Context: an optimization exercise on an open-source flow, tuned for small area, a short achievable clock period and few clock cycles per item. The choices shown serve that exercise and are no tape-out recipe.
In this exercise RTL edits were held to simulation tests only and were not proved equivalent to the original.
Some runs may be left out. An edit can pass the tests and still lose a function that they never use.

[flow/config.mk]
export PLATFORM = sky130hd
export DESIGN_NAME = systolic_array_integration
export DESIGN_NICKNAME = systolic_array_integration
export VERILOG_FILES = /design/flow/design.v
export SDC_FILE = /design/flow/constraint.sdc
export NUM_CORES = 4
export LEC_CHECK = 0
export CAP_MARGIN = 20
export CORE_MARGIN = 2
export CORE_UTILIZATION = 40
export SLEW_MARGIN = 20
[flow/constraint.sdc]
create_clock -name core_clock -period 12.0 [get_ports {clk}]
set_input_delay 2.4000 -clock core_clock [delete_from_list [all_inputs] [get_ports {clk}]]
set_output_delay 2.4000 -clock core_clock [all_outputs]
set_load 0.01 [all_outputs]
[flow/design.v]
module PE #(
    parameter DATA_WIDTH = 32
) (
    input clk,
    input reset,
    input wire [DATA_WIDTH-1 :0] weight_north,  
    input wire [DATA_WIDTH-1 :0] activation_west,
    output wire [DATA_WIDTH-1 :0] weight_south,  
    output wire [DATA_WIDTH-1 :0] activation_east,
    output wire [DATA_WIDTH-1 :0] result
);
    reg [DATA_WIDTH-1 :0] r_result;
    reg [DATA_WIDTH-1 :0] r_next_result;
    reg [DATA_WIDTH-1 :0] r_weight;
    reg [DATA_WIDTH-1 :0] r_activation;
    assign result          = r_result;
    assign weight_south    = r_weight;
    assign activation_east = r_activation; 
    always @(*) begin
        r_next_result <= r_result + (weight_north * activation_west);
    end
    always @(posedge clk or posedge reset) begin
       if(reset) begin
            r_result     <= 0;
            r_weight     <= 0;
            r_activation <= 0;
       end
       else begin
            r_result     <= r_next_result;
            r_weight     <= weight_north;
            r_activation <= activation_west;
       end
    end
endmodule
`timescale 1ns / 1ps
module skid_buffer #
(
    parameter DATA_WIDTH = 32
)
(
    input  wire                   clk,
    input  wire                   rst,
    input  wire                   s_valid,
    output wire                   s_ready,
    input  wire [DATA_WIDTH-1:0]  s_data,
    output wire                   m_valid,
    input  wire                   m_ready,
    output wire [DATA_WIDTH-1:0]  m_data
);
   localparam PIPE  = 1'b0 ;  
   localparam SKID  = 1'b1 ;  
   reg                		state_reg                                     ;         
   reg [DATA_WIDTH-1 : 0] 	m_data_reg, m_data_temp_reg                 ;         
   reg                		m_valid_reg, m_valid_temp_reg, s_ready_reg    ;         
   wire                	   ready                                        ;         
   assign ready   = m_ready || ~m_valid ;
   assign s_ready = s_ready_reg         ;
   assign m_data  = m_data_reg          ;
   assign m_valid = m_valid_reg         ;
   always @(posedge clk) begin
      if (rst) begin
         state_reg           	 <= PIPE ;
         m_data_reg            <= 'd0  ;     
         m_data_temp_reg       <= 'd0  ;
         m_valid_reg           <= 1'b0 ;
         m_valid_temp_reg 		 <= 1'b0 ;
         s_ready_reg           <= 1'b0 ;
      end
      else begin
         case (state_reg)   
            PIPE : begin
               if (ready) begin
                  m_data_reg           <= s_data  	;  
                  m_valid_reg          <= s_valid 	;
                  s_ready_reg          <= 1'b1    	;
               state_reg			      <= PIPE		;
               end
               else begin
                  m_data_temp_reg      <= s_data  	;
                  m_valid_temp_reg 	   <= s_valid 	;
                  s_ready_reg          <= 1'b0    	;
                  state_reg           	<= SKID    	;
               end
            end
            SKID : begin
               if (ready) begin
                  m_data_reg  			<= m_data_temp_reg  ;
                  m_valid_reg 			<= m_valid_temp_reg ;               
                  s_ready_reg 			<= 1'b1             ;
                  state_reg 			   <= PIPE             ;               
               end
            end
         endcase
      end
   end
endmodule
`timescale 1ns / 1ps
module sync_fifo 
# (
	parameter	FIFO_IN_REG		= 1,
	parameter	FIFO_OUT_REG	= 0,
	parameter   FIFO_CMD_LENGTH = 32,
	parameter   FIFO_DEPTH      = 4,
	parameter   FIFO_LOG2_DEPTH = 2
)
(
	input           				clk,
	input           				reset,
	input           				s_valid,
	output         				 	s_ready,
	input   [FIFO_CMD_LENGTH-1:0] 	s_data,
	output          				m_valid,
	input           				m_ready,
	output  [FIFO_CMD_LENGTH-1:0] 	m_data
);
	wire 							w_s_valid;
	wire							w_s_ready;
	wire 	[FIFO_CMD_LENGTH-1:0] 	w_s_data;
	wire 							w_m_valid;
	wire							w_m_ready;
	wire 	[FIFO_CMD_LENGTH-1:0] 	w_m_data;
	wire o_empty;
	wire o_full;
	wire i_hs = w_s_valid & w_s_ready;
	wire o_hs = w_m_valid & w_m_ready;
	reg     [FIFO_LOG2_DEPTH-1:0] 	wptr, wptr_nxt;
	reg             				wptr_round, wptr_round_nxt;
	reg     [FIFO_LOG2_DEPTH-1:0] 	rptr, rptr_nxt;
	reg             				rptr_round, rptr_round_nxt;
	reg     [FIFO_CMD_LENGTH-1:0] 	cmd_fifo[FIFO_DEPTH-1:0];
	integer i;
	always @(posedge clk ) begin
		if (reset) begin
			wptr <= 0;
			wptr_round <= 0;
			for (i=0; i<FIFO_DEPTH; i=i+1)
				cmd_fifo[i] <= {(FIFO_CMD_LENGTH){1'b0}};
		end else if (i_hs) begin
			cmd_fifo[wptr] <= w_s_data;
			{wptr_round,wptr}<= {wptr_round_nxt,wptr_nxt};
		end
	end
	always @(*) begin
		if (wptr == (FIFO_DEPTH-1)) begin
			wptr_nxt = 0;
			wptr_round_nxt = ~wptr_round;
		end else begin
			wptr_nxt = wptr + 'd1;
			wptr_round_nxt = wptr_round;
		end
	end
	always @(posedge clk) begin
		if (reset) begin
			rptr <= 0;
			rptr_round <= 0;
		end else if (o_hs) begin
			{rptr_round,rptr} <= {rptr_round_nxt,rptr_nxt};
		end
	end
	assign w_m_data = cmd_fifo[rptr];
	always @(*) begin
		if (rptr == (FIFO_DEPTH-1)) begin
			rptr_nxt = 0;
			rptr_round_nxt = ~rptr_round;
		end else begin
			rptr_nxt = rptr + 'd1;
			rptr_round_nxt = rptr_round;
		end
	end
	assign o_empty  = (wptr_round==rptr_round) && (wptr==rptr);  
	assign o_full = (wptr_round!=rptr_round) && (wptr==rptr);
	assign w_s_ready = ~o_full;
	assign w_m_valid = ~o_empty;
	generate
		if(FIFO_IN_REG) begin
			skid_buffer #(
			.DATA_WIDTH(FIFO_CMD_LENGTH)
			) u_skid_buffer_in (
			.clk				(clk),
			.rst				(reset),
			.s_valid			(s_valid     	),
			.s_ready			(s_ready      	),
			.s_data				(s_data 		),
			.m_valid			(w_s_valid     	),
			.m_ready			(w_s_ready      ),
			.m_data				(w_s_data 		));
		end else begin
			assign w_s_valid 	= s_valid;
			assign s_ready 		= w_s_ready;
			assign w_s_data 	= s_data;
		end
	endgenerate
	generate
		if(FIFO_OUT_REG) begin
			skid_buffer #(
			.DATA_WIDTH(FIFO_CMD_LENGTH)
			) u_skid_buffer_out (
			.clk				(clk),
			.rst				(reset),
			.s_valid			(w_m_valid     	),
			.s_ready			(w_m_ready      ),
			.s_data				(w_m_data 		),
			.m_valid			(m_valid     	),
			.m_ready			(m_ready      	),
			.m_data				(m_data 		));
		end else begin
			assign m_valid 		= w_m_valid;
			assign w_m_ready 	= m_ready;
			assign m_data		= w_m_data;
		end
	endgenerate
endmodule
module systolic_array_integration #(
    parameter DATA_WIDTH = 32,
    parameter M = 3,
    parameter COUNT_MAX = (3*M) + 1
) (
    input wire clk,
    input wire reset,
    input wire start,
    input  wire [M-1:0]          s_valid_w,     
    output wire [M-1:0]          s_ready_w,     
    input  wire [M*DATA_WIDTH-1:0] s_data_w,        
    input  wire [M-1:0]          s_valid_a,
    output wire [M-1:0]          s_ready_a,
    input  wire [M*DATA_WIDTH-1:0] s_data_a,        
    output wire [M*M*DATA_WIDTH-1:0] result_out,    
    output reg done
);
    reg [1:0] state;
    reg [$clog2(COUNT_MAX):0] cnt;
    localparam IDLE = 2'd0, COMPUTE = 2'd1, DONE = 2'd2;
    wire [DATA_WIDTH-1:0] weight_in [0:M-1];
    wire [DATA_WIDTH-1:0] activation_in [0:M-1];
    wire [DATA_WIDTH-1:0] weight_wire[0:M][0:M-1];
    wire [DATA_WIDTH-1:0] activation_wire[0:M-1][0:M];
    wire [M-1:0]          m_ready_w;     
    wire [M-1:0]          m_ready_a;
    wire [DATA_WIDTH-1:0] m_data_w [0:M-1];
    wire [DATA_WIDTH-1:0] m_data_a [0:M-1];
    reg [M-1:0]          s_ready_systolic_a;  
    reg [M-1:0]          s_ready_systolic_w;  
    genvar i, j;
    generate
        for (i = 0; i < M; i = i + 1) begin
            assign weight_wire[0][i] = weight_in[i];
            assign activation_wire[i][0] = activation_in[i];
        end
    endgenerate
    generate
        for (i = 0; i < M; i = i + 1) begin
            assign weight_in[i]     = (m_ready_w[i]) ? m_data_w[i] : 0;
            assign activation_in[i] = (m_ready_a[i]) ? m_data_a[i] : 0;
        end
    endgenerate
    generate
        for (i = 0; i < M; i = i + 1) begin
            assign m_ready_w[i] = s_ready_systolic_w[i];  
            assign m_ready_a[i] = s_ready_systolic_a[i];  
        end
    endgenerate
    generate
        for (i = 0; i < M; i = i + 1) begin : row
            for (j = 0; j < M; j = j + 1) begin : col
                PE #(.DATA_WIDTH(DATA_WIDTH)) pe_unit (
                    .clk(clk),
                    .reset(reset),
                    .weight_north(weight_wire[i][j]),
                    .activation_west(activation_wire[i][j]),
                    .weight_south(weight_wire[i+1][j]),
                    .activation_east(activation_wire[i][j+1]),
                    .result(result_out[(i*M+j)*DATA_WIDTH +: DATA_WIDTH])
                );
            end
        end
    endgenerate
    generate
        for (i = 0; i < M; i = i + 1) begin : weight_fifos
            sync_fifo #(
                .FIFO_CMD_LENGTH(DATA_WIDTH),
                .FIFO_IN_REG(0),   
                .FIFO_OUT_REG(0),  
                .FIFO_DEPTH(4),
                .FIFO_LOG2_DEPTH(2)
            ) weight_fifo (
                .clk(clk),
                .reset(reset),
                .s_valid(s_valid_w[i]),  
                .s_ready(s_ready_w[i]),  
                .s_data(s_data_w[i*DATA_WIDTH +: DATA_WIDTH]),    
                .m_valid(), 
                .m_ready(m_ready_w[i]),  
                .m_data(m_data_w[i])     
            );
        end
    endgenerate
    generate
        for (i = 0; i < M; i = i + 1) begin : activation_fifos
            sync_fifo #(
                .FIFO_CMD_LENGTH(DATA_WIDTH),
                .FIFO_IN_REG(0),
                .FIFO_OUT_REG(0),
                .FIFO_DEPTH(4),
                .FIFO_LOG2_DEPTH(2)
            ) activation_fifo (
                .clk(clk),
                .reset(reset),
                .s_valid(s_valid_a[i]),
                .s_ready(s_ready_a[i]),
                .s_data(s_data_a[i*DATA_WIDTH +: DATA_WIDTH]),
                .m_valid(),
                .m_ready(m_ready_a[i]),
                .m_data(m_data_a[i])
            );
        end
    endgenerate
    integer k;
    always @(posedge clk or posedge reset) begin
        if (reset) begin
            state <= IDLE;
            cnt <= 0;
            done <= 0;
            for (k = 0; k < M; k = k + 1) begin
                s_ready_systolic_w[k] <= 0;
                s_ready_systolic_a[k] <= 0;
            end
        end 
        else begin
            case (state)
                IDLE: begin
                    if (start) begin
                        state <= COMPUTE;
                        cnt <= 0;
                        done <= 0;
                    end
                end
                COMPUTE: begin
                    cnt <= cnt + 1;
                    for (k = 0; k < M; k = k + 1) begin
                        if (cnt >= k && cnt < k + M) begin
                            s_ready_systolic_w[k] <= 1;
                            s_ready_systolic_a[k] <= 1;
                        end 
                        else begin
                            s_ready_systolic_w[k] <= 0;
                            s_ready_systolic_a[k] <= 0;
                        end
                    end
                    if (cnt >= COUNT_MAX) begin
                        state <= DONE;
                    end
                end
                DONE: begin
                    done <= 1;
                end
            endcase
        end
    end
endmodule
[flow/run.sh]
#!/bin/bash
# synth_recipe.tcl (not shown) runs the flow's synth.tcl, then flattens the netlist and writes it again
# the make line also repeats each setting of config.mk as NAME=value (left out here)
make -C /OpenROAD-flow-scripts/flow DESIGN_CONFIG=/design/flow/config.mk WORK_HOME=/design/flow/orfs CLKGATE_MAP_FILE= SYNTH_SCRIPT=/design/flow/synth_recipe.tcl finish
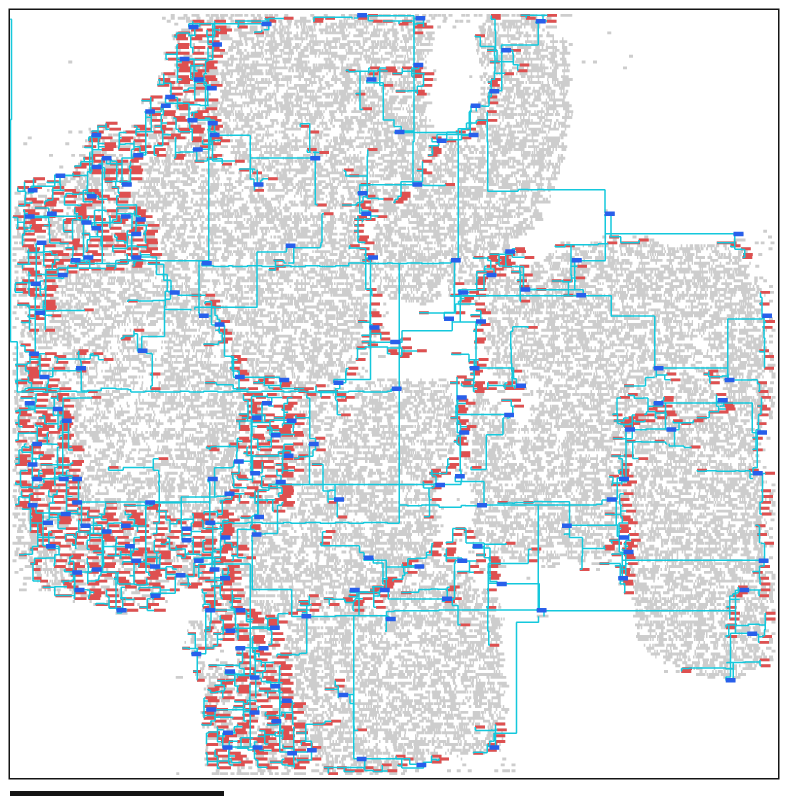
Fig. 1. Clock distribution (run 1).
Bar = 200 um.
[clock wires] cyan | length: 25.4 mm
[cells driving clock nets] blue | count: 186
[flip-flops] red | count: 1,499
flops lie: widely spread
routed clock nets: 187

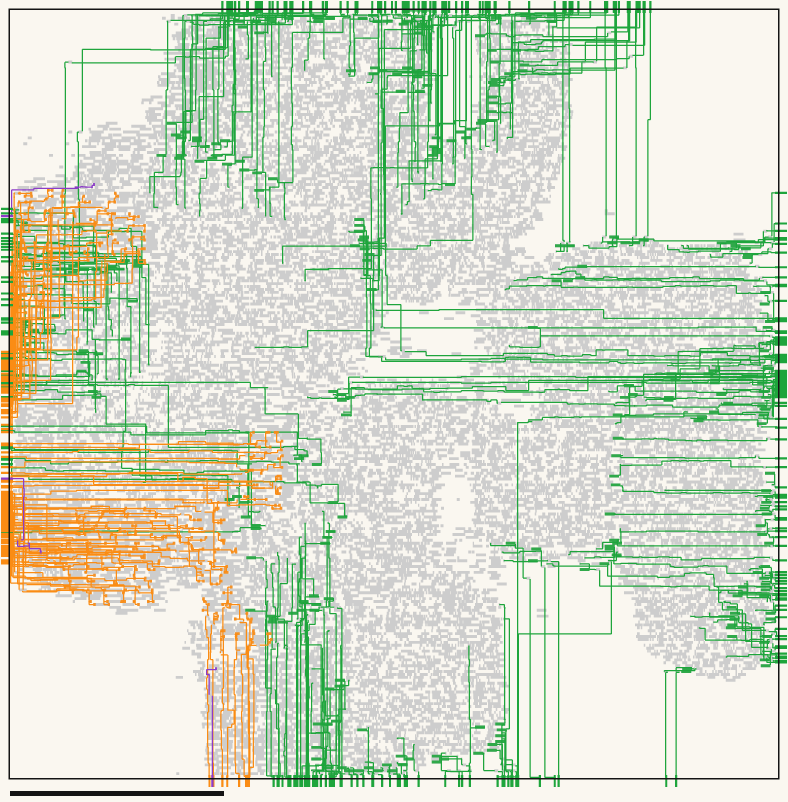
Fig. 2. Wires at chosen ports, followed through buffers (run 1).
Bar = 200 um.
| port | colour | direction | edge | end cells | buffers | wire |
|---|---|---|---|---|---|---|
| `s_ready_w` | purple | output | 2 left, 1 bottom | 3 | 3 | 331 um |
| `result_out` | green | output | 99 top, 93 right, 55 bottom, 41 left | 288 | 288 | 44.7 mm |
| `s_data_a` | orange | input | 87 left, 9 bottom | 384 | 96 | 18,200 um |

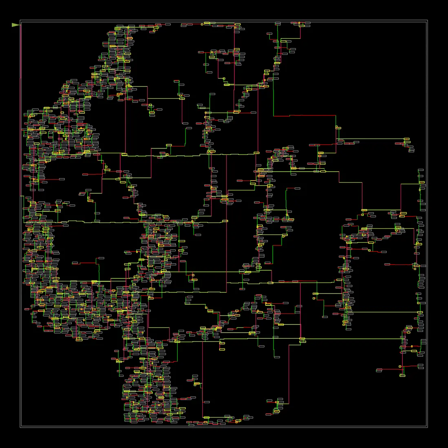
Fig. 3. Clock routing (run 1).
sequential cells: 1,499
clk sinks: 1,499

==> impl_metrics.csv, run 1 <==
group,metric,value,unit
finish,reg_top3,"activation_fifos.activation_fifo.cmd_fifo (384), weight_fifos.weight_fifo.cmd_fifo (384), row.col.pe_unit.r_result (288)",
grt,met1_usage,35.0,%
clocking,cts_root_buf,"clkbuf_16",
floorplan,start_util,40.2,%
status,status,"timing/DRC/antenna clean",
setup_path,crit_fanout,29,
finish,regArea,41200,sq um
setup_path,startpoint_type,"flop",
grt,grt_max_degree,254,
synth,synth-edff-count,768,
setup_path,rr_worst_depth,26,
detailed_routing,wl_met1,267000,um
synth,synthFlopType,"edfxtp_1",
sta,rsz0062_at_grt,"no",
setup_path,cp-end-kind,"flop",
grt,met3_usage,6.46,%
sta,final-max-slew-violation-count,0,
setup_path,crit_required,12.86,ns
placement,io_buffers,495,
grt,grt_pass1_vias,152000,
detailed_routing,dr.pass1.iters,6,
finish,nets,25400,
detailed_routing,wl_per_cell,24.7,um
detailed_routing,vias_per_cell,5.23,
synth,synthTopCellsByArea,"fa_1 (39%), edfxtp_1 (11%), inv_1 (8.4%), dfrtp_1 (8.4%), ha_1 (7.0%)",
Testbench counts for the RTL of run 1, summed over its fixed seeds: cycles 8,160, items 480.
==> run 1: metrics by stage <==
stage               std cells  setup WS, ns  instance area (sq um)
floorplan               20200          2.44                 203000
global placement        26600          2.64                 214000
detailed placement      26600          2.55                 214000
CTS                     27000          2.51                 221000
global route            27000          2.06                 221000
finish                  27000          2.46                 221000
==> run 1: synthesized netlist by cell type (all sizes together) (18+ instances only) <==
| master | number |
|---|---|
| dfxtp | 48 |
| nor3 | 51 |
| nand2 | 3016 |
| buf | 130 |
| inv | 4565 |
| clkbuf | 996 |
| and3 | 1302 |
| nor2b | 24 |
| dfrtp | 683 |
| mux2 | 18 |
| nand3 | 39 |
| or2 | 21 |
| mux2i | 63 |
| xnor2 | 646 |
| nor2 | 373 |
| o31ai | 18 |
| ha | 1130 |
| a21o | 124 |
| fa | 3942 |
| a21oi | 207 |
| o21bai | 42 |
| mux4 | 174 |
| edfxtp | 768 |
| xor2 | 183 |
| o21a | 36 |
| o21ai | 114 |
| nand2b | 29 |
| and2 | 1341 |
| a31oi | 20 |
==> run 1: critical path, cell delays in order, from the launching register on <==
cell     delay [ns]
dfxtp_2        0.67
buf_4          0.51
mux4_2         0.73
nand2_1        0.60
nor2_1         0.14
fa_1           0.59
fa_1           0.45
fa_1           0.51
inv_1          0.07
fa_1           0.55
inv_1          0.06
fa_1           0.50
inv_1          0.06
fa_1           0.52
inv_1          0.05
fa_1           0.49
inv_1          0.07
fa_1           0.48
inv_1          0.05
ha_1           0.37
nand2_1        0.07
o31ai_1        0.55
a41oi_1        0.40
a21oi_1        0.33
a31oi_1        0.15
o31ai_1        0.30
xnor2_1        0.11
==> run 1: cell type report <==
| type | instances | share of cell area (%) |
|---|---|---|
| sequential | 1499 | 18.6 |
| multi-input combinational | 13100 | 63.5 |
| tap | 6706 | 3.80 |
| antenna | 48 | 0.0544 |
| timing repair buffer | 810 | 3.34 |
| inverter | 4567 | 7.77 |
| clock buffer | 232 | 2.28 |
| clock inverter | 111 | 0.673 |
==> run 1: cell families after synthesis <==
family,share of synthesized area [%]
AOI/OAI and AO/OA,2.03
xor gates and xnor gates,3.64
adders and majority gates,45.9
buffers and inverters,10.8
DFF,20.3
muxes,2.35
and+or+nand+nor,15.1
==> run 2: a larger rewrite; changed files in full <==
==> flow/design.v <==
module PE (
    input  wire        clk,
    input  wire        reset,
    input  wire [31:0] a,       
    input  wire [31:0] w,       
    output reg  [31:0] result
);
  wire [15:0] one, two, neg;
  skid_buffer booth (.w(w), .one(one), .two(two), .neg(neg));
  reg  [31:0] acc0;
  reg  [30:0] acc1;
  reg  [30:0] acc2;
  reg  [9:0] acc_x;
  wire [30:0] ar0 = acc0[30:0];
  wire [30:0] ar1 = acc1;
  wire [30:0] ar2 = acc2;
  wire as31 = acc0[31];
  wire [31:0] pp0 = (({32{one[0]}} & a[31:0]) | ({32{two[0]}} & {a[30:0], 1'b0})) ^ {32{neg[0]}};
  wire [29:0] pp1 = (({30{one[1]}} & a[29:0]) | ({30{two[1]}} & {a[28:0], 1'b0})) ^ {30{neg[1]}};
  wire [27:0] pp2 = (({28{one[2]}} & a[27:0]) | ({28{two[2]}} & {a[26:0], 1'b0})) ^ {28{neg[2]}};
  wire [25:0] pp3 = (({26{one[3]}} & a[25:0]) | ({26{two[3]}} & {a[24:0], 1'b0})) ^ {26{neg[3]}};
  wire [23:0] pp4 = (({24{one[4]}} & a[23:0]) | ({24{two[4]}} & {a[22:0], 1'b0})) ^ {24{neg[4]}};
  wire [21:0] pp5 = (({22{one[5]}} & a[21:0]) | ({22{two[5]}} & {a[20:0], 1'b0})) ^ {22{neg[5]}};
  wire [19:0] pp6 = (({20{one[6]}} & a[19:0]) | ({20{two[6]}} & {a[18:0], 1'b0})) ^ {20{neg[6]}};
  wire [17:0] pp7 = (({18{one[7]}} & a[17:0]) | ({18{two[7]}} & {a[16:0], 1'b0})) ^ {18{neg[7]}};
  wire [15:0] pp8 = (({16{one[8]}} & a[15:0]) | ({16{two[8]}} & {a[14:0], 1'b0})) ^ {16{neg[8]}};
  wire [13:0] pp9 = (({14{one[9]}} & a[13:0]) | ({14{two[9]}} & {a[12:0], 1'b0})) ^ {14{neg[9]}};
  wire [11:0] pp10 = (({12{one[10]}} & a[11:0]) | ({12{two[10]}} & {a[10:0], 1'b0})) ^ {12{neg[10]}};
  wire [9:0] pp11 = (({10{one[11]}} & a[9:0]) | ({10{two[11]}} & {a[8:0], 1'b0})) ^ {10{neg[11]}};
  wire [7:0] pp12 = (({8{one[12]}} & a[7:0]) | ({8{two[12]}} & {a[6:0], 1'b0})) ^ {8{neg[12]}};
  wire [5:0] pp13 = (({6{one[13]}} & a[5:0]) | ({6{two[13]}} & {a[4:0], 1'b0})) ^ {6{neg[13]}};
  wire [3:0] pp14 = (({4{one[14]}} & a[3:0]) | ({4{two[14]}} & {a[2:0], 1'b0})) ^ {4{neg[14]}};
  wire t30 = one[15] & a[0];
  wire t31 = (one[15] & (a[1] ^ (neg[15] & a[0]))) | (two[15] & a[0]);
  wire s1, k2;
  assign {k2, s1} = pp0[18] + pp1[16];
  wire s3, k4;
  assign {k4, s3} = pp0[19] + pp1[17];
  wire s5, k6;
  assign s5 = pp0[20] ^ pp1[18] ^ pp2[16];
  assign k6 = (pp0[20] ^ pp1[18]) ? pp2[16] : pp0[20];
  wire s7, k8;
  assign {k8, s7} = pp3[14] + pp4[12];
  wire s9, k10;
  assign s9 = pp0[21] ^ pp1[19] ^ pp2[17];
  assign k10 = (pp0[21] ^ pp1[19]) ? pp2[17] : pp0[21];
  wire s11, k12;
  assign {k12, s11} = pp3[15] + pp4[13];
  wire s13, k14;
  assign s13 = pp0[22] ^ pp1[20] ^ pp2[18];
  assign k14 = (pp0[22] ^ pp1[20]) ? pp2[18] : pp0[22];
  wire s15, k16;
  assign s15 = pp3[16] ^ pp4[14] ^ pp5[12];
  assign k16 = (pp3[16] ^ pp4[14]) ? pp5[12] : pp3[16];
  wire s17, k18;
  assign {k18, s17} = pp6[10] + pp7[8];
  wire s19, k20;
  assign s19 = pp0[23] ^ pp1[21] ^ pp2[19];
  assign k20 = (pp0[23] ^ pp1[21]) ? pp2[19] : pp0[23];
  wire s21, k22;
  assign s21 = pp3[17] ^ pp4[15] ^ pp5[13];
  assign k22 = (pp3[17] ^ pp4[15]) ? pp5[13] : pp3[17];
  wire s23, k24;
  assign {k24, s23} = pp6[11] + pp7[9];
  wire s25, k26;
  assign s25 = pp0[24] ^ pp1[22] ^ pp2[20];
  assign k26 = (pp0[24] ^ pp1[22]) ? pp2[20] : pp0[24];
  wire s27, k28;
  assign s27 = pp3[18] ^ pp4[16] ^ pp5[14];
  assign k28 = (pp3[18] ^ pp4[16]) ? pp5[14] : pp3[18];
  wire s29, k30;
  assign s29 = pp6[12] ^ pp7[10] ^ pp8[8];
  assign k30 = (pp6[12] ^ pp7[10]) ? pp8[8] : pp6[12];
  wire s31, k32;
  assign {k32, s31} = pp9[6] + pp10[4];
  wire s33, k34;
  assign s33 = pp0[25] ^ pp1[23] ^ pp2[21];
  assign k34 = (pp0[25] ^ pp1[23]) ? pp2[21] : pp0[25];
  wire s35, k36;
  assign s35 = pp3[19] ^ pp4[17] ^ pp5[15];
  assign k36 = (pp3[19] ^ pp4[17]) ? pp5[15] : pp3[19];
  wire s37, k38;
  assign s37 = pp6[13] ^ pp7[11] ^ pp8[9];
  assign k38 = (pp6[13] ^ pp7[11]) ? pp8[9] : pp6[13];
  wire s39, k40;
  assign {k40, s39} = pp9[7] + pp10[5];
  wire s41, k42;
  assign s41 = pp0[26] ^ pp1[24] ^ pp2[22];
  assign k42 = (pp0[26] ^ pp1[24]) ? pp2[22] : pp0[26];
  wire s43, k44;
  assign s43 = pp3[20] ^ pp4[18] ^ pp5[16];
  assign k44 = (pp3[20] ^ pp4[18]) ? pp5[16] : pp3[20];
  wire s45, k46;
  assign s45 = pp6[14] ^ pp7[12] ^ pp8[10];
  assign k46 = (pp6[14] ^ pp7[12]) ? pp8[10] : pp6[14];
  wire s47, k48;
  assign s47 = pp9[8] ^ pp10[6] ^ pp11[4];
  assign k48 = (pp9[8] ^ pp10[6]) ? pp11[4] : pp9[8];
  wire s49, k50;
  assign {k50, s49} = pp12[2] + pp13[0];
  wire s51, k52;
  assign s51 = pp0[27] ^ pp1[25] ^ pp2[23];
  assign k52 = (pp0[27] ^ pp1[25]) ? pp2[23] : pp0[27];
  wire s53, k54;
  assign s53 = pp3[21] ^ pp4[19] ^ pp5[17];
  assign k54 = (pp3[21] ^ pp4[19]) ? pp5[17] : pp3[21];
  wire s55, k56;
  assign s55 = pp6[15] ^ pp7[13] ^ pp8[11];
  assign k56 = (pp6[15] ^ pp7[13]) ? pp8[11] : pp6[15];
  wire s57, k58;
  assign s57 = pp9[9] ^ pp10[7] ^ pp11[5];
  assign k58 = (pp9[9] ^ pp10[7]) ? pp11[5] : pp9[9];
  wire s59, k60;
  assign {k60, s59} = pp12[3] + pp13[1];
  wire s61, k62;
  assign s61 = pp0[28] ^ pp1[26] ^ pp2[24];
  assign k62 = (pp0[28] ^ pp1[26]) ? pp2[24] : pp0[28];
  wire s63, k64;
  assign s63 = pp3[22] ^ pp4[20] ^ pp5[18];
  assign k64 = (pp3[22] ^ pp4[20]) ? pp5[18] : pp3[22];
  wire s65, k66;
  assign s65 = pp6[16] ^ pp7[14] ^ pp8[12];
  assign k66 = (pp6[16] ^ pp7[14]) ? pp8[12] : pp6[16];
  wire s67, k68;
  assign s67 = pp9[10] ^ pp10[8] ^ pp11[6];
  assign k68 = (pp9[10] ^ pp10[8]) ? pp11[6] : pp9[10];
  wire s69, k70;
  assign s69 = pp12[4] ^ pp13[2] ^ pp14[0];
  assign k70 = (pp12[4] ^ pp13[2]) ? pp14[0] : pp12[4];
  wire s71, k72;
  assign {k72, s71} = neg[14] + ar0[28];
  wire s73, k74;
  assign s73 = pp0[29] ^ pp1[27] ^ pp2[25];
  assign k74 = (pp0[29] ^ pp1[27]) ? pp2[25] : pp0[29];
  wire s75, k76;
  assign s75 = pp3[23] ^ pp4[21] ^ pp5[19];
  assign k76 = (pp3[23] ^ pp4[21]) ? pp5[19] : pp3[23];
  wire s77, k78;
  assign s77 = pp6[17] ^ pp7[15] ^ pp8[13];
  assign k78 = (pp6[17] ^ pp7[15]) ? pp8[13] : pp6[17];
  wire s79, k80;
  assign s79 = pp9[11] ^ pp10[9] ^ pp11[7];
  assign k80 = (pp9[11] ^ pp10[9]) ? pp11[7] : pp9[11];
  wire s81, k82;
  assign s81 = pp12[5] ^ pp13[3] ^ pp14[1];
  assign k82 = (pp12[5] ^ pp13[3]) ? pp14[1] : pp12[5];
  wire s83, k84;
  assign {k84, s83} = ar0[29] + ar1[29];
  wire s85, k86;
  assign s85 = pp0[30] ^ pp1[28] ^ pp2[26];
  assign k86 = (pp0[30] ^ pp1[28]) ? pp2[26] : pp0[30];
  wire s87, k88;
  assign s87 = pp3[24] ^ pp4[22] ^ pp5[20];
  assign k88 = (pp3[24] ^ pp4[22]) ? pp5[20] : pp3[24];
  wire s89, k90;
  assign s89 = pp6[18] ^ pp7[16] ^ pp8[14];
  assign k90 = (pp6[18] ^ pp7[16]) ? pp8[14] : pp6[18];
  wire s91, k92;
  assign s91 = pp9[12] ^ pp10[10] ^ pp11[8];
  assign k92 = (pp9[12] ^ pp10[10]) ? pp11[8] : pp9[12];
  wire s93, k94;
  assign s93 = pp12[6] ^ pp13[4] ^ pp14[2];
  assign k94 = (pp12[6] ^ pp13[4]) ? pp14[2] : pp12[6];
  wire s95, k96;
  assign s95 = t30 ^ ar0[30] ^ ar1[30];
  assign k96 = (t30 ^ ar0[30]) ? ar1[30] : t30;
  wire s97, k98;
  assign {k98, s97} = pp0[10] + pp1[8];
  wire s99, k100;
  assign {k100, s99} = pp0[11] + pp1[9];
  wire s101, k102;
  assign {k102, s101} = pp0[12] + pp1[10] + pp2[8];
  wire s103, k104;
  assign {k104, s103} = pp3[6] + pp4[4];
  wire s105, k106;
  assign {k106, s105} = pp0[13] + pp1[11] + pp2[9];
  wire s107, k108;
  assign {k108, s107} = pp3[7] + pp4[5];
  wire s109, k110;
  assign {k110, s109} = pp0[14] + pp1[12] + pp2[10];
  wire s111, k112;
  assign {k112, s111} = pp3[8] + pp4[6] + pp5[4];
  wire s113, k114;
  assign {k114, s113} = pp6[2] + pp7[0];
  wire s115, k116;
  assign {k116, s115} = pp0[15] + pp1[13] + pp2[11];
  wire s117, k118;
  assign {k118, s117} = pp3[9] + pp4[7] + pp5[5];
  wire s119, k120;
  assign {k120, s119} = pp6[3] + pp7[1];
  wire s121, k122;
  assign {k122, s121} = pp0[16] + pp1[14] + pp2[12];
  wire s123, k124;
  assign {k124, s123} = pp3[10] + pp4[8] + pp5[6];
  wire s125, k126;
  assign {k126, s125} = pp6[4] + pp7[2] + pp8[0];
  wire s127, k128;
  assign {k128, s127} = neg[8] + ar0[16];
  wire s129, k130;
  assign {k130, s129} = pp0[17] + pp1[15] + pp2[13];
  wire s131, k132;
  assign {k132, s131} = pp3[11] + pp4[9] + pp5[7];
  wire s133, k134;
  assign {k134, s133} = pp6[5] + pp7[3] + pp8[1];
  wire s135, k136;
  assign {k136, s135} = ar0[17] + ar1[17];
  wire s137, k138;
  assign {k138, s137} = s1 + pp2[14] + pp3[12];
  wire s139, k140;
  assign {k140, s139} = pp4[10] + pp5[8] + pp6[6];
  wire s141, k142;
  assign {k142, s141} = pp7[4] + pp8[2] + pp9[0];
  wire s143, k144;
  assign {k144, s143} = neg[9] + ar0[18] + ar1[18];
  wire s145, k146;
  assign {k146, s145} = s3 + pp2[15] + pp3[13];
  wire s147, k148;
  assign {k148, s147} = pp4[11] + pp5[9] + pp6[7];
  wire s149, k150;
  assign {k150, s149} = pp7[5] + pp8[3] + pp9[1];
  wire s151, k152;
  assign {k152, s151} = ar0[19] + ar1[19] + ar2[19];
  wire s153, k154;
  assign {k154, s153} = s5 + s7 + pp5[10];
  wire s155, k156;
  assign {k156, s155} = pp6[8] + pp7[6] + pp8[4];
  wire s157, k158;
  assign {k158, s157} = pp9[2] + pp10[0] + neg[10];
  wire s159, k160;
  assign {k160, s159} = ar0[20] + ar1[20] + ar2[20];
  wire s161, k162;
  assign {k162, s161} = s9 + s11 + pp5[11];
  wire s163, k164;
  assign {k164, s163} = pp6[9] + pp7[7] + pp8[5];
  wire s165, k166;
  assign {k166, s165} = pp9[3] + pp10[1] + ar0[21];
  wire s167, k168;
  assign {k168, s167} = ar1[21] + ar2[21] + k6;
  wire s169, k170;
  assign {k170, s169} = s13 + s15 + s17;
  wire s171, k172;
  assign {k172, s171} = pp8[6] + pp9[4] + pp10[2];
  wire s173, k174;
  assign {k174, s173} = pp11[0] + neg[11] + ar0[22];
  wire s175, k176;
  assign {k176, s175} = ar1[22] + ar2[22] + k10;
  wire s177, k178;
  assign {k178, s177} = s19 + s21 + s23;
  wire s179, k180;
  assign {k180, s179} = pp8[7] + pp9[5] + pp10[3];
  wire s181, k182;
  assign {k182, s181} = pp11[1] + ar0[23] + ar1[23];
  wire s183, k184;
  assign {k184, s183} = ar2[23] + k14 + k16;
  wire s185, k186;
  assign {k186, s185} = s25 + s27 + s29;
  wire s187, k188;
  assign {k188, s187} = s31 + pp11[2] + pp12[0];
  wire s189, k190;
  assign {k190, s189} = neg[12] + ar0[24] + ar1[24];
  wire s191, k192;
  assign {k192, s191} = ar2[24] + k20 + k22;
  wire s193, k194;
  assign {k194, s193} = s33 + s35 + s37;
  wire s195, k196;
  assign {k196, s195} = s39 + pp11[3] + pp12[1];
  wire s197, k198;
  assign {k198, s197} = ar0[25] + ar1[25] + ar2[25];
  wire s199, k200;
  assign {k200, s199} = k26 + k28 + k30;
  wire s201, k202;
  assign {k202, s201} = s41 + s43 + s45;
  wire s203, k204;
  assign {k204, s203} = s47 + s49 + neg[13];
  wire s205, k206;
  assign {k206, s205} = ar0[26] + ar1[26] + ar2[26];
  wire s207, k208;
  assign {k208, s207} = k34 + k36 + k38;
  wire s209, k210;
  assign {k210, s209} = s51 + s53 + s55;
  wire s211, k212;
  assign {k212, s211} = s57 + s59 + ar0[27];
  wire s213, k214;
  assign {k214, s213} = ar1[27] + ar2[27] + k42;
  wire s215, k216;
  assign {k216, s215} = k44 + k46 + k48;
  wire s217, k218;
  assign {k218, s217} = s61 + s63 + s65;
  wire s219, k220;
  assign {k220, s219} = s67 + s69 + s71;
  wire s221, k222;
  assign {k222, s221} = ar1[28] + ar2[28] + k52;
  wire s223, k224;
  assign {k224, s223} = k54 + k56 + k58;
  wire s225, k226;
  assign {k226, s225} = s73 + s75 + s77;
  wire s227, k228;
  assign {k228, s227} = s79 + s81 + s83;
  wire s229, k230;
  assign {k230, s229} = ar2[29] + k62 + k64;
  wire s231, k232;
  assign {k232, s231} = k66 + k68 + k70;
  wire s233, k234;
  assign {k234, s233} = s85 + s87 + s89;
  wire s235, k236;
  assign {k236, s235} = s91 + s93 + s95;
  wire s237, k238;
  assign {k238, s237} = ar2[30] + k74 + k76;
  wire s239, k240;
  assign {k240, s239} = k78 + k80 + k82;
  wire s241, k242;
  assign {k242, s241} = pp0[4] + pp1[2];
  wire s243, k244;
  assign {k244, s243} = pp0[5] + pp1[3];
  wire s245, k246;
  assign {k246, s245} = pp0[6] + pp1[4] + pp2[2];
  wire s247, k248;
  assign {k248, s247} = pp3[0] + neg[3];
  wire s249, k250;
  assign {k250, s249} = pp0[7] + pp1[5] + pp2[3];
  wire s251, k252;
  assign {k252, s251} = pp3[1] + ar0[7];
  wire s253, k254;
  assign {k254, s253} = pp0[8] + pp1[6] + pp2[4];
  wire s255, k256;
  assign {k256, s255} = pp3[2] + pp4[0] + neg[4];
  wire s257, k258;
  assign {k258, s257} = ar0[8] + ar1[8];
  wire s259, k260;
  assign {k260, s259} = pp0[9] + pp1[7] + pp2[5];
  wire s261, k262;
  assign {k262, s261} = pp3[3] + pp4[1] + ar0[9];
  wire s263, k264;
  assign {k264, s263} = ar1[9] + ar2[9];
  wire s265, k266;
  assign {k266, s265} = s97 + pp2[6] + pp3[4];
  wire s267, k268;
  assign {k268, s267} = pp4[2] + pp5[0] + neg[5];
  wire s269, k270;
  assign {k270, s269} = ar0[10] + ar1[10] + ar2[10];
  wire s271, k272;
  assign {k272, s271} = s99 + pp2[7] + pp3[5];
  wire s273, k274;
  assign {k274, s273} = pp4[3] + pp5[1] + ar0[11];
  wire s275, k276;
  assign {k276, s275} = ar1[11] + ar2[11] + k98;
  wire s277, k278;
  assign {k278, s277} = s101 + s103 + pp5[2];
  wire s279, k280;
  assign {k280, s279} = pp6[0] + neg[6] + ar0[12];
  wire s281, k282;
  assign {k282, s281} = ar1[12] + ar2[12] + k100;
  wire s283, k284;
  assign {k284, s283} = s105 + s107 + pp5[3];
  wire s285, k286;
  assign {k286, s285} = pp6[1] + ar0[13] + ar1[13];
  wire s287, k288;
  assign {k288, s287} = ar2[13] + k102 + k104;
  wire s289, k290;
  assign {k290, s289} = s109 + s111 + s113;
  wire s291, k292;
  assign {k292, s291} = neg[7] + ar0[14] + ar1[14];
  wire s293, k294;
  assign {k294, s293} = ar2[14] + k106 + k108;
  wire s295, k296;
  assign {k296, s295} = s115 + s117 + s119;
  wire s297, k298;
  assign {k298, s297} = ar0[15] + ar1[15] + ar2[15];
  wire s299, k300;
  assign {k300, s299} = k110 + k112 + k114;
  wire s301, k302;
  assign {k302, s301} = s121 + s123 + s125;
  wire s303, k304;
  assign {k304, s303} = s127 + ar1[16] + ar2[16];
  wire s305, k306;
  assign {k306, s305} = k116 + k118 + k120;
  wire s307, k308;
  assign {k308, s307} = s129 + s131 + s133;
  wire s309, k310;
  assign {k310, s309} = s135 + ar2[17] + k122;
  wire s311, k312;
  assign {k312, s311} = k124 + k126 + k128;
  wire s313, k314;
  assign {k314, s313} = s137 + s139 + s141;
  wire s315, k316;
  assign {k316, s315} = s143 + ar2[18] + k130;
  wire s317, k318;
  assign {k318, s317} = k132 + k134 + k136;
  wire s319, k320;
  assign {k320, s319} = s145 + s147 + s149;
  wire s321, k322;
  assign {k322, s321} = s151 + k2 + k138;
  wire s323, k324;
  assign {k324, s323} = k140 + k142 + k144;
  wire s325, k326;
  assign {k326, s325} = s153 + s155 + s157;
  wire s327, k328;
  assign {k328, s327} = s159 + k4 + k146;
  wire s329, k330;
  assign {k330, s329} = k148 + k150 + k152;
  wire s331, k332;
  assign {k332, s331} = s161 + s163 + s165;
  wire s333, k334;
  assign {k334, s333} = s167 + k8 + k154;
  wire s335, k336;
  assign {k336, s335} = k156 + k158 + k160;
  wire s337, k338;
  assign {k338, s337} = s169 + s171 + s173;
  wire s339, k340;
  assign {k340, s339} = s175 + k12 + k162;
  wire s341, k342;
  assign {k342, s341} = k164 + k166 + k168;
  wire s343, k344;
  assign {k344, s343} = s177 + s179 + s181;
  wire s345, k346;
  assign {k346, s345} = s183 + k18 + k170;
  wire s347, k348;
  assign {k348, s347} = k172 + k174 + k176;
  wire s349, k350;
  assign {k350, s349} = s185 + s187 + s189;
  wire s351, k352;
  assign {k352, s351} = s191 + k24 + k178;
  wire s353, k354;
  assign {k354, s353} = k180 + k182 + k184;
  wire s355, k356;
  assign {k356, s355} = s193 + s195 + s197;
  wire s357, k358;
  assign {k358, s357} = s199 + k32 + k186;
  wire s359, k360;
  assign {k360, s359} = k188 + k190 + k192;
  wire s361, k362;
  assign {k362, s361} = s201 + s203 + s205;
  wire s363, k364;
  assign {k364, s363} = s207 + k40 + k194;
  wire s365, k366;
  assign {k366, s365} = k196 + k198 + k200;
  wire s367, k368;
  assign {k368, s367} = s209 + s211 + s213;
  wire s369, k370;
  assign {k370, s369} = s215 + k50 + k202;
  wire s371, k372;
  assign {k372, s371} = k204 + k206 + k208;
  wire s373, k374;
  assign {k374, s373} = s217 + s219 + s221;
  wire s375, k376;
  assign {k376, s375} = s223 + k60 + k210;
  wire s377, k378;
  assign {k378, s377} = k212 + k214 + k216;
  wire s379, k380;
  assign {k380, s379} = s225 + s227 + s229;
  wire s381, k382;
  assign {k382, s381} = s231 + k72 + k218;
  wire s383, k384;
  assign {k384, s383} = k220 + k222 + k224;
  wire s385, k386;
  assign {k386, s385} = s233 + s235 + s237;
  wire s387, k388;
  assign {k388, s387} = s239 + k84 + k226;
  wire s389, k390;
  assign {k390, s389} = k228 + k230 + k232;
  wire s391, k392;
  assign {k392, s391} = pp0[0] + neg[0];
  wire s393, k394;
  assign {k394, s393} = pp0[1] + ar0[1];
  wire s395, k396;
  assign {k396, s395} = pp0[2] + pp1[0] + neg[1];
  wire s397, k398;
  assign {k398, s397} = ar0[2] + ar1[2];
  wire s399, k400;
  assign {k400, s399} = pp0[3] + pp1[1] + ar0[3];
  wire s401, k402;
  assign {k402, s401} = ar1[3] + ar2[3];
  wire s403, k404;
  assign {k404, s403} = s241 + pp2[0] + neg[2];
  wire s405, k406;
  assign {k406, s405} = ar0[4] + ar1[4] + ar2[4];
  wire s407, k408;
  assign {k408, s407} = s243 + pp2[1] + ar0[5];
  wire s409, k410;
  assign {k410, s409} = ar1[5] + ar2[5] + k242;
  wire s411, k412;
  assign {k412, s411} = s245 + s247 + ar0[6];
  wire s413, k414;
  assign {k414, s413} = ar1[6] + ar2[6] + k244;
  wire s415, k416;
  assign {k416, s415} = s249 + s251 + ar1[7];
  wire s417, k418;
  assign {k418, s417} = ar2[7] + k246 + k248;
  wire s419, k420;
  assign {k420, s419} = s253 + s255 + s257;
  wire s421, k422;
  assign {k422, s421} = ar2[8] + k250 + k252;
  wire s423, k424;
  assign {k424, s423} = s259 + s261 + s263;
  wire s425, k426;
  assign {k426, s425} = k254 + k256 + k258;
  wire s427, k428;
  assign {k428, s427} = s265 + s267 + s269;
  wire s429, k430;
  assign {k430, s429} = k260 + k262 + k264;
  wire s431, k432;
  assign {k432, s431} = s271 + s273 + s275;
  wire s433, k434;
  assign {k434, s433} = k266 + k268 + k270;
  wire s435, k436;
  assign {k436, s435} = s277 + s279 + s281;
  wire s437, k438;
  assign {k438, s437} = k272 + k274 + k276;
  wire s439, k440;
  assign {k440, s439} = s283 + s285 + s287;
  wire s441, k442;
  assign {k442, s441} = k278 + k280 + k282;
  wire s443, k444;
  assign {k444, s443} = s289 + s291 + s293;
  wire s445, k446;
  assign {k446, s445} = k284 + k286 + k288;
  wire s447, k448;
  assign {k448, s447} = s295 + s297 + s299;
  wire s449, k450;
  assign {k450, s449} = k290 + k292 + k294;
  wire s451, k452;
  assign {k452, s451} = s301 + s303 + s305;
  wire s453, k454;
  assign {k454, s453} = k296 + k298 + k300;
  wire s455, k456;
  assign {k456, s455} = s307 + s309 + s311;
  wire s457, k458;
  assign {k458, s457} = k302 + k304 + k306;
  wire s459, k460;
  assign {k460, s459} = s313 + s315 + s317;
  wire s461, k462;
  assign {k462, s461} = k308 + k310 + k312;
  wire s463, k464;
  assign {k464, s463} = s319 + s321 + s323;
  wire s465, k466;
  assign {k466, s465} = k314 + k316 + k318;
  wire s467, k468;
  assign {k468, s467} = s325 + s327 + s329;
  wire s469, k470;
  assign {k470, s469} = k320 + k322 + k324;
  wire s471, k472;
  assign {k472, s471} = s331 + s333 + s335;
  wire s473, k474;
  assign {k474, s473} = k326 + k328 + k330;
  wire s475, k476;
  assign {k476, s475} = s337 + s339 + s341;
  wire s477, k478;
  assign {k478, s477} = k332 + k334 + k336;
  wire s479, k480;
  assign {k480, s479} = s343 + s345 + s347;
  wire s481, k482;
  assign {k482, s481} = k338 + k340 + k342;
  wire s483, k484;
  assign {k484, s483} = s349 + s351 + s353;
  wire s485, k486;
  assign {k486, s485} = k344 + k346 + k348;
  wire s487, k488;
  assign {k488, s487} = s355 + s357 + s359;
  wire s489, k490;
  assign {k490, s489} = k350 + k352 + k354;
  wire s491, k492;
  assign {k492, s491} = s361 + s363 + s365;
  wire s493, k494;
  assign {k494, s493} = k356 + k358 + k360;
  wire s495, k496;
  assign {k496, s495} = s367 + s369 + s371;
  wire s497, k498;
  assign {k498, s497} = k362 + k364 + k366;
  wire s499, k500;
  assign {k500, s499} = s373 + s375 + s377;
  wire s501, k502;
  assign {k502, s501} = k368 + k370 + k372;
  wire s503, k504;
  assign {k504, s503} = s379 + s381 + s383;
  wire s505, k506;
  assign {k506, s505} = k374 + k376 + k378;
  wire s507, k508;
  assign {k508, s507} = s385 + s387 + s389;
  wire s509, k510;
  assign {k510, s509} = k380 + k382 + k384;
  wire s511, k512;
  assign {k512, s511} = s391 + ar0[0];
  wire s513, k514;
  assign s513 = s393 ^ ar1[1] ^ ar2[1];
  assign k514 = (s393 ^ ar1[1]) ? ar2[1] : s393;
  wire s515, k516;
  assign s515 = s395 ^ s397 ^ ar2[2];
  assign k516 = (s395 ^ s397) ? ar2[2] : s395;
  wire s517, k518;
  assign s517 = s399 ^ s401 ^ k396;
  assign k518 = (s399 ^ s401) ? k396 : s399;
  wire s519, k520;
  assign s519 = s403 ^ s405 ^ k400;
  assign k520 = (s403 ^ s405) ? k400 : s403;
  wire s521, k522;
  assign s521 = s407 ^ s409 ^ k404;
  assign k522 = (s407 ^ s409) ? k404 : s407;
  wire s523, k524;
  assign s523 = s411 ^ s413 ^ k408;
  assign k524 = (s411 ^ s413) ? k408 : s411;
  wire s525, k526;
  assign s525 = s415 ^ s417 ^ k412;
  assign k526 = (s415 ^ s417) ? k412 : s415;
  wire s527, k528;
  assign s527 = s419 ^ s421 ^ k416;
  assign k528 = (s419 ^ s421) ? k416 : s419;
  wire s529, k530;
  assign s529 = s423 ^ s425 ^ k420;
  assign k530 = (s423 ^ s425) ? k420 : s423;
  wire s531, k532;
  assign s531 = s427 ^ s429 ^ k424;
  assign k532 = (s427 ^ s429) ? k424 : s427;
  wire s533, k534;
  assign s533 = s431 ^ s433 ^ k428;
  assign k534 = (s431 ^ s433) ? k428 : s431;
  wire s535, k536;
  assign s535 = s435 ^ s437 ^ k432;
  assign k536 = (s435 ^ s437) ? k432 : s435;
  wire s537, k538;
  assign s537 = s439 ^ s441 ^ k436;
  assign k538 = (s439 ^ s441) ? k436 : s439;
  wire s539, k540;
  assign s539 = s443 ^ s445 ^ k440;
  assign k540 = (s443 ^ s445) ? k440 : s443;
  wire s541, k542;
  assign s541 = s447 ^ s449 ^ k444;
  assign k542 = (s447 ^ s449) ? k444 : s447;
  wire s543, k544;
  assign s543 = s451 ^ s453 ^ k448;
  assign k544 = (s451 ^ s453) ? k448 : s451;
  wire s545, k546;
  assign s545 = s455 ^ s457 ^ k452;
  assign k546 = (s455 ^ s457) ? k452 : s455;
  wire s547, k548;
  assign s547 = s459 ^ s461 ^ k456;
  assign k548 = (s459 ^ s461) ? k456 : s459;
  wire s549, k550;
  assign s549 = s463 ^ s465 ^ k460;
  assign k550 = (s463 ^ s465) ? k460 : s463;
  wire s551, k552;
  assign s551 = s467 ^ s469 ^ k464;
  assign k552 = (s467 ^ s469) ? k464 : s467;
  wire s553, k554;
  assign s553 = s471 ^ s473 ^ k468;
  assign k554 = (s471 ^ s473) ? k468 : s471;
  wire s555, k556;
  assign s555 = s475 ^ s477 ^ k472;
  assign k556 = (s475 ^ s477) ? k472 : s475;
  wire s557, k558;
  assign s557 = s479 ^ s481 ^ k476;
  assign k558 = (s479 ^ s481) ? k476 : s479;
  wire s559, k560;
  assign s559 = s483 ^ s485 ^ k480;
  assign k560 = (s483 ^ s485) ? k480 : s483;
  wire s561, k562;
  assign s561 = s487 ^ s489 ^ k484;
  assign k562 = (s487 ^ s489) ? k484 : s487;
  wire s563, k564;
  assign s563 = s491 ^ s493 ^ k488;
  assign k564 = (s491 ^ s493) ? k488 : s491;
  wire s565, k566;
  assign s565 = s495 ^ s497 ^ k492;
  assign k566 = (s495 ^ s497) ? k492 : s495;
  wire s567, k568;
  assign s567 = s499 ^ s501 ^ k496;
  assign k568 = (s499 ^ s501) ? k496 : s499;
  wire s569, k570;
  assign s569 = s503 ^ s505 ^ k500;
  assign k570 = (s503 ^ s505) ? k500 : s503;
  wire s571, k572;
  assign s571 = s507 ^ s509 ^ k504;
  assign k572 = (s507 ^ s509) ? k504 : s507;
  wire top = pp0[31] ^ pp1[29] ^ pp2[27] ^ pp3[25] ^ pp4[23] ^ pp5[21] ^ pp6[19] ^ pp7[17] ^ pp8[15] ^ pp9[13] ^ pp10[11] ^ pp11[9] ^ pp12[7] ^ pp13[5] ^ pp14[3] ^ t31 ^ as31 ^ k86 ^ k88 ^ k90 ^ k92 ^ k94 ^ k96 ^ acc_x[0] ^ acc_x[1] ^ acc_x[2] ^ acc_x[3] ^ acc_x[4] ^ acc_x[5] ^ acc_x[6] ^ acc_x[7] ^ acc_x[8] ^ acc_x[9];
  wire [31:0] nxt0 = {top, s571, s569, s567, s565, s563, s561, s559, s557, s555, s553, s551, s549, s547, s545, s543, s541, s539, s537, s535, s533, s531, s529, s527, s525, s523, s521, s519, s517, s515, s513, s511};
  wire [30:0] nxt1 = {k506, k502, k498, k494, k490, k486, k482, k478, k474, k470, k466, k462, k458, k454, k450, k446, k442, k438, k434, k430, k426, k422, k418, k414, k410, k406, k402, k398, k394, k392, ar1[0]};
  wire [30:0] nxt2 = {k570, k568, k566, k564, k562, k560, k558, k556, k554, k552, k550, k548, k546, k544, k542, k540, k538, k536, k534, k532, k530, k528, k526, k524, k522, k520, k518, k516, k514, k512, ar2[0]};
  wire [9:0] nxt_x = {k572, k510, k508, k390, k388, k386, k240, k238, k236, k234};
  always @(posedge clk or posedge reset) begin
    if (reset) begin
      acc0  <= 32'd0;
      acc1  <= 31'd0;
      acc2  <= 31'd0;
      acc_x <= 10'd0;
    end else begin
      acc0  <= nxt0;
      acc1  <= nxt1;
      acc2  <= nxt2;
      acc_x <= nxt_x;
    end
  end
  wire [31:0] u0 = acc0;
  wire [31:0] u1 = {^acc_x, acc1};
  wire [31:0] u2 = {1'b0, acc2};
  wire [31:0] ra = u0 ^ u1 ^ u2;
  wire [31:0] rb = {((u0[30:0] & u1[30:0]) | (u0[30:0] & u2[30:0]) | (u1[30:0] & u2[30:0])), 1'b0};
  wire [31:0] rg = ra & rb;
  wire [31:0] rp = ra ^ rb;
  wire cg1 = rg[1] | (rp[1] & rg[0]);
  wire cg2 = rg[3] | (rp[3] & rg[2]);
  wire cp2 = rp[3] & rp[2];
  wire cg3 = rg[5] | (rp[5] & rg[4]);
  wire cp3 = rp[5] & rp[4];
  wire cg4 = rg[7] | (rp[7] & rg[6]);
  wire cp4 = rp[7] & rp[6];
  wire cg5 = rg[9] | (rp[9] & rg[8]);
  wire cp5 = rp[9] & rp[8];
  wire cg6 = rg[11] | (rp[11] & rg[10]);
  wire cp6 = rp[11] & rp[10];
  wire cg7 = rg[13] | (rp[13] & rg[12]);
  wire cp7 = rp[13] & rp[12];
  wire cg8 = rg[15] | (rp[15] & rg[14]);
  wire cp8 = rp[15] & rp[14];
  wire cg9 = rg[17] | (rp[17] & rg[16]);
  wire cp9 = rp[17] & rp[16];
  wire cg10 = rg[19] | (rp[19] & rg[18]);
  wire cp10 = rp[19] & rp[18];
  wire cg11 = rg[21] | (rp[21] & rg[20]);
  wire cp11 = rp[21] & rp[20];
  wire cg12 = rg[23] | (rp[23] & rg[22]);
  wire cp12 = rp[23] & rp[22];
  wire cg13 = rg[25] | (rp[25] & rg[24]);
  wire cp13 = rp[25] & rp[24];
  wire cg14 = rg[27] | (rp[27] & rg[26]);
  wire cp14 = rp[27] & rp[26];
  wire cg15 = rg[29] | (rp[29] & rg[28]);
  wire cp15 = rp[29] & rp[28];
  wire cg16 = rg[31] | (rp[31] & rg[30]);
  wire cg17 = rg[2] | (rp[2] & cg1);
  wire cp17 = rp[2] & rp[1];
  wire cg18 = cg2 | (cp2 & cg1);
  wire cp18 = cp2 & rp[1];
  wire cg19 = rg[6] | (rp[6] & cg3);
  wire cp19 = rp[6] & cp3;
  wire cg20 = cg4 | (cp4 & cg3);
  wire cp20 = cp4 & cp3;
  wire cg21 = rg[10] | (rp[10] & cg5);
  wire cp21 = rp[10] & cp5;
  wire cg22 = cg6 | (cp6 & cg5);
  wire cp22 = cp6 & cp5;
  wire cg23 = rg[14] | (rp[14] & cg7);
  wire cp23 = rp[14] & cp7;
  wire cg24 = cg8 | (cp8 & cg7);
  wire cp24 = cp8 & cp7;
  wire cg25 = rg[18] | (rp[18] & cg9);
  wire cp25 = rp[18] & cp9;
  wire cg26 = cg10 | (cp10 & cg9);
  wire cp26 = cp10 & cp9;
  wire cg27 = rg[22] | (rp[22] & cg11);
  wire cp27 = rp[22] & cp11;
  wire cg28 = cg12 | (cp12 & cg11);
  wire cp28 = cp12 & cp11;
  wire cg29 = rg[26] | (rp[26] & cg13);
  wire cp29 = rp[26] & cp13;
  wire cg30 = cg14 | (cp14 & cg13);
  wire cp30 = cp14 & cp13;
  wire cg31 = rg[30] | (rp[30] & cg15);
  wire cp31 = rp[30] & cp15;
  wire cg32 = cg16 | (rp[31] & cg15);
  wire cg33 = rg[4] | (rp[4] & cg18);
  wire cp33 = rp[4] & cp18;
  wire cg34 = cg3 | (cp3 & cg18);
  wire cp34 = cp3 & cp18;
  wire cg35 = cg19 | (cp19 & cg18);
  wire cp35 = cp19 & cp18;
  wire cg36 = cg20 | (cp20 & cg18);
  wire cp36 = cp20 & cp18;
  wire cg37 = rg[12] | (rp[12] & cg22);
  wire cp37 = rp[12] & cp22;
  wire cg38 = cg7 | (cp7 & cg22);
  wire cp38 = cp7 & cp22;
  wire cg39 = cg23 | (cp23 & cg22);
  wire cp39 = cp23 & cp22;
  wire cg40 = cg24 | (cp24 & cg22);
  wire cp40 = cp24 & cp22;
  wire cg41 = rg[20] | (rp[20] & cg26);
  wire cp41 = rp[20] & cp26;
  wire cg42 = cg11 | (cp11 & cg26);
  wire cp42 = cp11 & cp26;
  wire cg43 = cg27 | (cp27 & cg26);
  wire cp43 = cp27 & cp26;
  wire cg44 = cg28 | (cp28 & cg26);
  wire cp44 = cp28 & cp26;
  wire cg45 = rg[28] | (rp[28] & cg30);
  wire cp45 = rp[28] & cp30;
  wire cg46 = cg15 | (cp15 & cg30);
  wire cp46 = cp15 & cp30;
  wire cg47 = cg31 | (cp31 & cg30);
  wire cp47 = cp31 & cp30;
  wire cg48 = cg32 | (rp[31] & cg30);
  wire cg49 = rg[8] | (rp[8] & cg36);
  wire cp49 = rp[8] & cp36;
  wire cg50 = cg5 | (cp5 & cg36);
  wire cp50 = cp5 & cp36;
  wire cg51 = cg21 | (cp21 & cg36);
  wire cp51 = cp21 & cp36;
  wire cg52 = cg22 | (cp22 & cg36);
  wire cp52 = cp22 & cp36;
  wire cg53 = cg37 | (cp37 & cg36);
  wire cp53 = cp37 & cp36;
  wire cg54 = cg38 | (cp38 & cg36);
  wire cp54 = cp38 & cp36;
  wire cg55 = cg39 | (cp39 & cg36);
  wire cp55 = cp39 & cp36;
  wire cg56 = cg40 | (cp40 & cg36);
  wire cp56 = cp40 & cp36;
  wire cg57 = rg[24] | (rp[24] & cg44);
  wire cp57 = rp[24] & cp44;
  wire cg58 = cg13 | (cp13 & cg44);
  wire cp58 = cp13 & cp44;
  wire cg59 = cg29 | (cp29 & cg44);
  wire cp59 = cp29 & cp44;
  wire cg60 = cg30 | (cp30 & cg44);
  wire cp60 = cp30 & cp44;
  wire cg61 = cg45 | (cp45 & cg44);
  wire cp61 = cp45 & cp44;
  wire cg62 = cg46 | (cp46 & cg44);
  wire cp62 = cp46 & cp44;
  wire cg63 = cg47 | (cp47 & cg44);
  wire cp63 = cp47 & cp44;
  wire cg64 = cg48 | (rp[31] & cg44);
  wire cg65 = rg[16] | (rp[16] & cg56);
  wire cp65 = rp[16] & cp56;
  wire cg66 = cg9 | (cp9 & cg56);
  wire cp66 = cp9 & cp56;
  wire cg67 = cg25 | (cp25 & cg56);
  wire cp67 = cp25 & cp56;
  wire cg68 = cg26 | (cp26 & cg56);
  wire cp68 = cp26 & cp56;
  wire cg69 = cg41 | (cp41 & cg56);
  wire cp69 = cp41 & cp56;
  wire cg70 = cg42 | (cp42 & cg56);
  wire cp70 = cp42 & cp56;
  wire cg71 = cg43 | (cp43 & cg56);
  wire cp71 = cp43 & cp56;
  wire cg72 = cg44 | (cp44 & cg56);
  wire cp72 = cp44 & cp56;
  wire cg73 = cg57 | (cp57 & cg56);
  wire cp73 = cp57 & cp56;
  wire cg74 = cg58 | (cp58 & cg56);
  wire cp74 = cp58 & cp56;
  wire cg75 = cg59 | (cp59 & cg56);
  wire cp75 = cp59 & cp56;
  wire cg76 = cg60 | (cp60 & cg56);
  wire cp76 = cp60 & cp56;
  wire cg77 = cg61 | (cp61 & cg56);
  wire cp77 = cp61 & cp56;
  wire cg78 = cg62 | (cp62 & cg56);
  wire cp78 = cp62 & cp56;
  wire cg79 = cg63 | (cp63 & cg56);
  wire cp79 = cp63 & cp56;
  wire cg80 = cg64 | (rp[31] & cg56);
  wire [31:0] sum = rp ^ {cg79, cg78, cg77, cg76, cg75, cg74, cg73, cg72, cg71, cg70, cg69, cg68, cg67, cg66, cg65, cg56, cg55, cg54, cg53, cg52, cg51, cg50, cg49, cg36, cg35, cg34, cg33, cg18, cg17, cg1, rg[0], 1'b0};
  always @(posedge clk) result <= sum;
endmodule
module skid_buffer (
    input  wire [31:0] w,
    output wire [15:0] one,
    output wire [15:0] two,
    output wire [15:0] neg
);
    wire [32:0] wx = {w, 1'b0};
    genvar i;
    generate
        for (i = 0; i < 16; i = i + 1) begin : dig
            assign one[i] = wx[2*i+1] ^ wx[2*i];
            assign two[i] = (wx[2*i+2] & ~wx[2*i+1] & ~wx[2*i]) | (~wx[2*i+2] & wx[2*i+1] & wx[2*i]);
            assign neg[i] = wx[2*i+2] & ~(wx[2*i+1] & wx[2*i]);
        end
    endgenerate
endmodule
module sync_fifo (
    input  wire        clk,
    input  wire        reset,
    input  wire        s_valid,
    output wire        s_ready,
    input  wire [31:0] s_data,
    input  wire        pop,
    output wire        hv_next,
    output wire [31:0] head_next,
    output wire [31:0] head
);
    reg [1:0]  taken;    
    reg [1:0]  n;        
    reg [31:0] q0, q1, q2;
    assign s_ready = (taken != 2'd3);
    wire       push   = s_valid & s_ready;
    wire [1:0] m      = n - {1'b0, pop};    
    wire [1:0] n_next = m + {1'b0, push};
    assign hv_next   = push | n[1] | (n[0] & ~pop);    
    assign head_next = (push && m == 2'd0) ? s_data : (pop ? q1 : q0);
    assign head      = q0;
    always @(posedge clk or posedge reset) begin
        if (reset) begin
            taken <= 2'd0;
            n     <= 2'd0;
        end else begin
            if (push) taken <= taken + 2'd1;
            n <= n_next;
        end
    end
    always @(posedge clk) begin
        q0 <= head_next;
        if (push && m == 2'd1)  q1 <= s_data;
        else if (pop)           q1 <= q2;
        if (push && m == 2'd2)  q2 <= s_data;
    end
endmodule
module systolic_array_integration #(
    parameter DATA_WIDTH = 32,
    parameter M = 3
) (
    input  wire clk,
    input  wire reset,
    input  wire start,
    input  wire [M-1:0]              s_valid_w,
    output wire [M-1:0]              s_ready_w,
    input  wire [M*DATA_WIDTH-1:0]   s_data_w,
    input  wire [M-1:0]              s_valid_a,
    output wire [M-1:0]              s_ready_a,
    input  wire [M*DATA_WIDTH-1:0]   s_data_a,
    output wire [M*M*DATA_WIDTH-1:0] result_out,
    output reg done
);
    wire [M-1:0] hvn_w, hvn_a;
    wire [31:0]  hn_w [0:M-1];
    wire [31:0]  hn_w_unused [0:M-1];
    wire [31:0]  hn_a_unused [0:M-1];
    wire [31:0]  ha [0:M-1];
    wire [31:0]  wg [0:M-1];    
    reg  [1:0] step;       
    reg        fire;       
    reg        started;
    wire       fire_next = (&hvn_w) & (&hvn_a);
    genvar i, j;
    generate
        for (i = 0; i < M; i = i + 1) begin : lane
            sync_fifo wq (
                .clk(clk), .reset(reset),
                .s_valid(s_valid_w[i]), .s_ready(s_ready_w[i]),
                .s_data(s_data_w[i*32 +: 32]),
                .pop(fire), .hv_next(hvn_w[i]), .head_next(hn_w[i]),
                .head(hn_w_unused[i]));
            sync_fifo aq (
                .clk(clk), .reset(reset),
                .s_valid(s_valid_a[i]), .s_ready(s_ready_a[i]),
                .s_data(s_data_a[i*32 +: 32]),
                .pop(fire), .hv_next(hvn_a[i]), .head_next(hn_a_unused[i]),
                .head(ha[i]));
            reg [31:0] wstep;
            always @(posedge clk) wstep <= fire_next ? hn_w[i] : 32'd0;
            assign wg[i] = wstep;
        end
        for (i = 0; i < M; i = i + 1) begin : row
            for (j = 0; j < M; j = j + 1) begin : col
                PE pe_unit (
                    .clk(clk), .reset(reset),
                    .a(ha[i]),
                    .w(wg[j]),
                    .result(result_out[(i*M+j)*32 +: 32]));
            end
        end
    endgenerate
    always @(posedge clk or posedge reset) begin
        if (reset) begin
            step    <= 2'd0;
            fire    <= 1'b0;
            started <= 1'b0;
            done    <= 1'b0;
        end else begin
            fire <= fire_next;
            if (fire) step <= step + 2'd1;
            if (start) started <= 1'b1;
            if ((start | started) && step == 2'd3)
                done <= 1'b1;
        end
    end
endmodule
==> flow/config.mk <==
export PLATFORM = sky130hd
export DESIGN_NAME = systolic_array_integration
export DESIGN_NICKNAME = systolic_array_integration
export VERILOG_FILES = /design/flow/design.v
export SDC_FILE = /design/flow/constraint.sdc
export NUM_CORES = 4
export LEC_CHECK = 0
export CAP_MARGIN = 70
export CORE_MARGIN = 2
export CORE_UTILIZATION = 40
export SLEW_MARGIN = 70
export SYNTH_HIERARCHICAL = 1
==> run 2 against run 1 <==
  * Still clean
  * Critical path depth fell by 11
  * Sequential share of layout area up 4.1 points
  * Count of clock-buffer cells in the layout rose by 75
  * Via count shrank 7.3%
  * Die area down 11%
  * Largest cell class unchanged
  * Highest routed layer unchanged
==> impl_metrics.csv, run 2 <==
group,metric,value,unit
grt,grt_pass1_vias,138000,
placement,io_buffers,495,
setup_path,cp-end-kind,"flop",
sta,clock.fmax,198,MHz
synth,synth_area_per_cell,10.5,sq um
finish,final_cells,23500,
sta,final-max-slew-violation-count,0,
clocking,clock-sinks,1907,
synth,synth-edff-count,384,
setup_path,worst-path-stages,15,
setup_path,critPathTopFamily,"adder cells",
detailed_routing,dr.pass1.iters,7,
setup_path,timing.rr.start,"lane[0].wstep[1]",
finish,fin_area,207000,sq um
sta,rsz0062_at_grt,"no",
clocking,cts_root_buf,"clkbuf_16",
placement,place_ws,6.91,ns
grt,grt_max_degree,65,
grt,grt_first_pass_wirelength,905000,um
synth,synthFlopType,"dfrtp_1",
setup_path,slowest_stage,"fa_1",
synth,synth_commonest_cells,"xnor2_1 (2,511), a22oi_1 (2,295), fa_1 (1,881)",
setup_path,rr_worst_depth,15,
setup_path,max_stage_delay,0.54,ns
setup_path,startpoint_type,"flop",
status,status,"timing/DRC/antenna clean",
floorplan,start_util,40.1,%
setup_path,crit_required,12.86,ns
detailed_routing,wl_per_cell,25.6,um
clocking,cts_resized,0,
floorplan,core_area,452000,sq um
finish,reg_top3,"row.col.pe_unit.acc0 (288), row.col.pe_unit.result (288)",
setup_path,path_buf_inv,5,
grt,grt_overflow,0,
sta,tightest_slew,0.497,ns
clocking,cts_hold_buffers,0,
setup_path,crit_fanout,38,
placement,gp_congestion,0.903,
detailed_routing,vias_per_cell,5.57,
synth,yosysMostFrequentCell,"xnor2_1",
placement,postPlaceCellArea,198000,sq um
setup_path,worstSetupStartpoint,"lane[0].wstep[1]",
setup_path,reg2reg_slack,6.96,ns
synth,synthTopCellsByArea,"fa_1 (21%), dfrtp_1 (13%), xnor2_1 (12%), a22oi_1 (9.5%), xor2_1 (7.8%)",
sta,fin_ws,6.96,ns
finish,nets,20100,
setup_path,cp_cell_sequence,"buf_12 -> buf_16 -> buf_16 -> nand2_1 -> o22ai_4 -> buf_4 -> a22oi_1 -> xnor2_1 -> xnor2_1 -> xnor2_1 -> fa_1 -> fa_1 -> inv_1 -> fa_1 -> maj3_1",
placement,dp.cells,23000,
Testbench counts for the RTL of run 2, summed over its fixed seeds: cycles 3,360, items 480.
run 2: kinds of logic after synthesis:
family          Yosys count  share of synthesized area (%)
simple gates           1459                           4.10
xor+xnor               4129                           19.9
compound gates         3262                           12.9
mux                     454                           3.03
buf+inv                3119                           6.69
flops                  1907                           25.8
fa+ha+maj              2953                           27.6
run 2: metal layers:
layer	global-route usage, %	wire length (um)	part of all wire (%)
met1	34.1	246000	41
met2	40.8	272000	45
met3	5.58	51200	8.5
met4	12.3	32200	5.3
met5	0	13	0.0022
run 2: Yosys stat by module (local to each module, per instance):
| module | flip-flops and latches | times used |
|---|---|---|
| sync_fifo | 100 | 6 |
| systolic_array_integration | 101 | 1 |
| skid_buffer | 0 | 9 |
| PE | 134 | 9 |
run 2: layout make-up:
| class | instances | area [sq um] | area share [%] |
|---|---|---|---|
| inverters | 1816 | 6890 | 3.32 |
| well taps | 5976 | 7480 | 3.60 |
| multi-input cells | 12300 | 125000 | 60.2 |
| diodes | 26 | 65.1 | 0.0314 |
| clock inverters | 138 | 1790 | 0.862 |
| clock buffers | 307 | 6530 | 3.15 |
| repair buffers | 1105 | 12700 | 6.10 |
| flip-flops and latches | 1907 | 47200 | 22.7 |
run 2: worst min-delay path by stage:
| stage | from | end | slack [ns] | cells after the start |
|---|---|---|---|---|
| after CTS | row[2].col[2].pe_unit.acc0[0] | row[2].col[2].pe_unit.result[0] | 0.37 | 0 |
| after global routing | row[2].col[2].pe_unit.acc0[0] | row[2].col[2].pe_unit.result[0] | 0.37 | 0 |
| after global placement | row[2].col[2].pe_unit.acc0[0] | row[2].col[2].pe_unit.result[0] | 0.37 | 0 |
| after floorplan | row[0].col[0].pe_unit.acc0[0] | row[0].col[0].pe_unit.result[0] | 0.35 | 0 |
| final | row[2].col[2].pe_unit.acc0[0] | row[2].col[2].pe_unit.result[0] | 0.37 | 0 |
| after detailed placement | row[2].col[2].pe_unit.acc0[0] | row[2].col[2].pe_unit.result[0] | 0.37 | 0 |
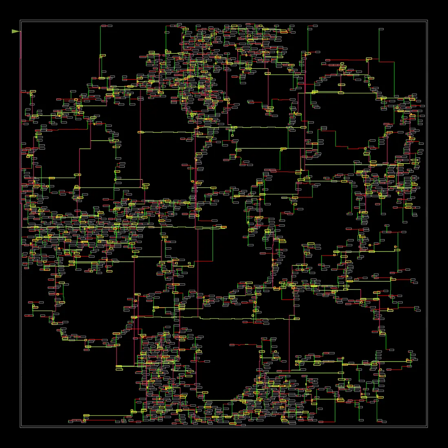
Fig. 4. Clock routing (run 2).
worst skew pair latency: 1.00 ns

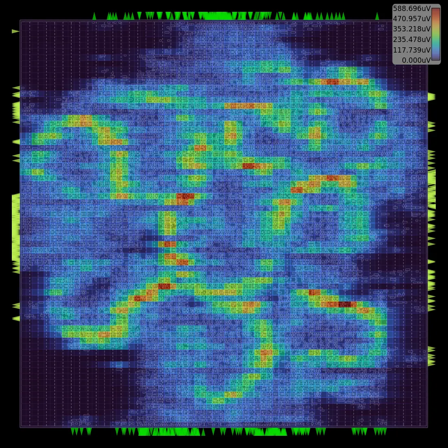
Fig. 5. Static IR drop (run 2).

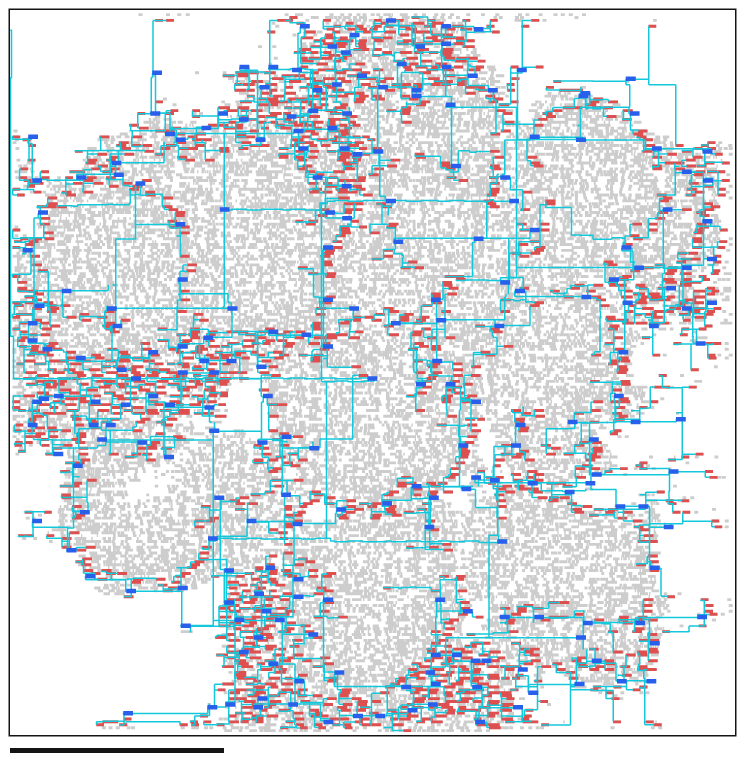
Fig. 6. Clock distribution (run 2).
Bar = 200 um.
[flip-flops] red | count: 1,907
[clock wires] cyan | length: 31.5 mm
[cells driving clock nets] blue | count: 236
routed clock nets: 237
flops lie: widely spread

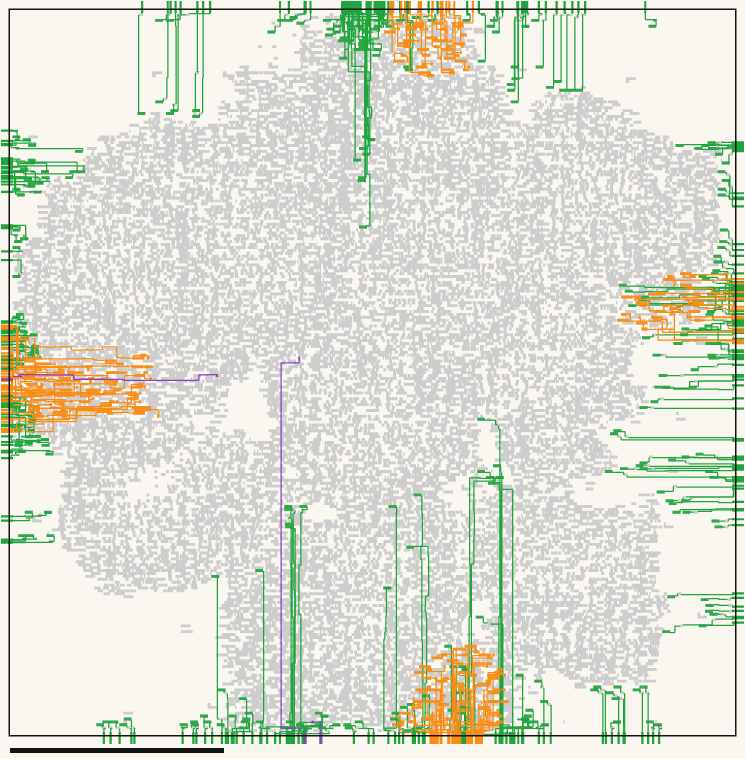
Fig. 7. Wires at chosen ports, followed through buffers (run 2).
Bar = 200 um.
| port | colour | direction | edge | end cells | buffers | wire |
|---|---|---|---|---|---|---|
| `s_ready_w` | purple | output | 2 bottom, 1 left | 3 | 3 | 613 um |
| `s_data_a` | orange | input | 32 left, 32 bottom, 18 top, 14 right | 288 | 96 | 7,880 um |
| `result_out` | green | output | 81 bottom, 76 right, 71 top, 60 left | 288 | 288 | 15,300 um |

--- run 3 (diff from run 2) ---
--- a/flow/design.v
+++ b/flow/design.v
@@ -4,7 +4,7 @@
     input  wire [31:0] a,       
-    input  wire [31:0] w,       
+    input  wire [15:0] one,     
+    input  wire [15:0] two,     
+    input  wire [15:0] neg,     
     output reg  [31:0] result
 );
-  wire [15:0] one, two, neg;
-  skid_buffer booth (.w(w), .one(one), .two(two), .neg(neg));
   reg  [31:0] acc0;
@@ -855,16 +855,18 @@
 module skid_buffer (
+    input  wire        clk,
+    input  wire        en,
     input  wire [31:0] w,
-    output wire [15:0] one,
-    output wire [15:0] two,
-    output wire [15:0] neg
+    output reg  [15:0] one,
+    output reg  [15:0] two,
+    output reg  [15:0] neg
 );
     wire [32:0] wx = {w, 1'b0};
-    genvar i;
-    generate
-        for (i = 0; i < 16; i = i + 1) begin : dig
-            assign one[i] = wx[2*i+1] ^ wx[2*i];
-            assign two[i] = (wx[2*i+2] & ~wx[2*i+1] & ~wx[2*i]) | (~wx[2*i+2] & wx[2*i+1] & wx[2*i]);
-            assign neg[i] = wx[2*i+2] & ~(wx[2*i+1] & wx[2*i]);
+    integer i;
+    always @(posedge clk) begin
+        for (i = 0; i < 16; i = i + 1) begin
+            one[i] <= en & (wx[2*i+1] ^ wx[2*i]);
+            two[i] <= en & ((wx[2*i+2] & ~wx[2*i+1] & ~wx[2*i]) | (~wx[2*i+2] & wx[2*i+1] & wx[2*i]));
+            neg[i] <= wx[2*i+2] & ~(wx[2*i+1] & wx[2*i]);
         end
-    endgenerate
+    end
 endmodule
@@ -878,2 +880,3 @@
     output wire        hv_next,
+    output wire        hold,
     output wire [31:0] head_next,
@@ -888,3 +891,4 @@
     wire [1:0] n_next = m + {1'b0, push};
-    assign hv_next   = push | n[1] | (n[0] & ~pop);    
+    assign hold      = n[1] | (n[0] & ~pop);    
+    assign hv_next   = push | hold;              
     assign head_next = (push && m == 2'd0) ? s_data : (pop ? q1 : q0);
@@ -928,3 +932,5 @@
     wire [31:0]  ha [0:M-1];
-    wire [31:0]  wg [0:M-1];    
+    wire [15:0]  one [0:M-1];    
+    wire [15:0]  two [0:M-1];    
+    wire [15:0]  neg [0:M-1];
     reg  [1:0] step;       
@@ -948,5 +954,5 @@
                 .head(ha[i]));
-            reg [31:0] wstep;
-            always @(posedge clk) wstep <= fire_next ? hn_w[i] : 32'd0;
-            assign wg[i] = wstep;
+            skid_buffer enc (
+                .clk(clk), .en(fire_next), .w(hn_w[i]),
+                .one(one[i]), .two(two[i]), .neg(neg[i]));
         end
@@ -957,3 +963,3 @@
                     .a(ha[i]),
-                    .w(wg[j]),
+                    .one(one[j]), .two(two[j]), .neg(neg[j]),
                     .result(result_out[(i*M+j)*32 +: 32]));
==> run 3 against run 2 <==
  * Worst hold slack improved by 0.011 ns
  * Synthesized area is 0.14% lower
  * Fmax increased by 3.2%
  * Highest routed layer unchanged
  * Still clean on timing, DRC and antenna
==> impl_metrics.csv, run 3 <==
group,metric,value,unit
min_path,worst_hold_path.num_cells,0,
min_path,hold_end,"row[1].col[1].pe_unit.result[0]",
status,status,"timing/DRC/antenna clean",
setup_path,worstSetupStartpoint,"lane[1].aq.taken[0]",
grt,grt_max_degree,65,
clocking,cts_hold_buffers,0,
synth,synth_commonest_cells,"xnor2_1 (2,484), a22oi_1 (2,250), fa_1 (1,881)",
setup_path,crit_fanout,4,
finish,regArea,48300,sq um
placement,io_buffers,495,
synth,yosysMostFrequentCell,"xnor2_1",
detailed_routing,dr.pass1.iters,7,
sta,final-max-slew-violation-count,0,
synth,synthTopCellsByArea,"fa_1 (21%), dfrtp_1 (13%), xnor2_1 (12%), a22oi_1 (9.3%), xor2_1 (7.8%)",
sta,rsz0062_at_grt,"no",
finish,final_cells,23400,
clocking,cts_resized,0,
grt,grt_first_pass_wirelength,966000,um
floorplan,start_util,40.1,%
min_path,hp-start,"row[1].col[1].pe_unit.acc0[0]",
grt,grt_pass1_vias,141000,
sta,clock.fmax,205,MHz
placement,place_ws,6.91,ns
setup_path,reg2reg_slack,7.38,ns
setup_path,crit_required,9.60,ns
placement,dp.cells,22900,
synth,synth-edff-count,384,
grt,grt_overflow,0,
setup_path,timing.rr.start,"lane[0].enc.neg[4]",
placement,gp_congestion,0.905,
setup_path,rr_worst_depth,13,
synth,synth_area_per_cell,10.6,sq um
clocking,h-tree-depth,4,
sta,tightest_slew,0.521,ns
finish,reg_top3,"row.col.pe_unit.acc0 (288), row.col.pe_unit.result (288)",
setup_path,cp_cell_sequence,"ha_1 -> inv_1 -> clkdlybuf4s50_1",
detailed_routing,wl_per_cell,28.0,um
sta,fin_ws,7.11,ns
detailed_routing,vias_per_cell,5.80,
setup_path,slowest_stage,"clkdlybuf4s50_1",
clocking,cts_root_buf,"clkbuf_16",
setup_path,startpoint_type,"flop",
Testbench counts for the RTL of run 3, summed over its fixed seeds: cycles 3,360, items 480.
run 3: cell types whose count changed after synthesis, sizes merged, moves of 73 or more:
cell    delta
clkbuf   -319
buf      +294
and3      -96
a21oi     +81
nand3b   -117
nor2b     -99
o21ai     -81
nand2b   -135
nand2     +73
ha        -90
run 3: cell families (layout without fill, tap and decap cells):
logic type | Yosys count | after routing | synth area share, %
multiplexers | 454 | 454 | 3.03
XOR/XNOR | 4111 | 4111 | 19.9
other | 0 | 15 | 0
buffers and inverters | 3139 | 3459 | 7.10
AO/OA/AOI/OAI | 3271 | 3271 | 12.9
AND/OR/NAND/NOR | 1312 | 1312 | 3.52
flip-flops | 1955 | 1955 | 26.3
adder cells (fa/ha/maj) | 2881 | 2881 | 27.1
run 3: layout make-up:
type                    instances  area share (%)
diodes                         15          0.0179
clock buffers                 338            3.27
clock inverters               107           0.606
inverters                    1861            3.36
multi-input cells           12000            58.0
flip-flops and latches       1955            23.0
well taps                    5976            3.56
repair buffers               1153            8.13
run 3: per-layer routing:
layer / global-route usage [%] / part of all wire [%] / up-vias
li1: - / - / 57000
met1: 37.7 / 40 / 68500
met2: 42.1 / 43 / 8154
met3: 7.08 / 11 / 2163
met4: 13.8 / 5.9 / 28
met5: 0 / 0.026 / -
run 3: per-module statistics from Yosys, one instance, submodules excluded:
module                      cell area (sq um)  flip-flops and latches  copies in the design
PE                                      16900                     134                     9
systolic_array_integration                191                       5                     1
skid_buffer                              1760                      48                     3
sync_fifo                                3990                     100                     6
run 3: stage by stage:
step / instance area, sq um
final: 210000
after global routing: 210000
after CTS: 209000
after detailed placement: 201000
after floorplan: 181000
after global placement: 190000
run 3: critical path: cells and delay by family (launching register included):
kind	cells	cell delay [ns]
DFF	1	0.40
adders and majority gates	1	0.28
buffers and inverters	2	0.79
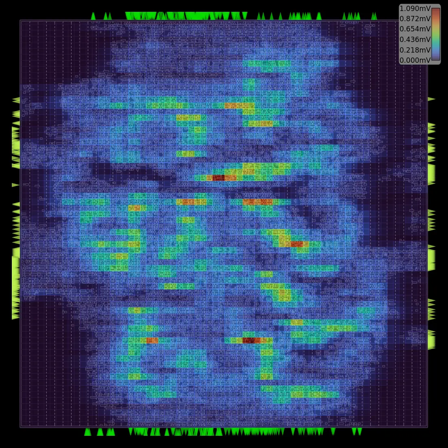
Fig. 8. Static IR drop (run 3).

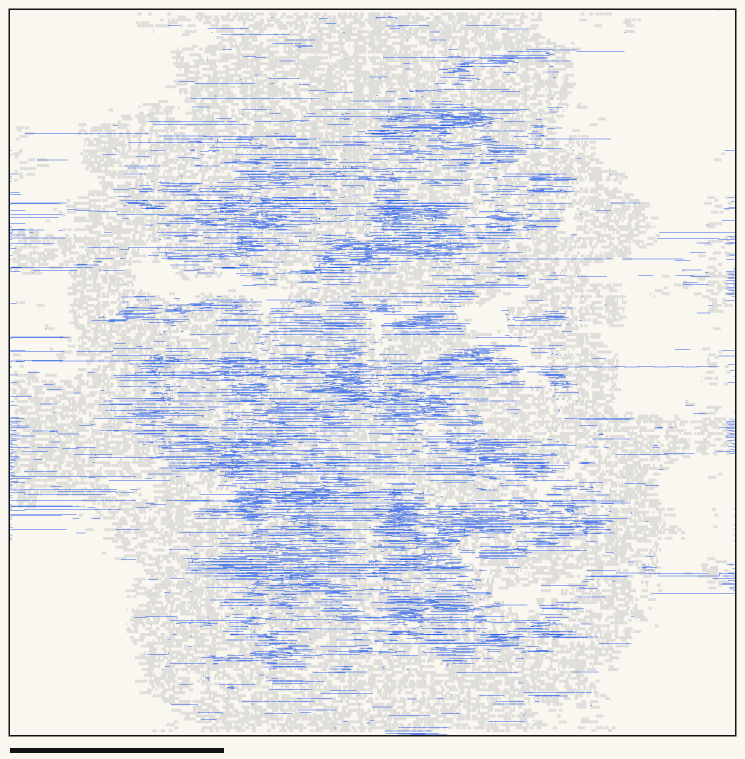
Fig. 9. The metal 3 layer (run 3).
Bar = 200 um. Cells faint in the background.
wire length on this layer: 71.6 mm
longest straight run: 194 um
nets with wire on the layer: 1,494

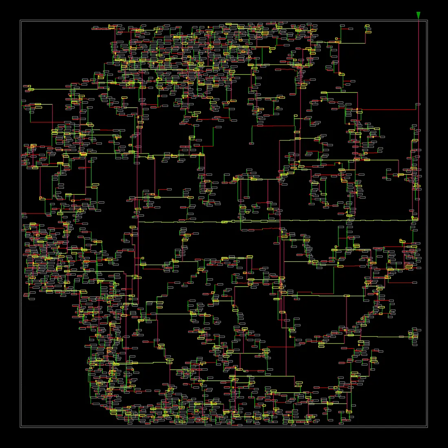
Fig. 10. Clock routing (run 3).
sequential cells: 1,955
clk sinks: 1,955
worst skew pair latency: 1.03 ns
Clock Buffer Count: 338

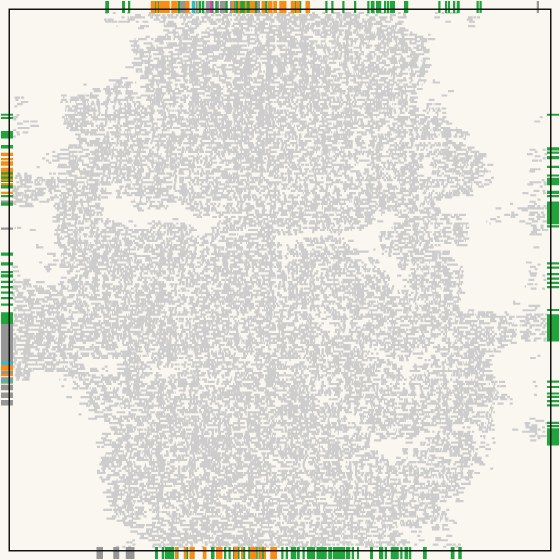
Fig. 11. Ports around the boundary (run 3).
Pins as bars across the die edge, other pins in grey.
| port | colour | pins | direction | edge |
|---|---|---|---|---|
| `result_out` | green | 288 | output | 90 bottom, 89 right, 67 top, 42 left |
| `s_data_a` | orange | 96 | input | 53 top, 27 bottom, 16 left |
| `done` | magenta | 1 | output | top |
| `s_ready_w` | cyan | 3 | output | 2 left, 1 top |

--- run 4 (diff from run 3) ---
--- a/flow/design.v
+++ b/flow/design.v
@@ -885,5 +885,6 @@
     reg [1:0]  taken;    
+    reg        ready;    
     reg [1:0]  n;        
     reg [31:0] q0, q1, q2;
-    assign s_ready = (taken != 2'd3);
+    assign s_ready = ready;
     wire       push   = s_valid & s_ready;
@@ -898,5 +899,9 @@
             taken <= 2'd0;
+            ready <= 1'b1;
             n     <= 2'd0;
         end else begin
-            if (push) taken <= taken + 2'd1;
+            if (push) begin
+                taken <= taken + 2'd1;
+                ready <= (taken != 2'd2);
+            end
             n <= n_next;
==> run 4 against run 3 <==
  * Setup slack improved by 0.24 ns
  * Fmax rose by 5.2%
  * Still clean
  * Critical endpoint is now s_ready_w[1]
  * Routed wire length up 1.1%
  * Sequential share of layout area fell by 0.088 points
==> impl_metrics.csv, run 4 <==
group,metric,value,unit
status,status,"timing/DRC/antenna clean",
sta,tightest_slew,0.518,ns
setup_path,startpoint_type,"flop",
synth,synth-edff-count,384,
setup_path,cp_cell_sequence,"clkdlybuf4s50_1",
sta,rsz0062_at_grt,"no",
synth,synthTopCellsByArea,"fa_1 (21%), dfrtp_1 (13%), xnor2_1 (12%), a22oi_1 (9.2%), xor2_1 (7.8%)",
setup_path,slowest_stage,"clkdlybuf4s50_1",
setup_path,critPathTopFamily,"buffers and inverters",
setup_path,crit_fanout,5,
grt,grt_first_pass_wirelength,977000,um
grt,grt_overflow,0,
placement,io_buffers,495,
setup_path,crit_required,9.60,ns
synth,synthSimpleGateAreaFrac,3.58,%
synth,synthAdderAreaFrac,27.0,%
synth,synth_area_per_cell,10.6,sq um
floorplan,start_util,40.1,%
detailed_routing,wl_per_cell,28.1,um
sta,final-max-slew-violation-count,0,
placement,place_ws,6.96,ns
grt,grt_max_degree,65,
Testbench counts for the RTL of run 4, summed over its fixed seeds: cycles 3,360, items 480.
[run 4: Yosys stat by module (local to each module, per instance)]
module,cells,flip-flops and latches,copies in the design
skid_buffer,145,48,3
PE,1681,134,9
sync_fifo,265,101,6
systolic_array_integration,14,5,1
[run 4: layer usage]
layer	track usage, %	vias up	share of wire [%]
met1	35.7	68500	38
met2	44.5	7976	45
li1	-	57300	-
met3	6.35	2355	9.9
met4	18.2	8	7.5
met5	0	-	0.0083
[run 4: cell type report]
cell class | count | area, sq um | share of cell area [%]
diodes | 20 | 50.0 | 0.0237
clock buffers | 334 | 7060 | 3.34
clock inverters | 120 | 1450 | 0.683
inverters | 1870 | 7090 | 3.35
multi-input cells | 12100 | 122000 | 57.5
flip-flops and latches | 1961 | 48500 | 22.9
well taps | 5976 | 7480 | 3.54
repair buffers | 1207 | 18200 | 8.58
[run 4: worst paths after layout]
kind                       slack, ns                               to                          start  cells past startpoint
hold / removal                  0.38  row[1].col[0].pe_unit.result[0]  row[1].col[0].pe_unit.acc0[0]                      0
setup / recovery                7.35                     s_ready_w[1]               lane[1].wq.ready                      1
setup reg to reg                7.46   row[2].col[2].pe_unit.acc2[30]             lane[2].enc.neg[1]                     13
min in group asynchronous       1.47              lane[0].wq.taken[1]                          reset                      2
max in group asynchronous       9.33   row[2].col[2].pe_unit.acc2[26]                          reset                      6
hold reg to reg                 0.38  row[1].col[0].pe_unit.result[0]  row[1].col[0].pe_unit.acc0[0]                      0
[run 4: per-stage QoR]
stage / hold slack, ns / instances / cell area (sq um) / util [%]
global placement: 0.362 / 22600 / 191000 / 42.2
finish: 0.377 / 23500 / 212000 / 46.8
global route: 0.387 / 23500 / 211000 / 46.8
CTS: 0.377 / 23500 / 211000 / 46.6
detailed placement: 0.364 / 23000 / 202000 / 44.7
floorplan: 0.353 / 17200 / 181000 / -
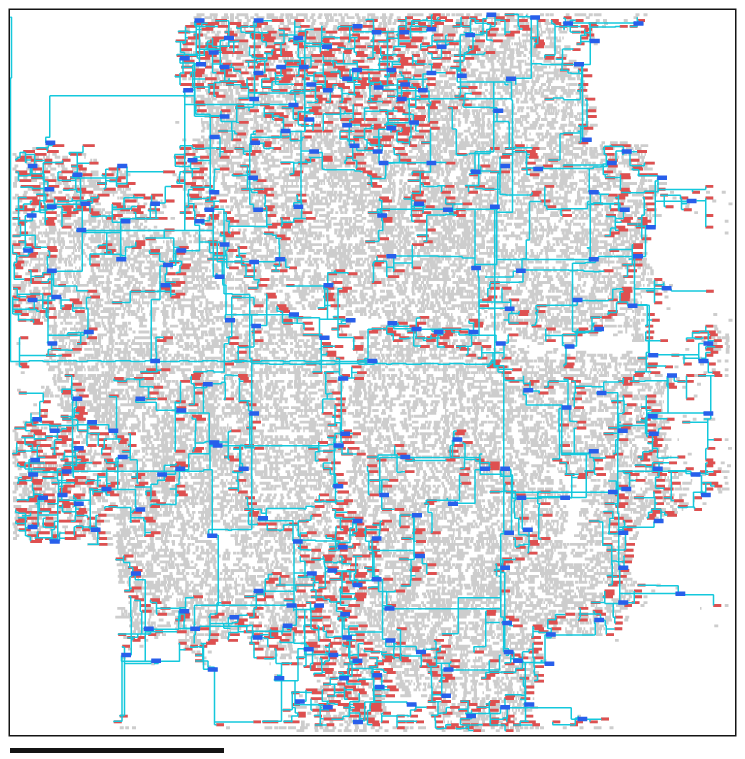
Fig. 12. Clock distribution (run 4).
Bar = 200 um.
[flip-flops] red | count: 1,961
[clock wires] cyan | length: 32.9 mm
[cells driving clock nets] blue | count: 241
routed clock nets: 242
flops lie: widely spread

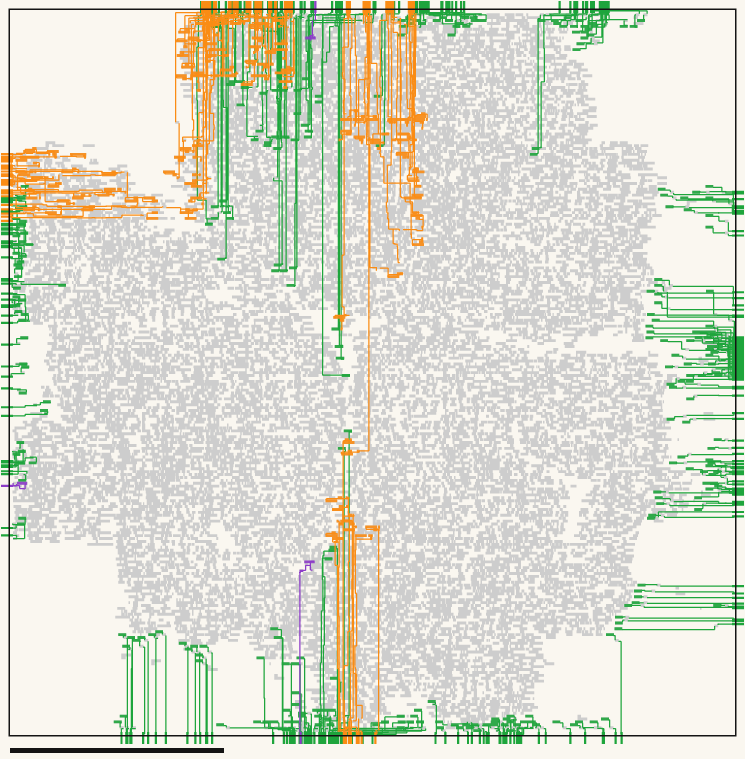
Fig. 13. Wires at chosen ports, followed through buffers (run 4).
Bar = 200 um.
| port | colour | direction | edge | end cells | buffers | wire |
|---|---|---|---|---|---|---|
| `result_out` | green | output | 83 bottom, 83 top, 82 right, 40 left | 288 | 288 | 17,900 um |
| `s_ready_w` | purple | output | 1 left, 1 bottom, 1 top | 3 | 3 | 250 um |
| `s_data_a` | orange | input | 63 top, 24 left, 9 bottom | 288 | 96 | 12,300 um |

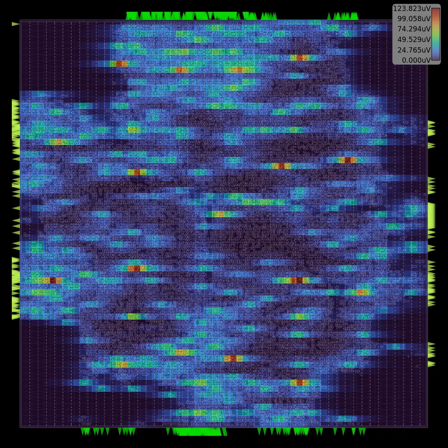
Fig. 14. Static IR drop (run 4).

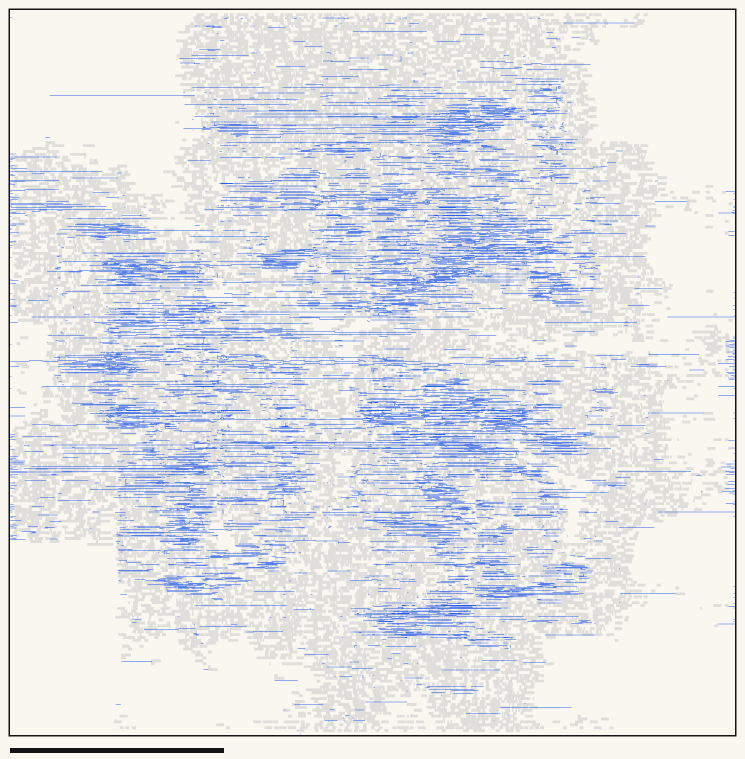
Fig. 15. The metal 3 layer (run 4).
Bar = 200 um. Cells faint in the background.
wire length on this layer: 65.3 mm
longest straight run: 248 um
share of all routed wire: 9.9%
main direction: horizontal

--- run 5 (diff from run 4) ---
--- a/flow/design.v
+++ b/flow/design.v
@@ -943,3 +943,3 @@
     reg        started;
-    wire       fire_next = (&hvn_w) & (&hvn_a);
+    wire       fire_next = (&hvn_w) & (&hvn_a) & ~reset;
     genvar i, j;
--- a/flow/config.mk
+++ b/flow/config.mk
@@ -9,3 +9,4 @@
 export CORE_MARGIN = 2
-export CORE_UTILIZATION = 40
+export CORE_UTILIZATION = 60
+export PLACE_DENSITY = 0.75
 export SLEW_MARGIN = 70
==> run 5 against run 4 <==
  * Largest cell class unchanged
  * Cell count is 10% lower
  * Utilization increased by 22 points
  * Synthesized area shrank 0.98%
  * First-iteration DRC count is 30% higher
  * Global-route usage is 11 points higher
  * Flip-flop and latch count did not move
  * Die area decreased by 34%
==> impl_metrics.csv, run 5 <==
group,metric,value,unit
setup_path,rr_worst_depth,12,
setup_path,startpoint_type,"flop",
grt,grt_pass1_vias,145000,
synth,ys_ff_latch,1961,
synth,synthSimpleGateAreaFrac,3.53,%
grt,grt_first_pass_wirelength,911000,um
sta,fin_crit,4.52,ns
clocking,post_cts_buffers,0,
run,max-cap-violations,0,
synth,seq_area_frac_synth,26.6,%
setup_path,crit_fanout,5,
finish,reg_top3,"row.col.pe_unit.acc0 (288), row.col.pe_unit.result (288)",
sta,final.setup.tns,0,ns
setup_path,reg2reg_slack,7.57,ns
placement,place_ws,6.98,ns
clocking,cts_made_buffers,228,
sta,rsz0062_at_grt,"no",
synth,synthAdderAreaFrac,27.3,%
setup_path,worstSetupStartpoint,"lane[0].aq.ready",
synth,synth_top_area_share,21.0,%
setup_path,critPathArrivalTime,2.12,ns
grt,grt_max_degree,65,
floorplan,ios,496,
synth,synthFlopType,"dfrtp_1",
synth,synth-edff-count,384,
setup_path,cp_cell_sequence,"clkdlybuf4s50_1",
floorplan,die_x,551,um
detailed_routing,wl_per_cell,28.8,um
clocking,cts_resized,0,
setup_path,worst-path-stages,1,
synth,synth.cell_area,180000,sq um
setup_path,crit_path_end,"s_ready_a[0]",
setup_path,timing.rr.start,"lane[2].aq.q0[1]",
clocking,cts_tree,"done",
setup_path,critPathKind,"reg2out",
setup_path,reg2reg_to,"row[2].col[0].pe_unit.acc2[30]",
sta,final-max-slew-violation-count,0,
synth,synth_xor_area_share,20.1,%
grt,grt_overflow,0,
placement,io_buffers,495,
setup_path,critPathTopFamily,"flip-flops",
setup_path,slowest_stage,"dfstp_2",
sta,tightest_slew,0.546,ns
detailed_routing,vias_per_cell,6.56,
synth,synthCells,16900,
setup_path,crit_required,9.60,ns
setup_path,cp-end-kind,"output pin",
status,status,"timing/DRC/antenna clean",
finish,nFillCells,21100,
synth,synth_area_per_cell,10.6,sq um
synth,synth_top_cell_by_area,"fa_1",
synth,synthTopCellsByArea,"fa_1 (21%), dfrtp_1 (13%), xnor2_1 (12%), a22oi_1 (9.5%), xor2_1 (8.2%)",
clocking,cts_root_buf,"clkbuf_16",
detailed_routing,dr.pass1.iters,8,
sta,relSlewSlack,63.6,%
floorplan,start_util,60.4,%
Testbench counts for the RTL of run 5, summed over its fixed seeds: cycles 3,360, items 480.
[run 5: changes by cell type in the layout (fill, tap and decap cells not counted), sizes merged, moves of 18 or more]
cell and change:
a211oi +18, clkbuf -50, a211o -18, nand2 -55, buf -76, a21oi -27, o21ai -54, inv -40
xnor2 -36, and2 +27, o21a -27, a31oi -27, nor2 -72, xor2 +54
[run 5: per-stage QoR]
step	instances	instance area [sq um]	utilization (%)	hold WS (ns)
CTS	21100	204000	68.6	0.381
global placement	20300	186000	62.6	0.361
floorplan	16900	180000	-	0.353
global route	21100	206000	69.1	0.393
detailed placement	20600	196000	65.9	0.370
finish	21100	206000	69.1	0.374
[run 5: worst min-delay path by stage]
stage / from / end / slack [ns] / depth (start not counted)
floorplan: row[0].col[0].pe_unit.acc0[0] / row[0].col[0].pe_unit.result[0] / 0.35 / 0
global placement: row[0].col[2].pe_unit.acc0[0] / row[0].col[2].pe_unit.result[0] / 0.36 / 0
detailed placement: row[0].col[2].pe_unit.acc0[0] / row[0].col[2].pe_unit.result[0] / 0.37 / 0
CTS: row[0].col[2].pe_unit.acc0[0] / row[0].col[2].pe_unit.result[0] / 0.38 / 0
global route: row[0].col[2].pe_unit.acc0[0] / row[0].col[2].pe_unit.result[0] / 0.39 / 0
finish: row[0].col[2].pe_unit.acc0[0] / row[0].col[2].pe_unit.result[0] / 0.37 / 0
[run 5: cells by family after synthesis]
kind of cell,after synthesis
xor+xnor,4120
buf+inv,3094
compound gates,3121
mux,448
fa+ha+maj,2881
flops,1961
simple gates,1264
[run 5: area by class of cell]
cell class	count	area [sq um]	share of cell area (%)
diodes	35	87.6	0.0426
clock buffers	284	6290	3.06
clock inverters	146	1700	0.828
inverters	1816	6880	3.35
multi-input cells	11800	120000	58.5
flip-flops and latches	1961	48500	23.6
well taps	3939	4930	2.40
repair buffers	1129	17100	8.31
[run 5: routing by layer]
metal  track usage [%]  part of all wire (%)  vias to the layer above
li1                  -                     -                    56100
met1              49.5                    35                    68000
met2              58.9                    42                    11100
met3              14.5                    14                     3495
met4              25.5                   8.1                       26
met5             0.532                 0.056                        -
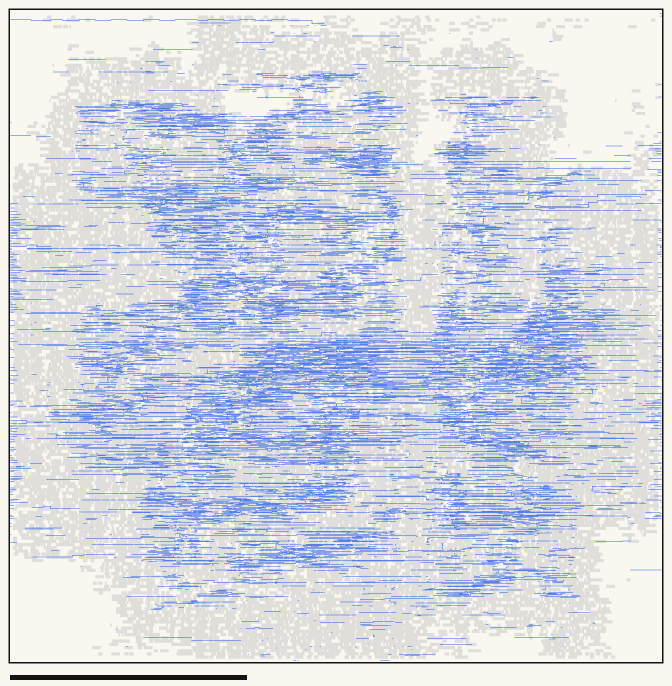
Fig. 16. The metal 3 layer (run 5).
Bar = 200 um. Cells faint in the background.
longest straight run: 210 um
main direction: horizontal
share of all routed wire: 14%
wire length on this layer: 88.0 mm
nets with wire on the layer: 1,965

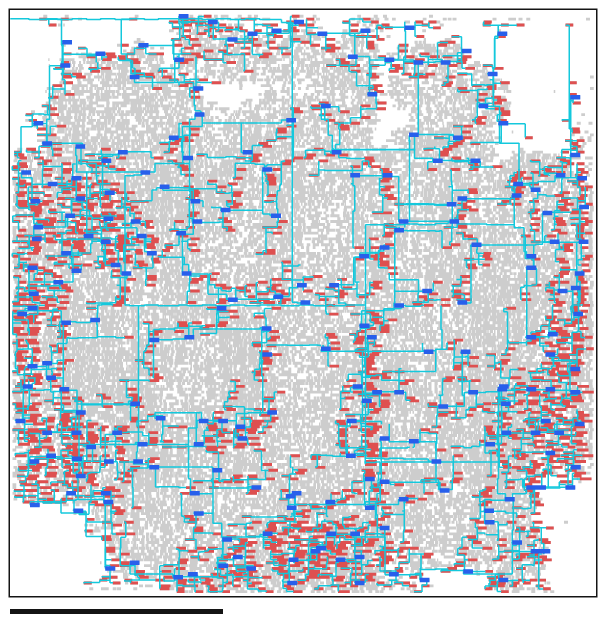
Fig. 17. Clock distribution (run 5).
Bar = 200 um.
[flip-flops] red | count: 1,961
[cells driving clock nets] blue | count: 228
[clock wires] cyan | length: 28.6 mm
flops lie: widely spread
routed clock nets: 229

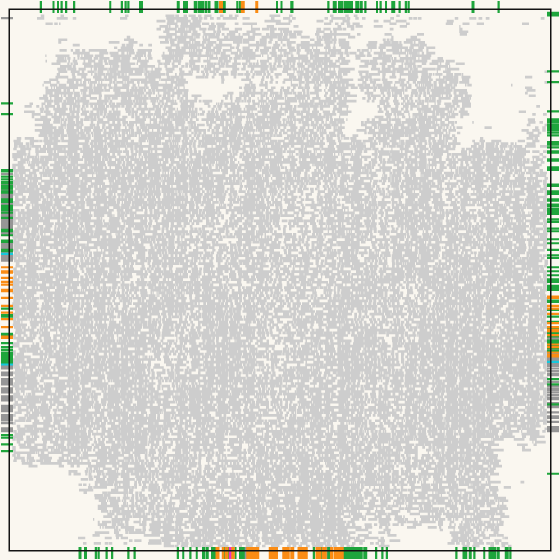
Fig. 18. Ports around the boundary (run 5).
Pins as bars across the die edge, other pins in grey.
| port | colour | pins | direction | edge |
|---|---|---|---|---|
| `done` | magenta | 1 | output | bottom |
| `result_out` | green | 288 | output | 88 bottom, 79 right, 71 top, 50 left |
| `s_ready_w` | cyan | 3 | output | 2 left, 1 right |
| `s_data_a` | orange | 96 | input | 60 bottom, 15 right, 15 left, 6 top |
all pins by edge: 156 bottom, 135 left, 128 right, 77 top

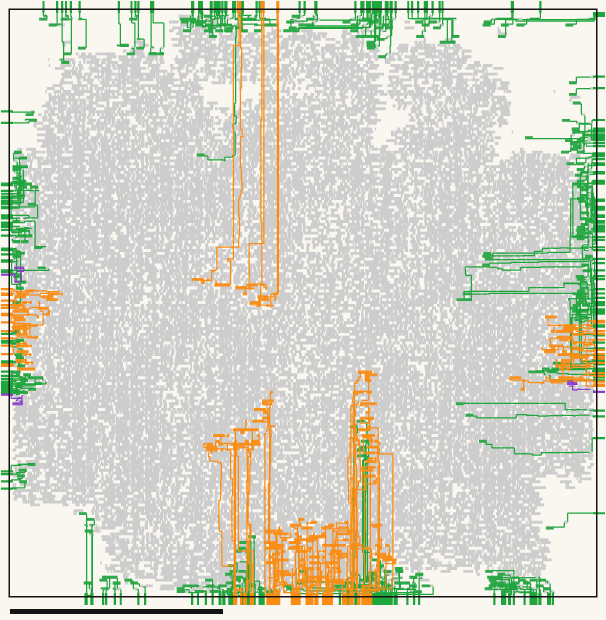
Fig. 19. Wires at chosen ports, followed through buffers (run 5).
Bar = 200 um.
| port | colour | direction | edge | end cells | buffers | wire |
|---|---|---|---|---|---|---|
| `s_ready_w` | purple | output | 2 left, 1 right | 3 | 3 | 117 um |
| `result_out` | green | output | 88 bottom, 79 right, 71 top, 50 left | 288 | 288 | 11,100 um |
| `s_data_a` | orange | input | 60 bottom, 15 right, 15 left, 6 top | 288 | 96 | 10,300 um |

--- run 6 (diff from run 5) ---
--- a/flow/design.v
+++ b/flow/design.v
@@ -3,8 +3,11 @@
     input  wire        reset,
-    input  wire [31:0] a,       
-    input  wire [15:0] one,     
-    input  wire [15:0] two,     
-    input  wire [15:0] neg,     
+    input  wire [31:0] a_next,  
+    input  wire [5:0]  hv_next,  
+    input  wire [31:0] w_next,   
     output reg  [31:0] result
 );
+  wire [15:0] one, two, neg;
+  skid_buffer booth (.clk(clk), .en(&hv_next), .w(w_next), .one(one), .two(two), .neg(neg));
+  reg  [31:0] a;
+  always @(posedge clk) a <= a_next;
   reg  [31:0] acc0;
@@ -935,7 +938,5 @@
     wire [31:0]  hn_w_unused [0:M-1];
-    wire [31:0]  hn_a_unused [0:M-1];
+    wire [31:0]  hn_a [0:M-1];
     wire [31:0]  ha [0:M-1];
-    wire [15:0]  one [0:M-1];    
-    wire [15:0]  two [0:M-1];    
-    wire [15:0]  neg [0:M-1];
+    wire [5:0]   hv_cell = {hvn_w, hvn_a} & {6{~reset}};
     reg  [1:0] step;       
@@ -957,7 +958,4 @@
                 .s_data(s_data_a[i*32 +: 32]),
-                .pop(fire), .hv_next(hvn_a[i]), .head_next(hn_a_unused[i]),
+                .pop(fire), .hv_next(hvn_a[i]), .head_next(hn_a[i]),
                 .head(ha[i]));
-            skid_buffer enc (
-                .clk(clk), .en(fire_next), .w(hn_w[i]),
-                .one(one[i]), .two(two[i]), .neg(neg[i]));
         end
@@ -967,4 +965,4 @@
                     .clk(clk), .reset(reset),
-                    .a(ha[i]),
-                    .one(one[j]), .two(two[j]), .neg(neg[j]),
+                    .a_next(hn_a[i]),
+                    .hv_next(hv_cell), .w_next(hn_w[j]),
                     .result(result_out[(i*M+j)*32 +: 32]));
==> flow/flow/run.sh (new file) <==
#!/bin/bash
# Layout flow: the standard layout (standard.sh, all ORFS steps from
# synthesis to the routed layout), except that the input and output port
# buffers are inserted as sky130_fd_sc_hd__buf_4 rather than the flow's
# default choice. Every port still gets its own buffer.
set -euo pipefail
export BUFFER_PORTS_ARGS="-buffer_cell sky130_fd_sc_hd__buf_4"
bash standard.sh > standard_flow.log 2>&1
==> flow/standard.sh (new file) <==
#!/bin/bash
# synth_recipe.tcl (not shown) runs the flow's synth.tcl, then flattens the netlist and writes it again
# the make line also repeats each setting of config.mk as NAME=value (left out here)
make -C /OpenROAD-flow-scripts/flow DESIGN_CONFIG=/design/flow/config.mk WORK_HOME=/design/flow/orfs CLKGATE_MAP_FILE= SYNTH_SCRIPT=/design/flow/synth_recipe.tcl "${@:-finish}"
removed: flow/run.sh
==> run 6 against run 5 <==
  * Still clean
  * Critical path depth grew 16
  * Global-route usage shrank 3.6 points
  * Worst hold slack gained 0.0031 ns
  * Highest routed layer unchanged
==> impl_metrics.csv, run 6 <==
group,metric,value,unit
synth,synthTopCellsByArea,"fa_1 (19%), dfxtp_1 (12%), dfrtp_1 (12%), xnor2_1 (11%), a22oi_1 (8.8%)",
synth,ys_ff_latch,2537,
finish,regArea,60300,sq um
floorplan,start_util,60.3,%
sta,rsz0062_at_grt,"no",
clocking,cts_root_buf,"clkbuf_16",
detailed_routing,wl_met3,69900,um
synth,synth_top_area_share,19.3,%
sta,fin_crit,4.26,ns
synth,synth_area_per_cell,10.8,sq um
synth,synth-edff-count,384,
clocking,cts_tree,"done",
synth,seq_area_frac_synth,30.4,%
detailed_routing,vias_per_cell,6.22,
setup_path,startpoint_type,"flop",
sta,final-max-slew-violation-count,0,
synth,synth_top_cell_by_area,"fa_1",
setup_path,crit_fanout,35,
grt,grt_pass1_vias,146000,
sta,tightest_slew,0.523,ns
synth,synth.cell_area,195000,sq um
setup_path,slowest_stage,"dfrtp_4",
setup_path,cp-end-kind,"flop",
grt,met1_usage,47.3,%
grt,grt_max_degree,65,
synth,synthFlopType,"dfxtp_1",
sta,final.setup.tns,0,ns
detailed_routing,highest_layer,"met5",
detailed_routing,dr.pass1.iters,28,
clocking,cts_resized,0,
status,status,"timing/DRC/antenna clean",
sta,hold_slack,0.377,ns
grt,met3_usage,10.0,%
grt,grt_first_pass_wirelength,912000,um
grt,grt_busiest_layer,"met2",
synth,synthAdderAreaFrac,25.7,%
run,max-cap-violations,0,
floorplan,die_x,574,um
setup_path,critPathKind,"reg2reg",
grt,grt_overflow,0,
sta,relSlewSlack,65.0,%
grt,use_met2,54.9,%
synth,synthSimpleGateAreaFrac,4.90,%
floorplan,ios,496,
finish,reg_top3,"row.col.pe_unit.a (288), row.col.pe_unit.acc0 (288), row.col.pe_unit.result (288)",
detailed_routing,wl_met1,227000,um
Testbench counts for the RTL of run 6, summed over its fixed seeds: cycles 3,360, items 480.
run 6: stage by stage:
| stage | worst slack [ns] | cells | util (%) | instance area (sq um) |
|---|---|---|---|---|
| global route | 7.58 | 22700 | 67.1 | 217000 |
| finish | 7.74 | 22700 | 67.1 | 217000 |
| CTS | 7.76 | 22600 | 66.8 | 216000 |
| floorplan | 6.92 | 18100 | - | 195000 |
| detailed placement | 7.13 | 22100 | 63.7 | 207000 |
| global placement | 7.03 | 22000 | 62.2 | 202000 |
run 6: worst paths after layout:
check,cells after the start,slack [ns],to,startpoint
min,0,0.38,row[0].col[2].pe_unit.result[0],row[0].col[2].pe_unit.acc0[0]
max,17,7.74,row[2].col[0].pe_unit.booth.two[9],fire
max in group asynchronous,7,9.13,row[2].col[1].pe_unit.acc0[1],reset
min in group asynchronous,3,1.73,lane[1].aq.taken[1],reset
max reg2reg,17,7.74,row[2].col[0].pe_unit.booth.two[9],fire
min reg2reg,0,0.38,row[0].col[2].pe_unit.result[0],row[0].col[2].pe_unit.acc0[0]
run 6: Yosys stat by module (local to each module, per instance):
module | times used | area (sq um)
systolic_array_integration | 1 | 233
PE | 9 | 17300
sync_fifo | 6 | 3910
skid_buffer | 9 | 1760
run 6: area by class of cell:
class | instances | area share, %
diodes | 35 | 0.0403
clock buffers | 378 | 3.73
clock inverters | 152 | 0.795
inverters | 1852 | 3.23
multi-input cells | 12400 | 57.5
flip-flops and latches | 2537 | 27.7
well taps | 4325 | 2.49
repair buffers | 978 | 4.46
run 6: worst max-delay path: cells and delay by family, from the launching register on:
kind                     cells  cell delay [ns]
flip-flops                   1             0.58
buffers and inverters        9             1.91
AND/OR/NAND/NOR              7             1.30
adder cells (fa/ha/maj)      1             0.21
run 6: kinds of logic (layout without fill, tap and decap cells):
logic type / after synthesis / in the layout
buffers and inverters: 3160 / 3360
other: 0 / 35
adders and majority gates: 2962 / 2962
muxes: 448 / 448
and+or+nand+nor: 1749 / 1749
AOI/OAI and AO/OA: 3139 / 3139
xor gates and xnor gates: 4129 / 4129
DFF: 2537 / 2537
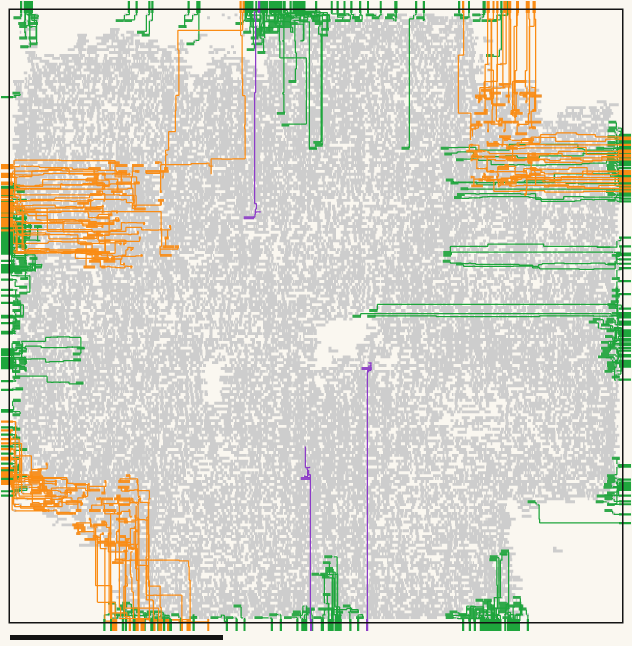
Fig. 20. Wires at chosen ports, followed through buffers (run 6).
Bar = 200 um.
| port | colour | direction | edge | end cells | buffers | wire |
|---|---|---|---|---|---|---|
| `result_out` | green | output | 76 right, 72 top, 71 bottom, 69 left | 288 | 288 | 9,710 um |
| `s_data_a` | orange | input | 45 left, 17 bottom, 17 right, 17 top | 288 | 96 | 13,000 um |
| `s_ready_w` | purple | output | 2 bottom, 1 top | 3 | 3 | 649 um |

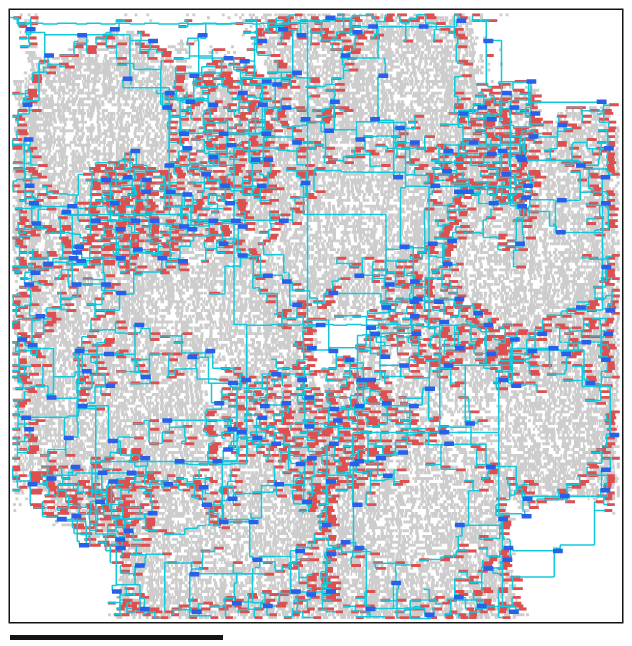
Fig. 21. Clock distribution (run 6).
Bar = 200 um.
[flip-flops] red | count: 2,537
[cells driving clock nets] blue | count: 287
[clock wires] cyan | length: 34.6 mm
flops lie: widely spread
routed clock nets: 288

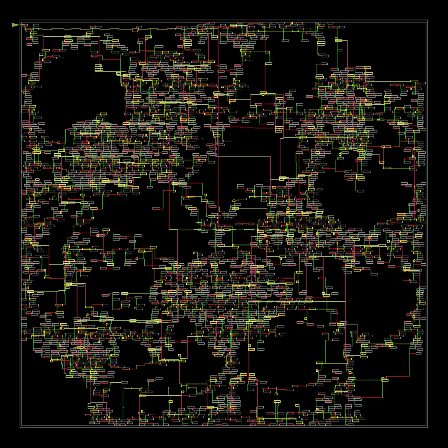
Fig. 22. Clock routing (run 6).
CTS Buf Count: 287
clk sinks: 2,537

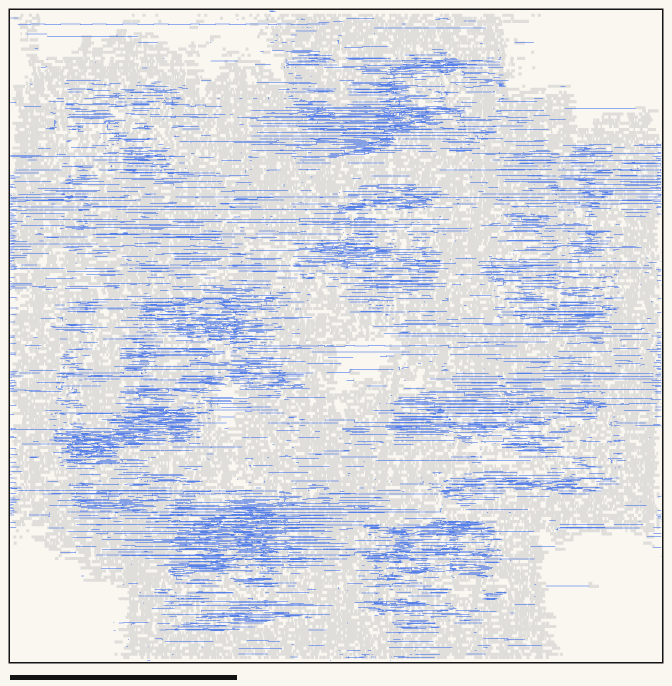
Fig. 23. The metal 3 layer (run 6).
Bar = 200 um. Cells faint in the background.
nets with wire on the layer: 1,868
wire length on this layer: 69.9 mm
longest straight run: 235 um
main direction: horizontal
share of all routed wire: 12%

--- run 7 (diff from run 6) ---
--- a/flow/design.v
+++ b/flow/design.v
@@ -6,2 +6,3 @@
     input  wire [31:0] w_next,   
+    output wire [31:0] a_now,   
     output reg  [31:0] result
@@ -12,2 +13,3 @@
   always @(posedge clk) a <= a_next;
+  assign a_now = a;
   reg  [31:0] acc0;
@@ -875,3 +877,5 @@
 endmodule
-module sync_fifo (
+module sync_fifo #(
+    parameter OWN_HEAD = 1
+) (
     input  wire        clk,
@@ -885,3 +889,3 @@
     output wire [31:0] head_next,
-    output wire [31:0] head
+    input  wire [31:0] head_in
 );
@@ -890,5 +894,6 @@
     reg [1:0]  n;        
-    reg [31:0] q0, q1, q2;
+    reg [31:0] q1, q2;
+    wire [31:0] q0;          
     assign s_ready = ready;
-    wire       push   = s_valid & s_ready;
+    wire       push   = s_valid & (taken != 2'd3);    
     wire [1:0] m      = n - {1'b0, pop};    
@@ -898,3 +903,2 @@
     assign head_next = (push && m == 2'd0) ? s_data : (pop ? q1 : q0);
-    assign head      = q0;
     always @(posedge clk or posedge reset) begin
@@ -912,4 +916,12 @@
     end
+    generate
+        if (OWN_HEAD) begin : own
+            reg [31:0] h;
+            always @(posedge clk) h <= head_next;
+            assign q0 = h;
+        end else begin : ext
+            assign q0 = head_in;
+        end
+    endgenerate
     always @(posedge clk) begin
-        q0 <= head_next;
         if (push && m == 2'd1)  q1 <= s_data;
@@ -936,6 +948,6 @@
     wire [M-1:0] hvn_w, hvn_a;
-    wire [31:0]  hn_w [0:M-1];
-    wire [31:0]  hn_w_unused [0:M-1];
+    wire [M-1:0] hold_unused_w, hold_unused_a;
+    wire [31:0]  hn_w [0:M-1];    
     wire [31:0]  hn_a [0:M-1];
-    wire [31:0]  ha [0:M-1];
+    wire [31:0]  ha   [0:M-1];    
     wire [5:0]   hv_cell = {hvn_w, hvn_a} & {6{~reset}};
@@ -944,3 +956,2 @@
     reg        started;
-    wire       fire_next = (&hvn_w) & (&hvn_a) & ~reset;
     genvar i, j;
@@ -948,3 +959,3 @@
         for (i = 0; i < M; i = i + 1) begin : lane
-            sync_fifo wq (
+            sync_fifo #(.OWN_HEAD(1)) wq (
                 .clk(clk), .reset(reset),
@@ -952,5 +963,5 @@
                 .s_data(s_data_w[i*32 +: 32]),
-                .pop(fire), .hv_next(hvn_w[i]), .head_next(hn_w[i]),
-                .head(hn_w_unused[i]));
-            sync_fifo aq (
+                .pop(fire), .hv_next(hvn_w[i]), .hold(hold_unused_w[i]),
+                .head_next(hn_w[i]), .head_in(32'd0));
+            sync_fifo #(.OWN_HEAD(0)) aq (
                 .clk(clk), .reset(reset),
@@ -958,4 +969,4 @@
                 .s_data(s_data_a[i*32 +: 32]),
-                .pop(fire), .hv_next(hvn_a[i]), .head_next(hn_a[i]),
-                .head(ha[i]));
+                .pop(fire), .hv_next(hvn_a[i]), .hold(hold_unused_a[i]),
+                .head_next(hn_a[i]), .head_in(ha[i]));
         end
@@ -963,2 +974,3 @@
             for (j = 0; j < M; j = j + 1) begin : col
+                wire [31:0] a_now;
                 PE pe_unit (
@@ -967,3 +979,7 @@
                     .hv_next(hv_cell), .w_next(hn_w[j]),
+                    .a_now(a_now),
                     .result(result_out[(i*M+j)*32 +: 32]));
+                if (j == 0) begin : head
+                    assign ha[i] = a_now;
+                end
             end
@@ -978,3 +994,3 @@
         end else begin
-            fire <= fire_next;
+            fire <= &hv_cell;
             if (fire) step <= step + 2'd1;
==> run 7 against run 6 <==
  * Still clean
  * Setup slack improved by 0.052 ns
  * Utilization decreased by 0.30 points
  * Register-to-register slack improved by 0.23 ns
  * Critical endpoint is now s_ready_w[1]
==> impl_metrics.csv, run 7 <==
group,metric,value,unit
run,max-cap-violations,0,
setup_path,critPathKind,"reg2out",
grt,grt_max_degree,65,
grt,grt_first_pass_wirelength,903000,um
grt,grt_overflow,0,
setup_path,startpoint_type,"flop",
detailed_routing,drc,0,
grt,met3_usage,8.87,%
detailed_routing,vias_per_cell,6.20,
detailed_routing,drt-total-wl,596000,um
synth,synth_area_per_cell,10.8,sq um
floorplan,start_util,60.1,%
setup_path,cp_cell_sequence,"buf_4",
sta,final-max-slew-violation-count,0,
sta,relSlewSlack,66.2,%
finish,final_util,66.8,%
floorplan,core_area,323000,sq um
sta,rsz0062_at_grt,"no",
synth,synth.cell_area,194000,sq um
grt,grt_pass1_vias,146000,
floorplan,ios,496,
clocking,cts_resized,0,
placement,io_buffers,495,
sta,fin_crit,4.21,ns
sta,final.setup.tns,0,ns
floorplan,die_x,573,um
setup_path,path_buf_inv,1,
setup_path,critPathTopFamily,"flip-flops",
grt,grt_busiest_layer,"met2",
status,status,"timing/DRC/antenna clean",
detailed_routing,dr.pass1.iters,10,
finish,reg_top3,"row.col.pe_unit.a (288), row.col.pe_unit.acc0 (288), row.col.pe_unit.result (288)",
setup_path,cp-end-kind,"output pin",
grt,met1_usage,44.8,%
clocking,cts_tree,"done",
setup_path,crit_fanout,2,
sta,tightest_slew,0.506,ns
finish,syn_to_final_growth,11.1,%
Testbench counts for the RTL of run 7, summed over its fixed seeds: cycles 3,360, items 480.
run 7: path summary, 6_finish.rpt:
kind | start | endpoint | slack [ns] | cells after the start
worst max-delay path | lane[1].wq.ready | s_ready_w[1] | 7.79 | 1
worst min-delay path | row[2].col[2].pe_unit.acc0[0] | row[2].col[2].pe_unit.result[0] | 0.38 | 0
worst max register to register | fire | row[2].col[1].pe_unit.booth.one[8] | 7.97 | 13
worst min register to register | row[2].col[2].pe_unit.acc0[0] | row[2].col[2].pe_unit.result[0] | 0.38 | 0
max in group asynchronous | reset | row[2].col[2].pe_unit.acc0[1] | 9.26 | 5
min in group asynchronous | reset | lane[2].wq.taken[0] | 1.55 | 2
run 7: layout make-up:
class,instances,area [sq um],area share (%)
clock buffer,393,8160,3.78
sequential,2441,58300,27.0
timing repair buffer,976,9490,4.39
multi-input combinational,12500,126000,58.4
clock inverter,126,1370,0.636
antenna,49,123,0.0568
tap,4325,5410,2.50
inverter,1816,6880,3.18
run 7: stage by stage:
stage / worst slack (ns) / std cells / hold WS [ns] / area, sq um
final: 7.79 / 22600 / 0.375 / 216000
after global routing: 7.79 / 22600 / 0.385 / 216000
after CTS: 7.76 / 22500 / 0.377 / 215000
after detailed placement: 7.17 / 22000 / 0.363 / 205000
after global placement: 7.06 / 21900 / 0.363 / 201000
after floorplan: 6.92 / 18100 / 0.353 / 194000
run 7: routing by layer:
metal  vias to the layer above  wire [um]  share of wire [%]
met1                     69500     216000                 36
met3                      2396      64500                 11
li1                      59900          -                  -
met4                        36      48800                8.2
met5                         -        251              0.042
met2                      8351     267000                 45
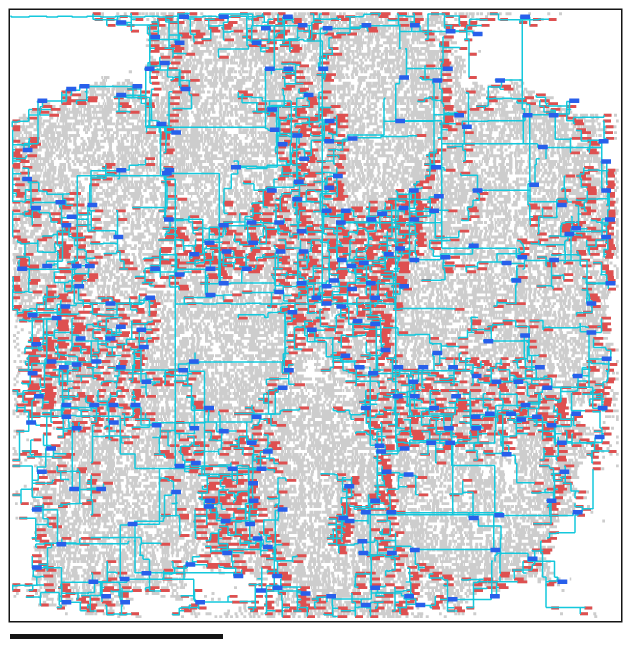
Fig. 24. Clock distribution (run 7).
Bar = 200 um.
[flip-flops] red | count: 2,441
[clock wires] cyan | length: 34.2 mm
[cells driving clock nets] blue | count: 281
flops lie: widely spread

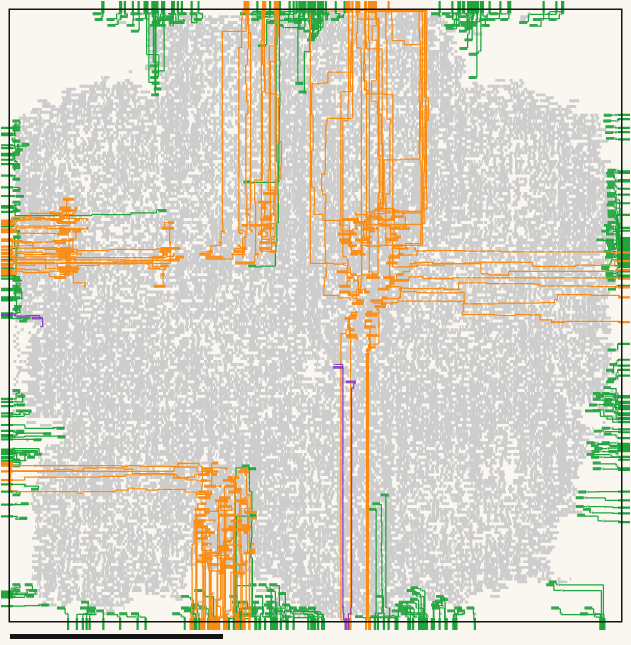
Fig. 25. Wires at chosen ports, followed through buffers (run 7).
Bar = 200 um.
| port | colour | direction | edge | end cells | buffers | wire |
|---|---|---|---|---|---|---|
| `s_data_a` | orange | input | 32 bottom, 31 top, 26 left, 7 right | 288 | 96 | 18,800 um |
| `result_out` | green | output | 80 bottom, 80 top, 73 right, 55 left | 288 | 288 | 7,750 um |
| `s_ready_w` | purple | output | 2 bottom, 1 left | 3 | 3 | 526 um |

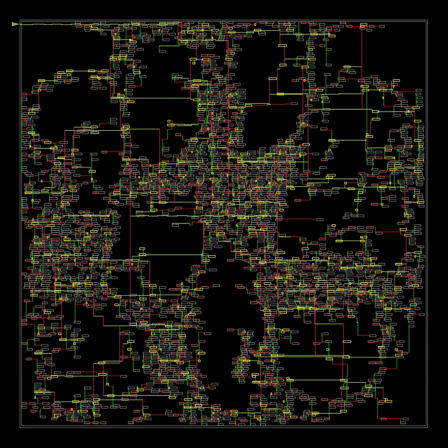
Fig. 26. Clock routing (run 7).
CTS Buf Count: 281
clk sinks: 2,441
worst skew pair latency: 0.98 ns

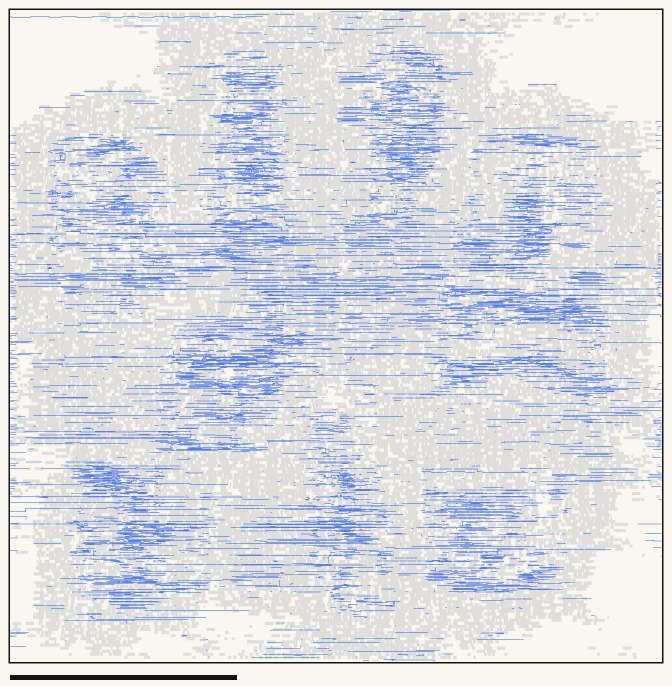
Fig. 27. The metal 3 layer (run 7).
Bar = 200 um. Cells faint in the background.
nets with wire on the layer: 1,799
longest straight run: 175 um
main direction: horizontal
wire length on this layer: 64.5 mm

afterwards: timing with drivers on the ports:
In the flow no input, the clock included, has a driving cell. The finished layouts below were timed again as built, in two steps.
Step 1, drivers: a clkbuf_16 drives clk and a buf_2 each remaining input, both assumed.
Step 2 moves the port delays by t, midway between the first and last clock arrival at a register: inputs arrive t later, outputs are due t later. That takes back most of the time a late clock gives input paths.
a / b / c = no drivers / after step 1 / after step 2; a / b = the first two.
run	shift t [ns]	slack for setup (ns)	slew at the worst register clock pin (ns)	cell pins on the clock port's net
run 1	1.036	2.459 / 2.459 / 2.459	0.08 / 0.08	1
run 2	1.097	6.960 / 6.907 / 6.960	0.08 / 0.08	1
run 3	1.103	7.115 / 6.990 / 6.824	0.08 / 0.08	1
run 4	1.103	7.354 / 7.235 / 6.913	0.08 / 0.08	1
run 5	1.052	7.479 / 7.366 / 6.799	0.08 / 0.08	1
run 6	1.054	7.741 / 7.741 / 6.980	0.07 / 0.07	1
run 7	1.053	7.793 / 7.678 / 7.072	0.08 / 0.08	1
After both steps setup and hold are still met in every run listed. The setup slack of run 6, which loses most, moves by 0.000 ns with the drivers and by -0.761 ns with both steps.
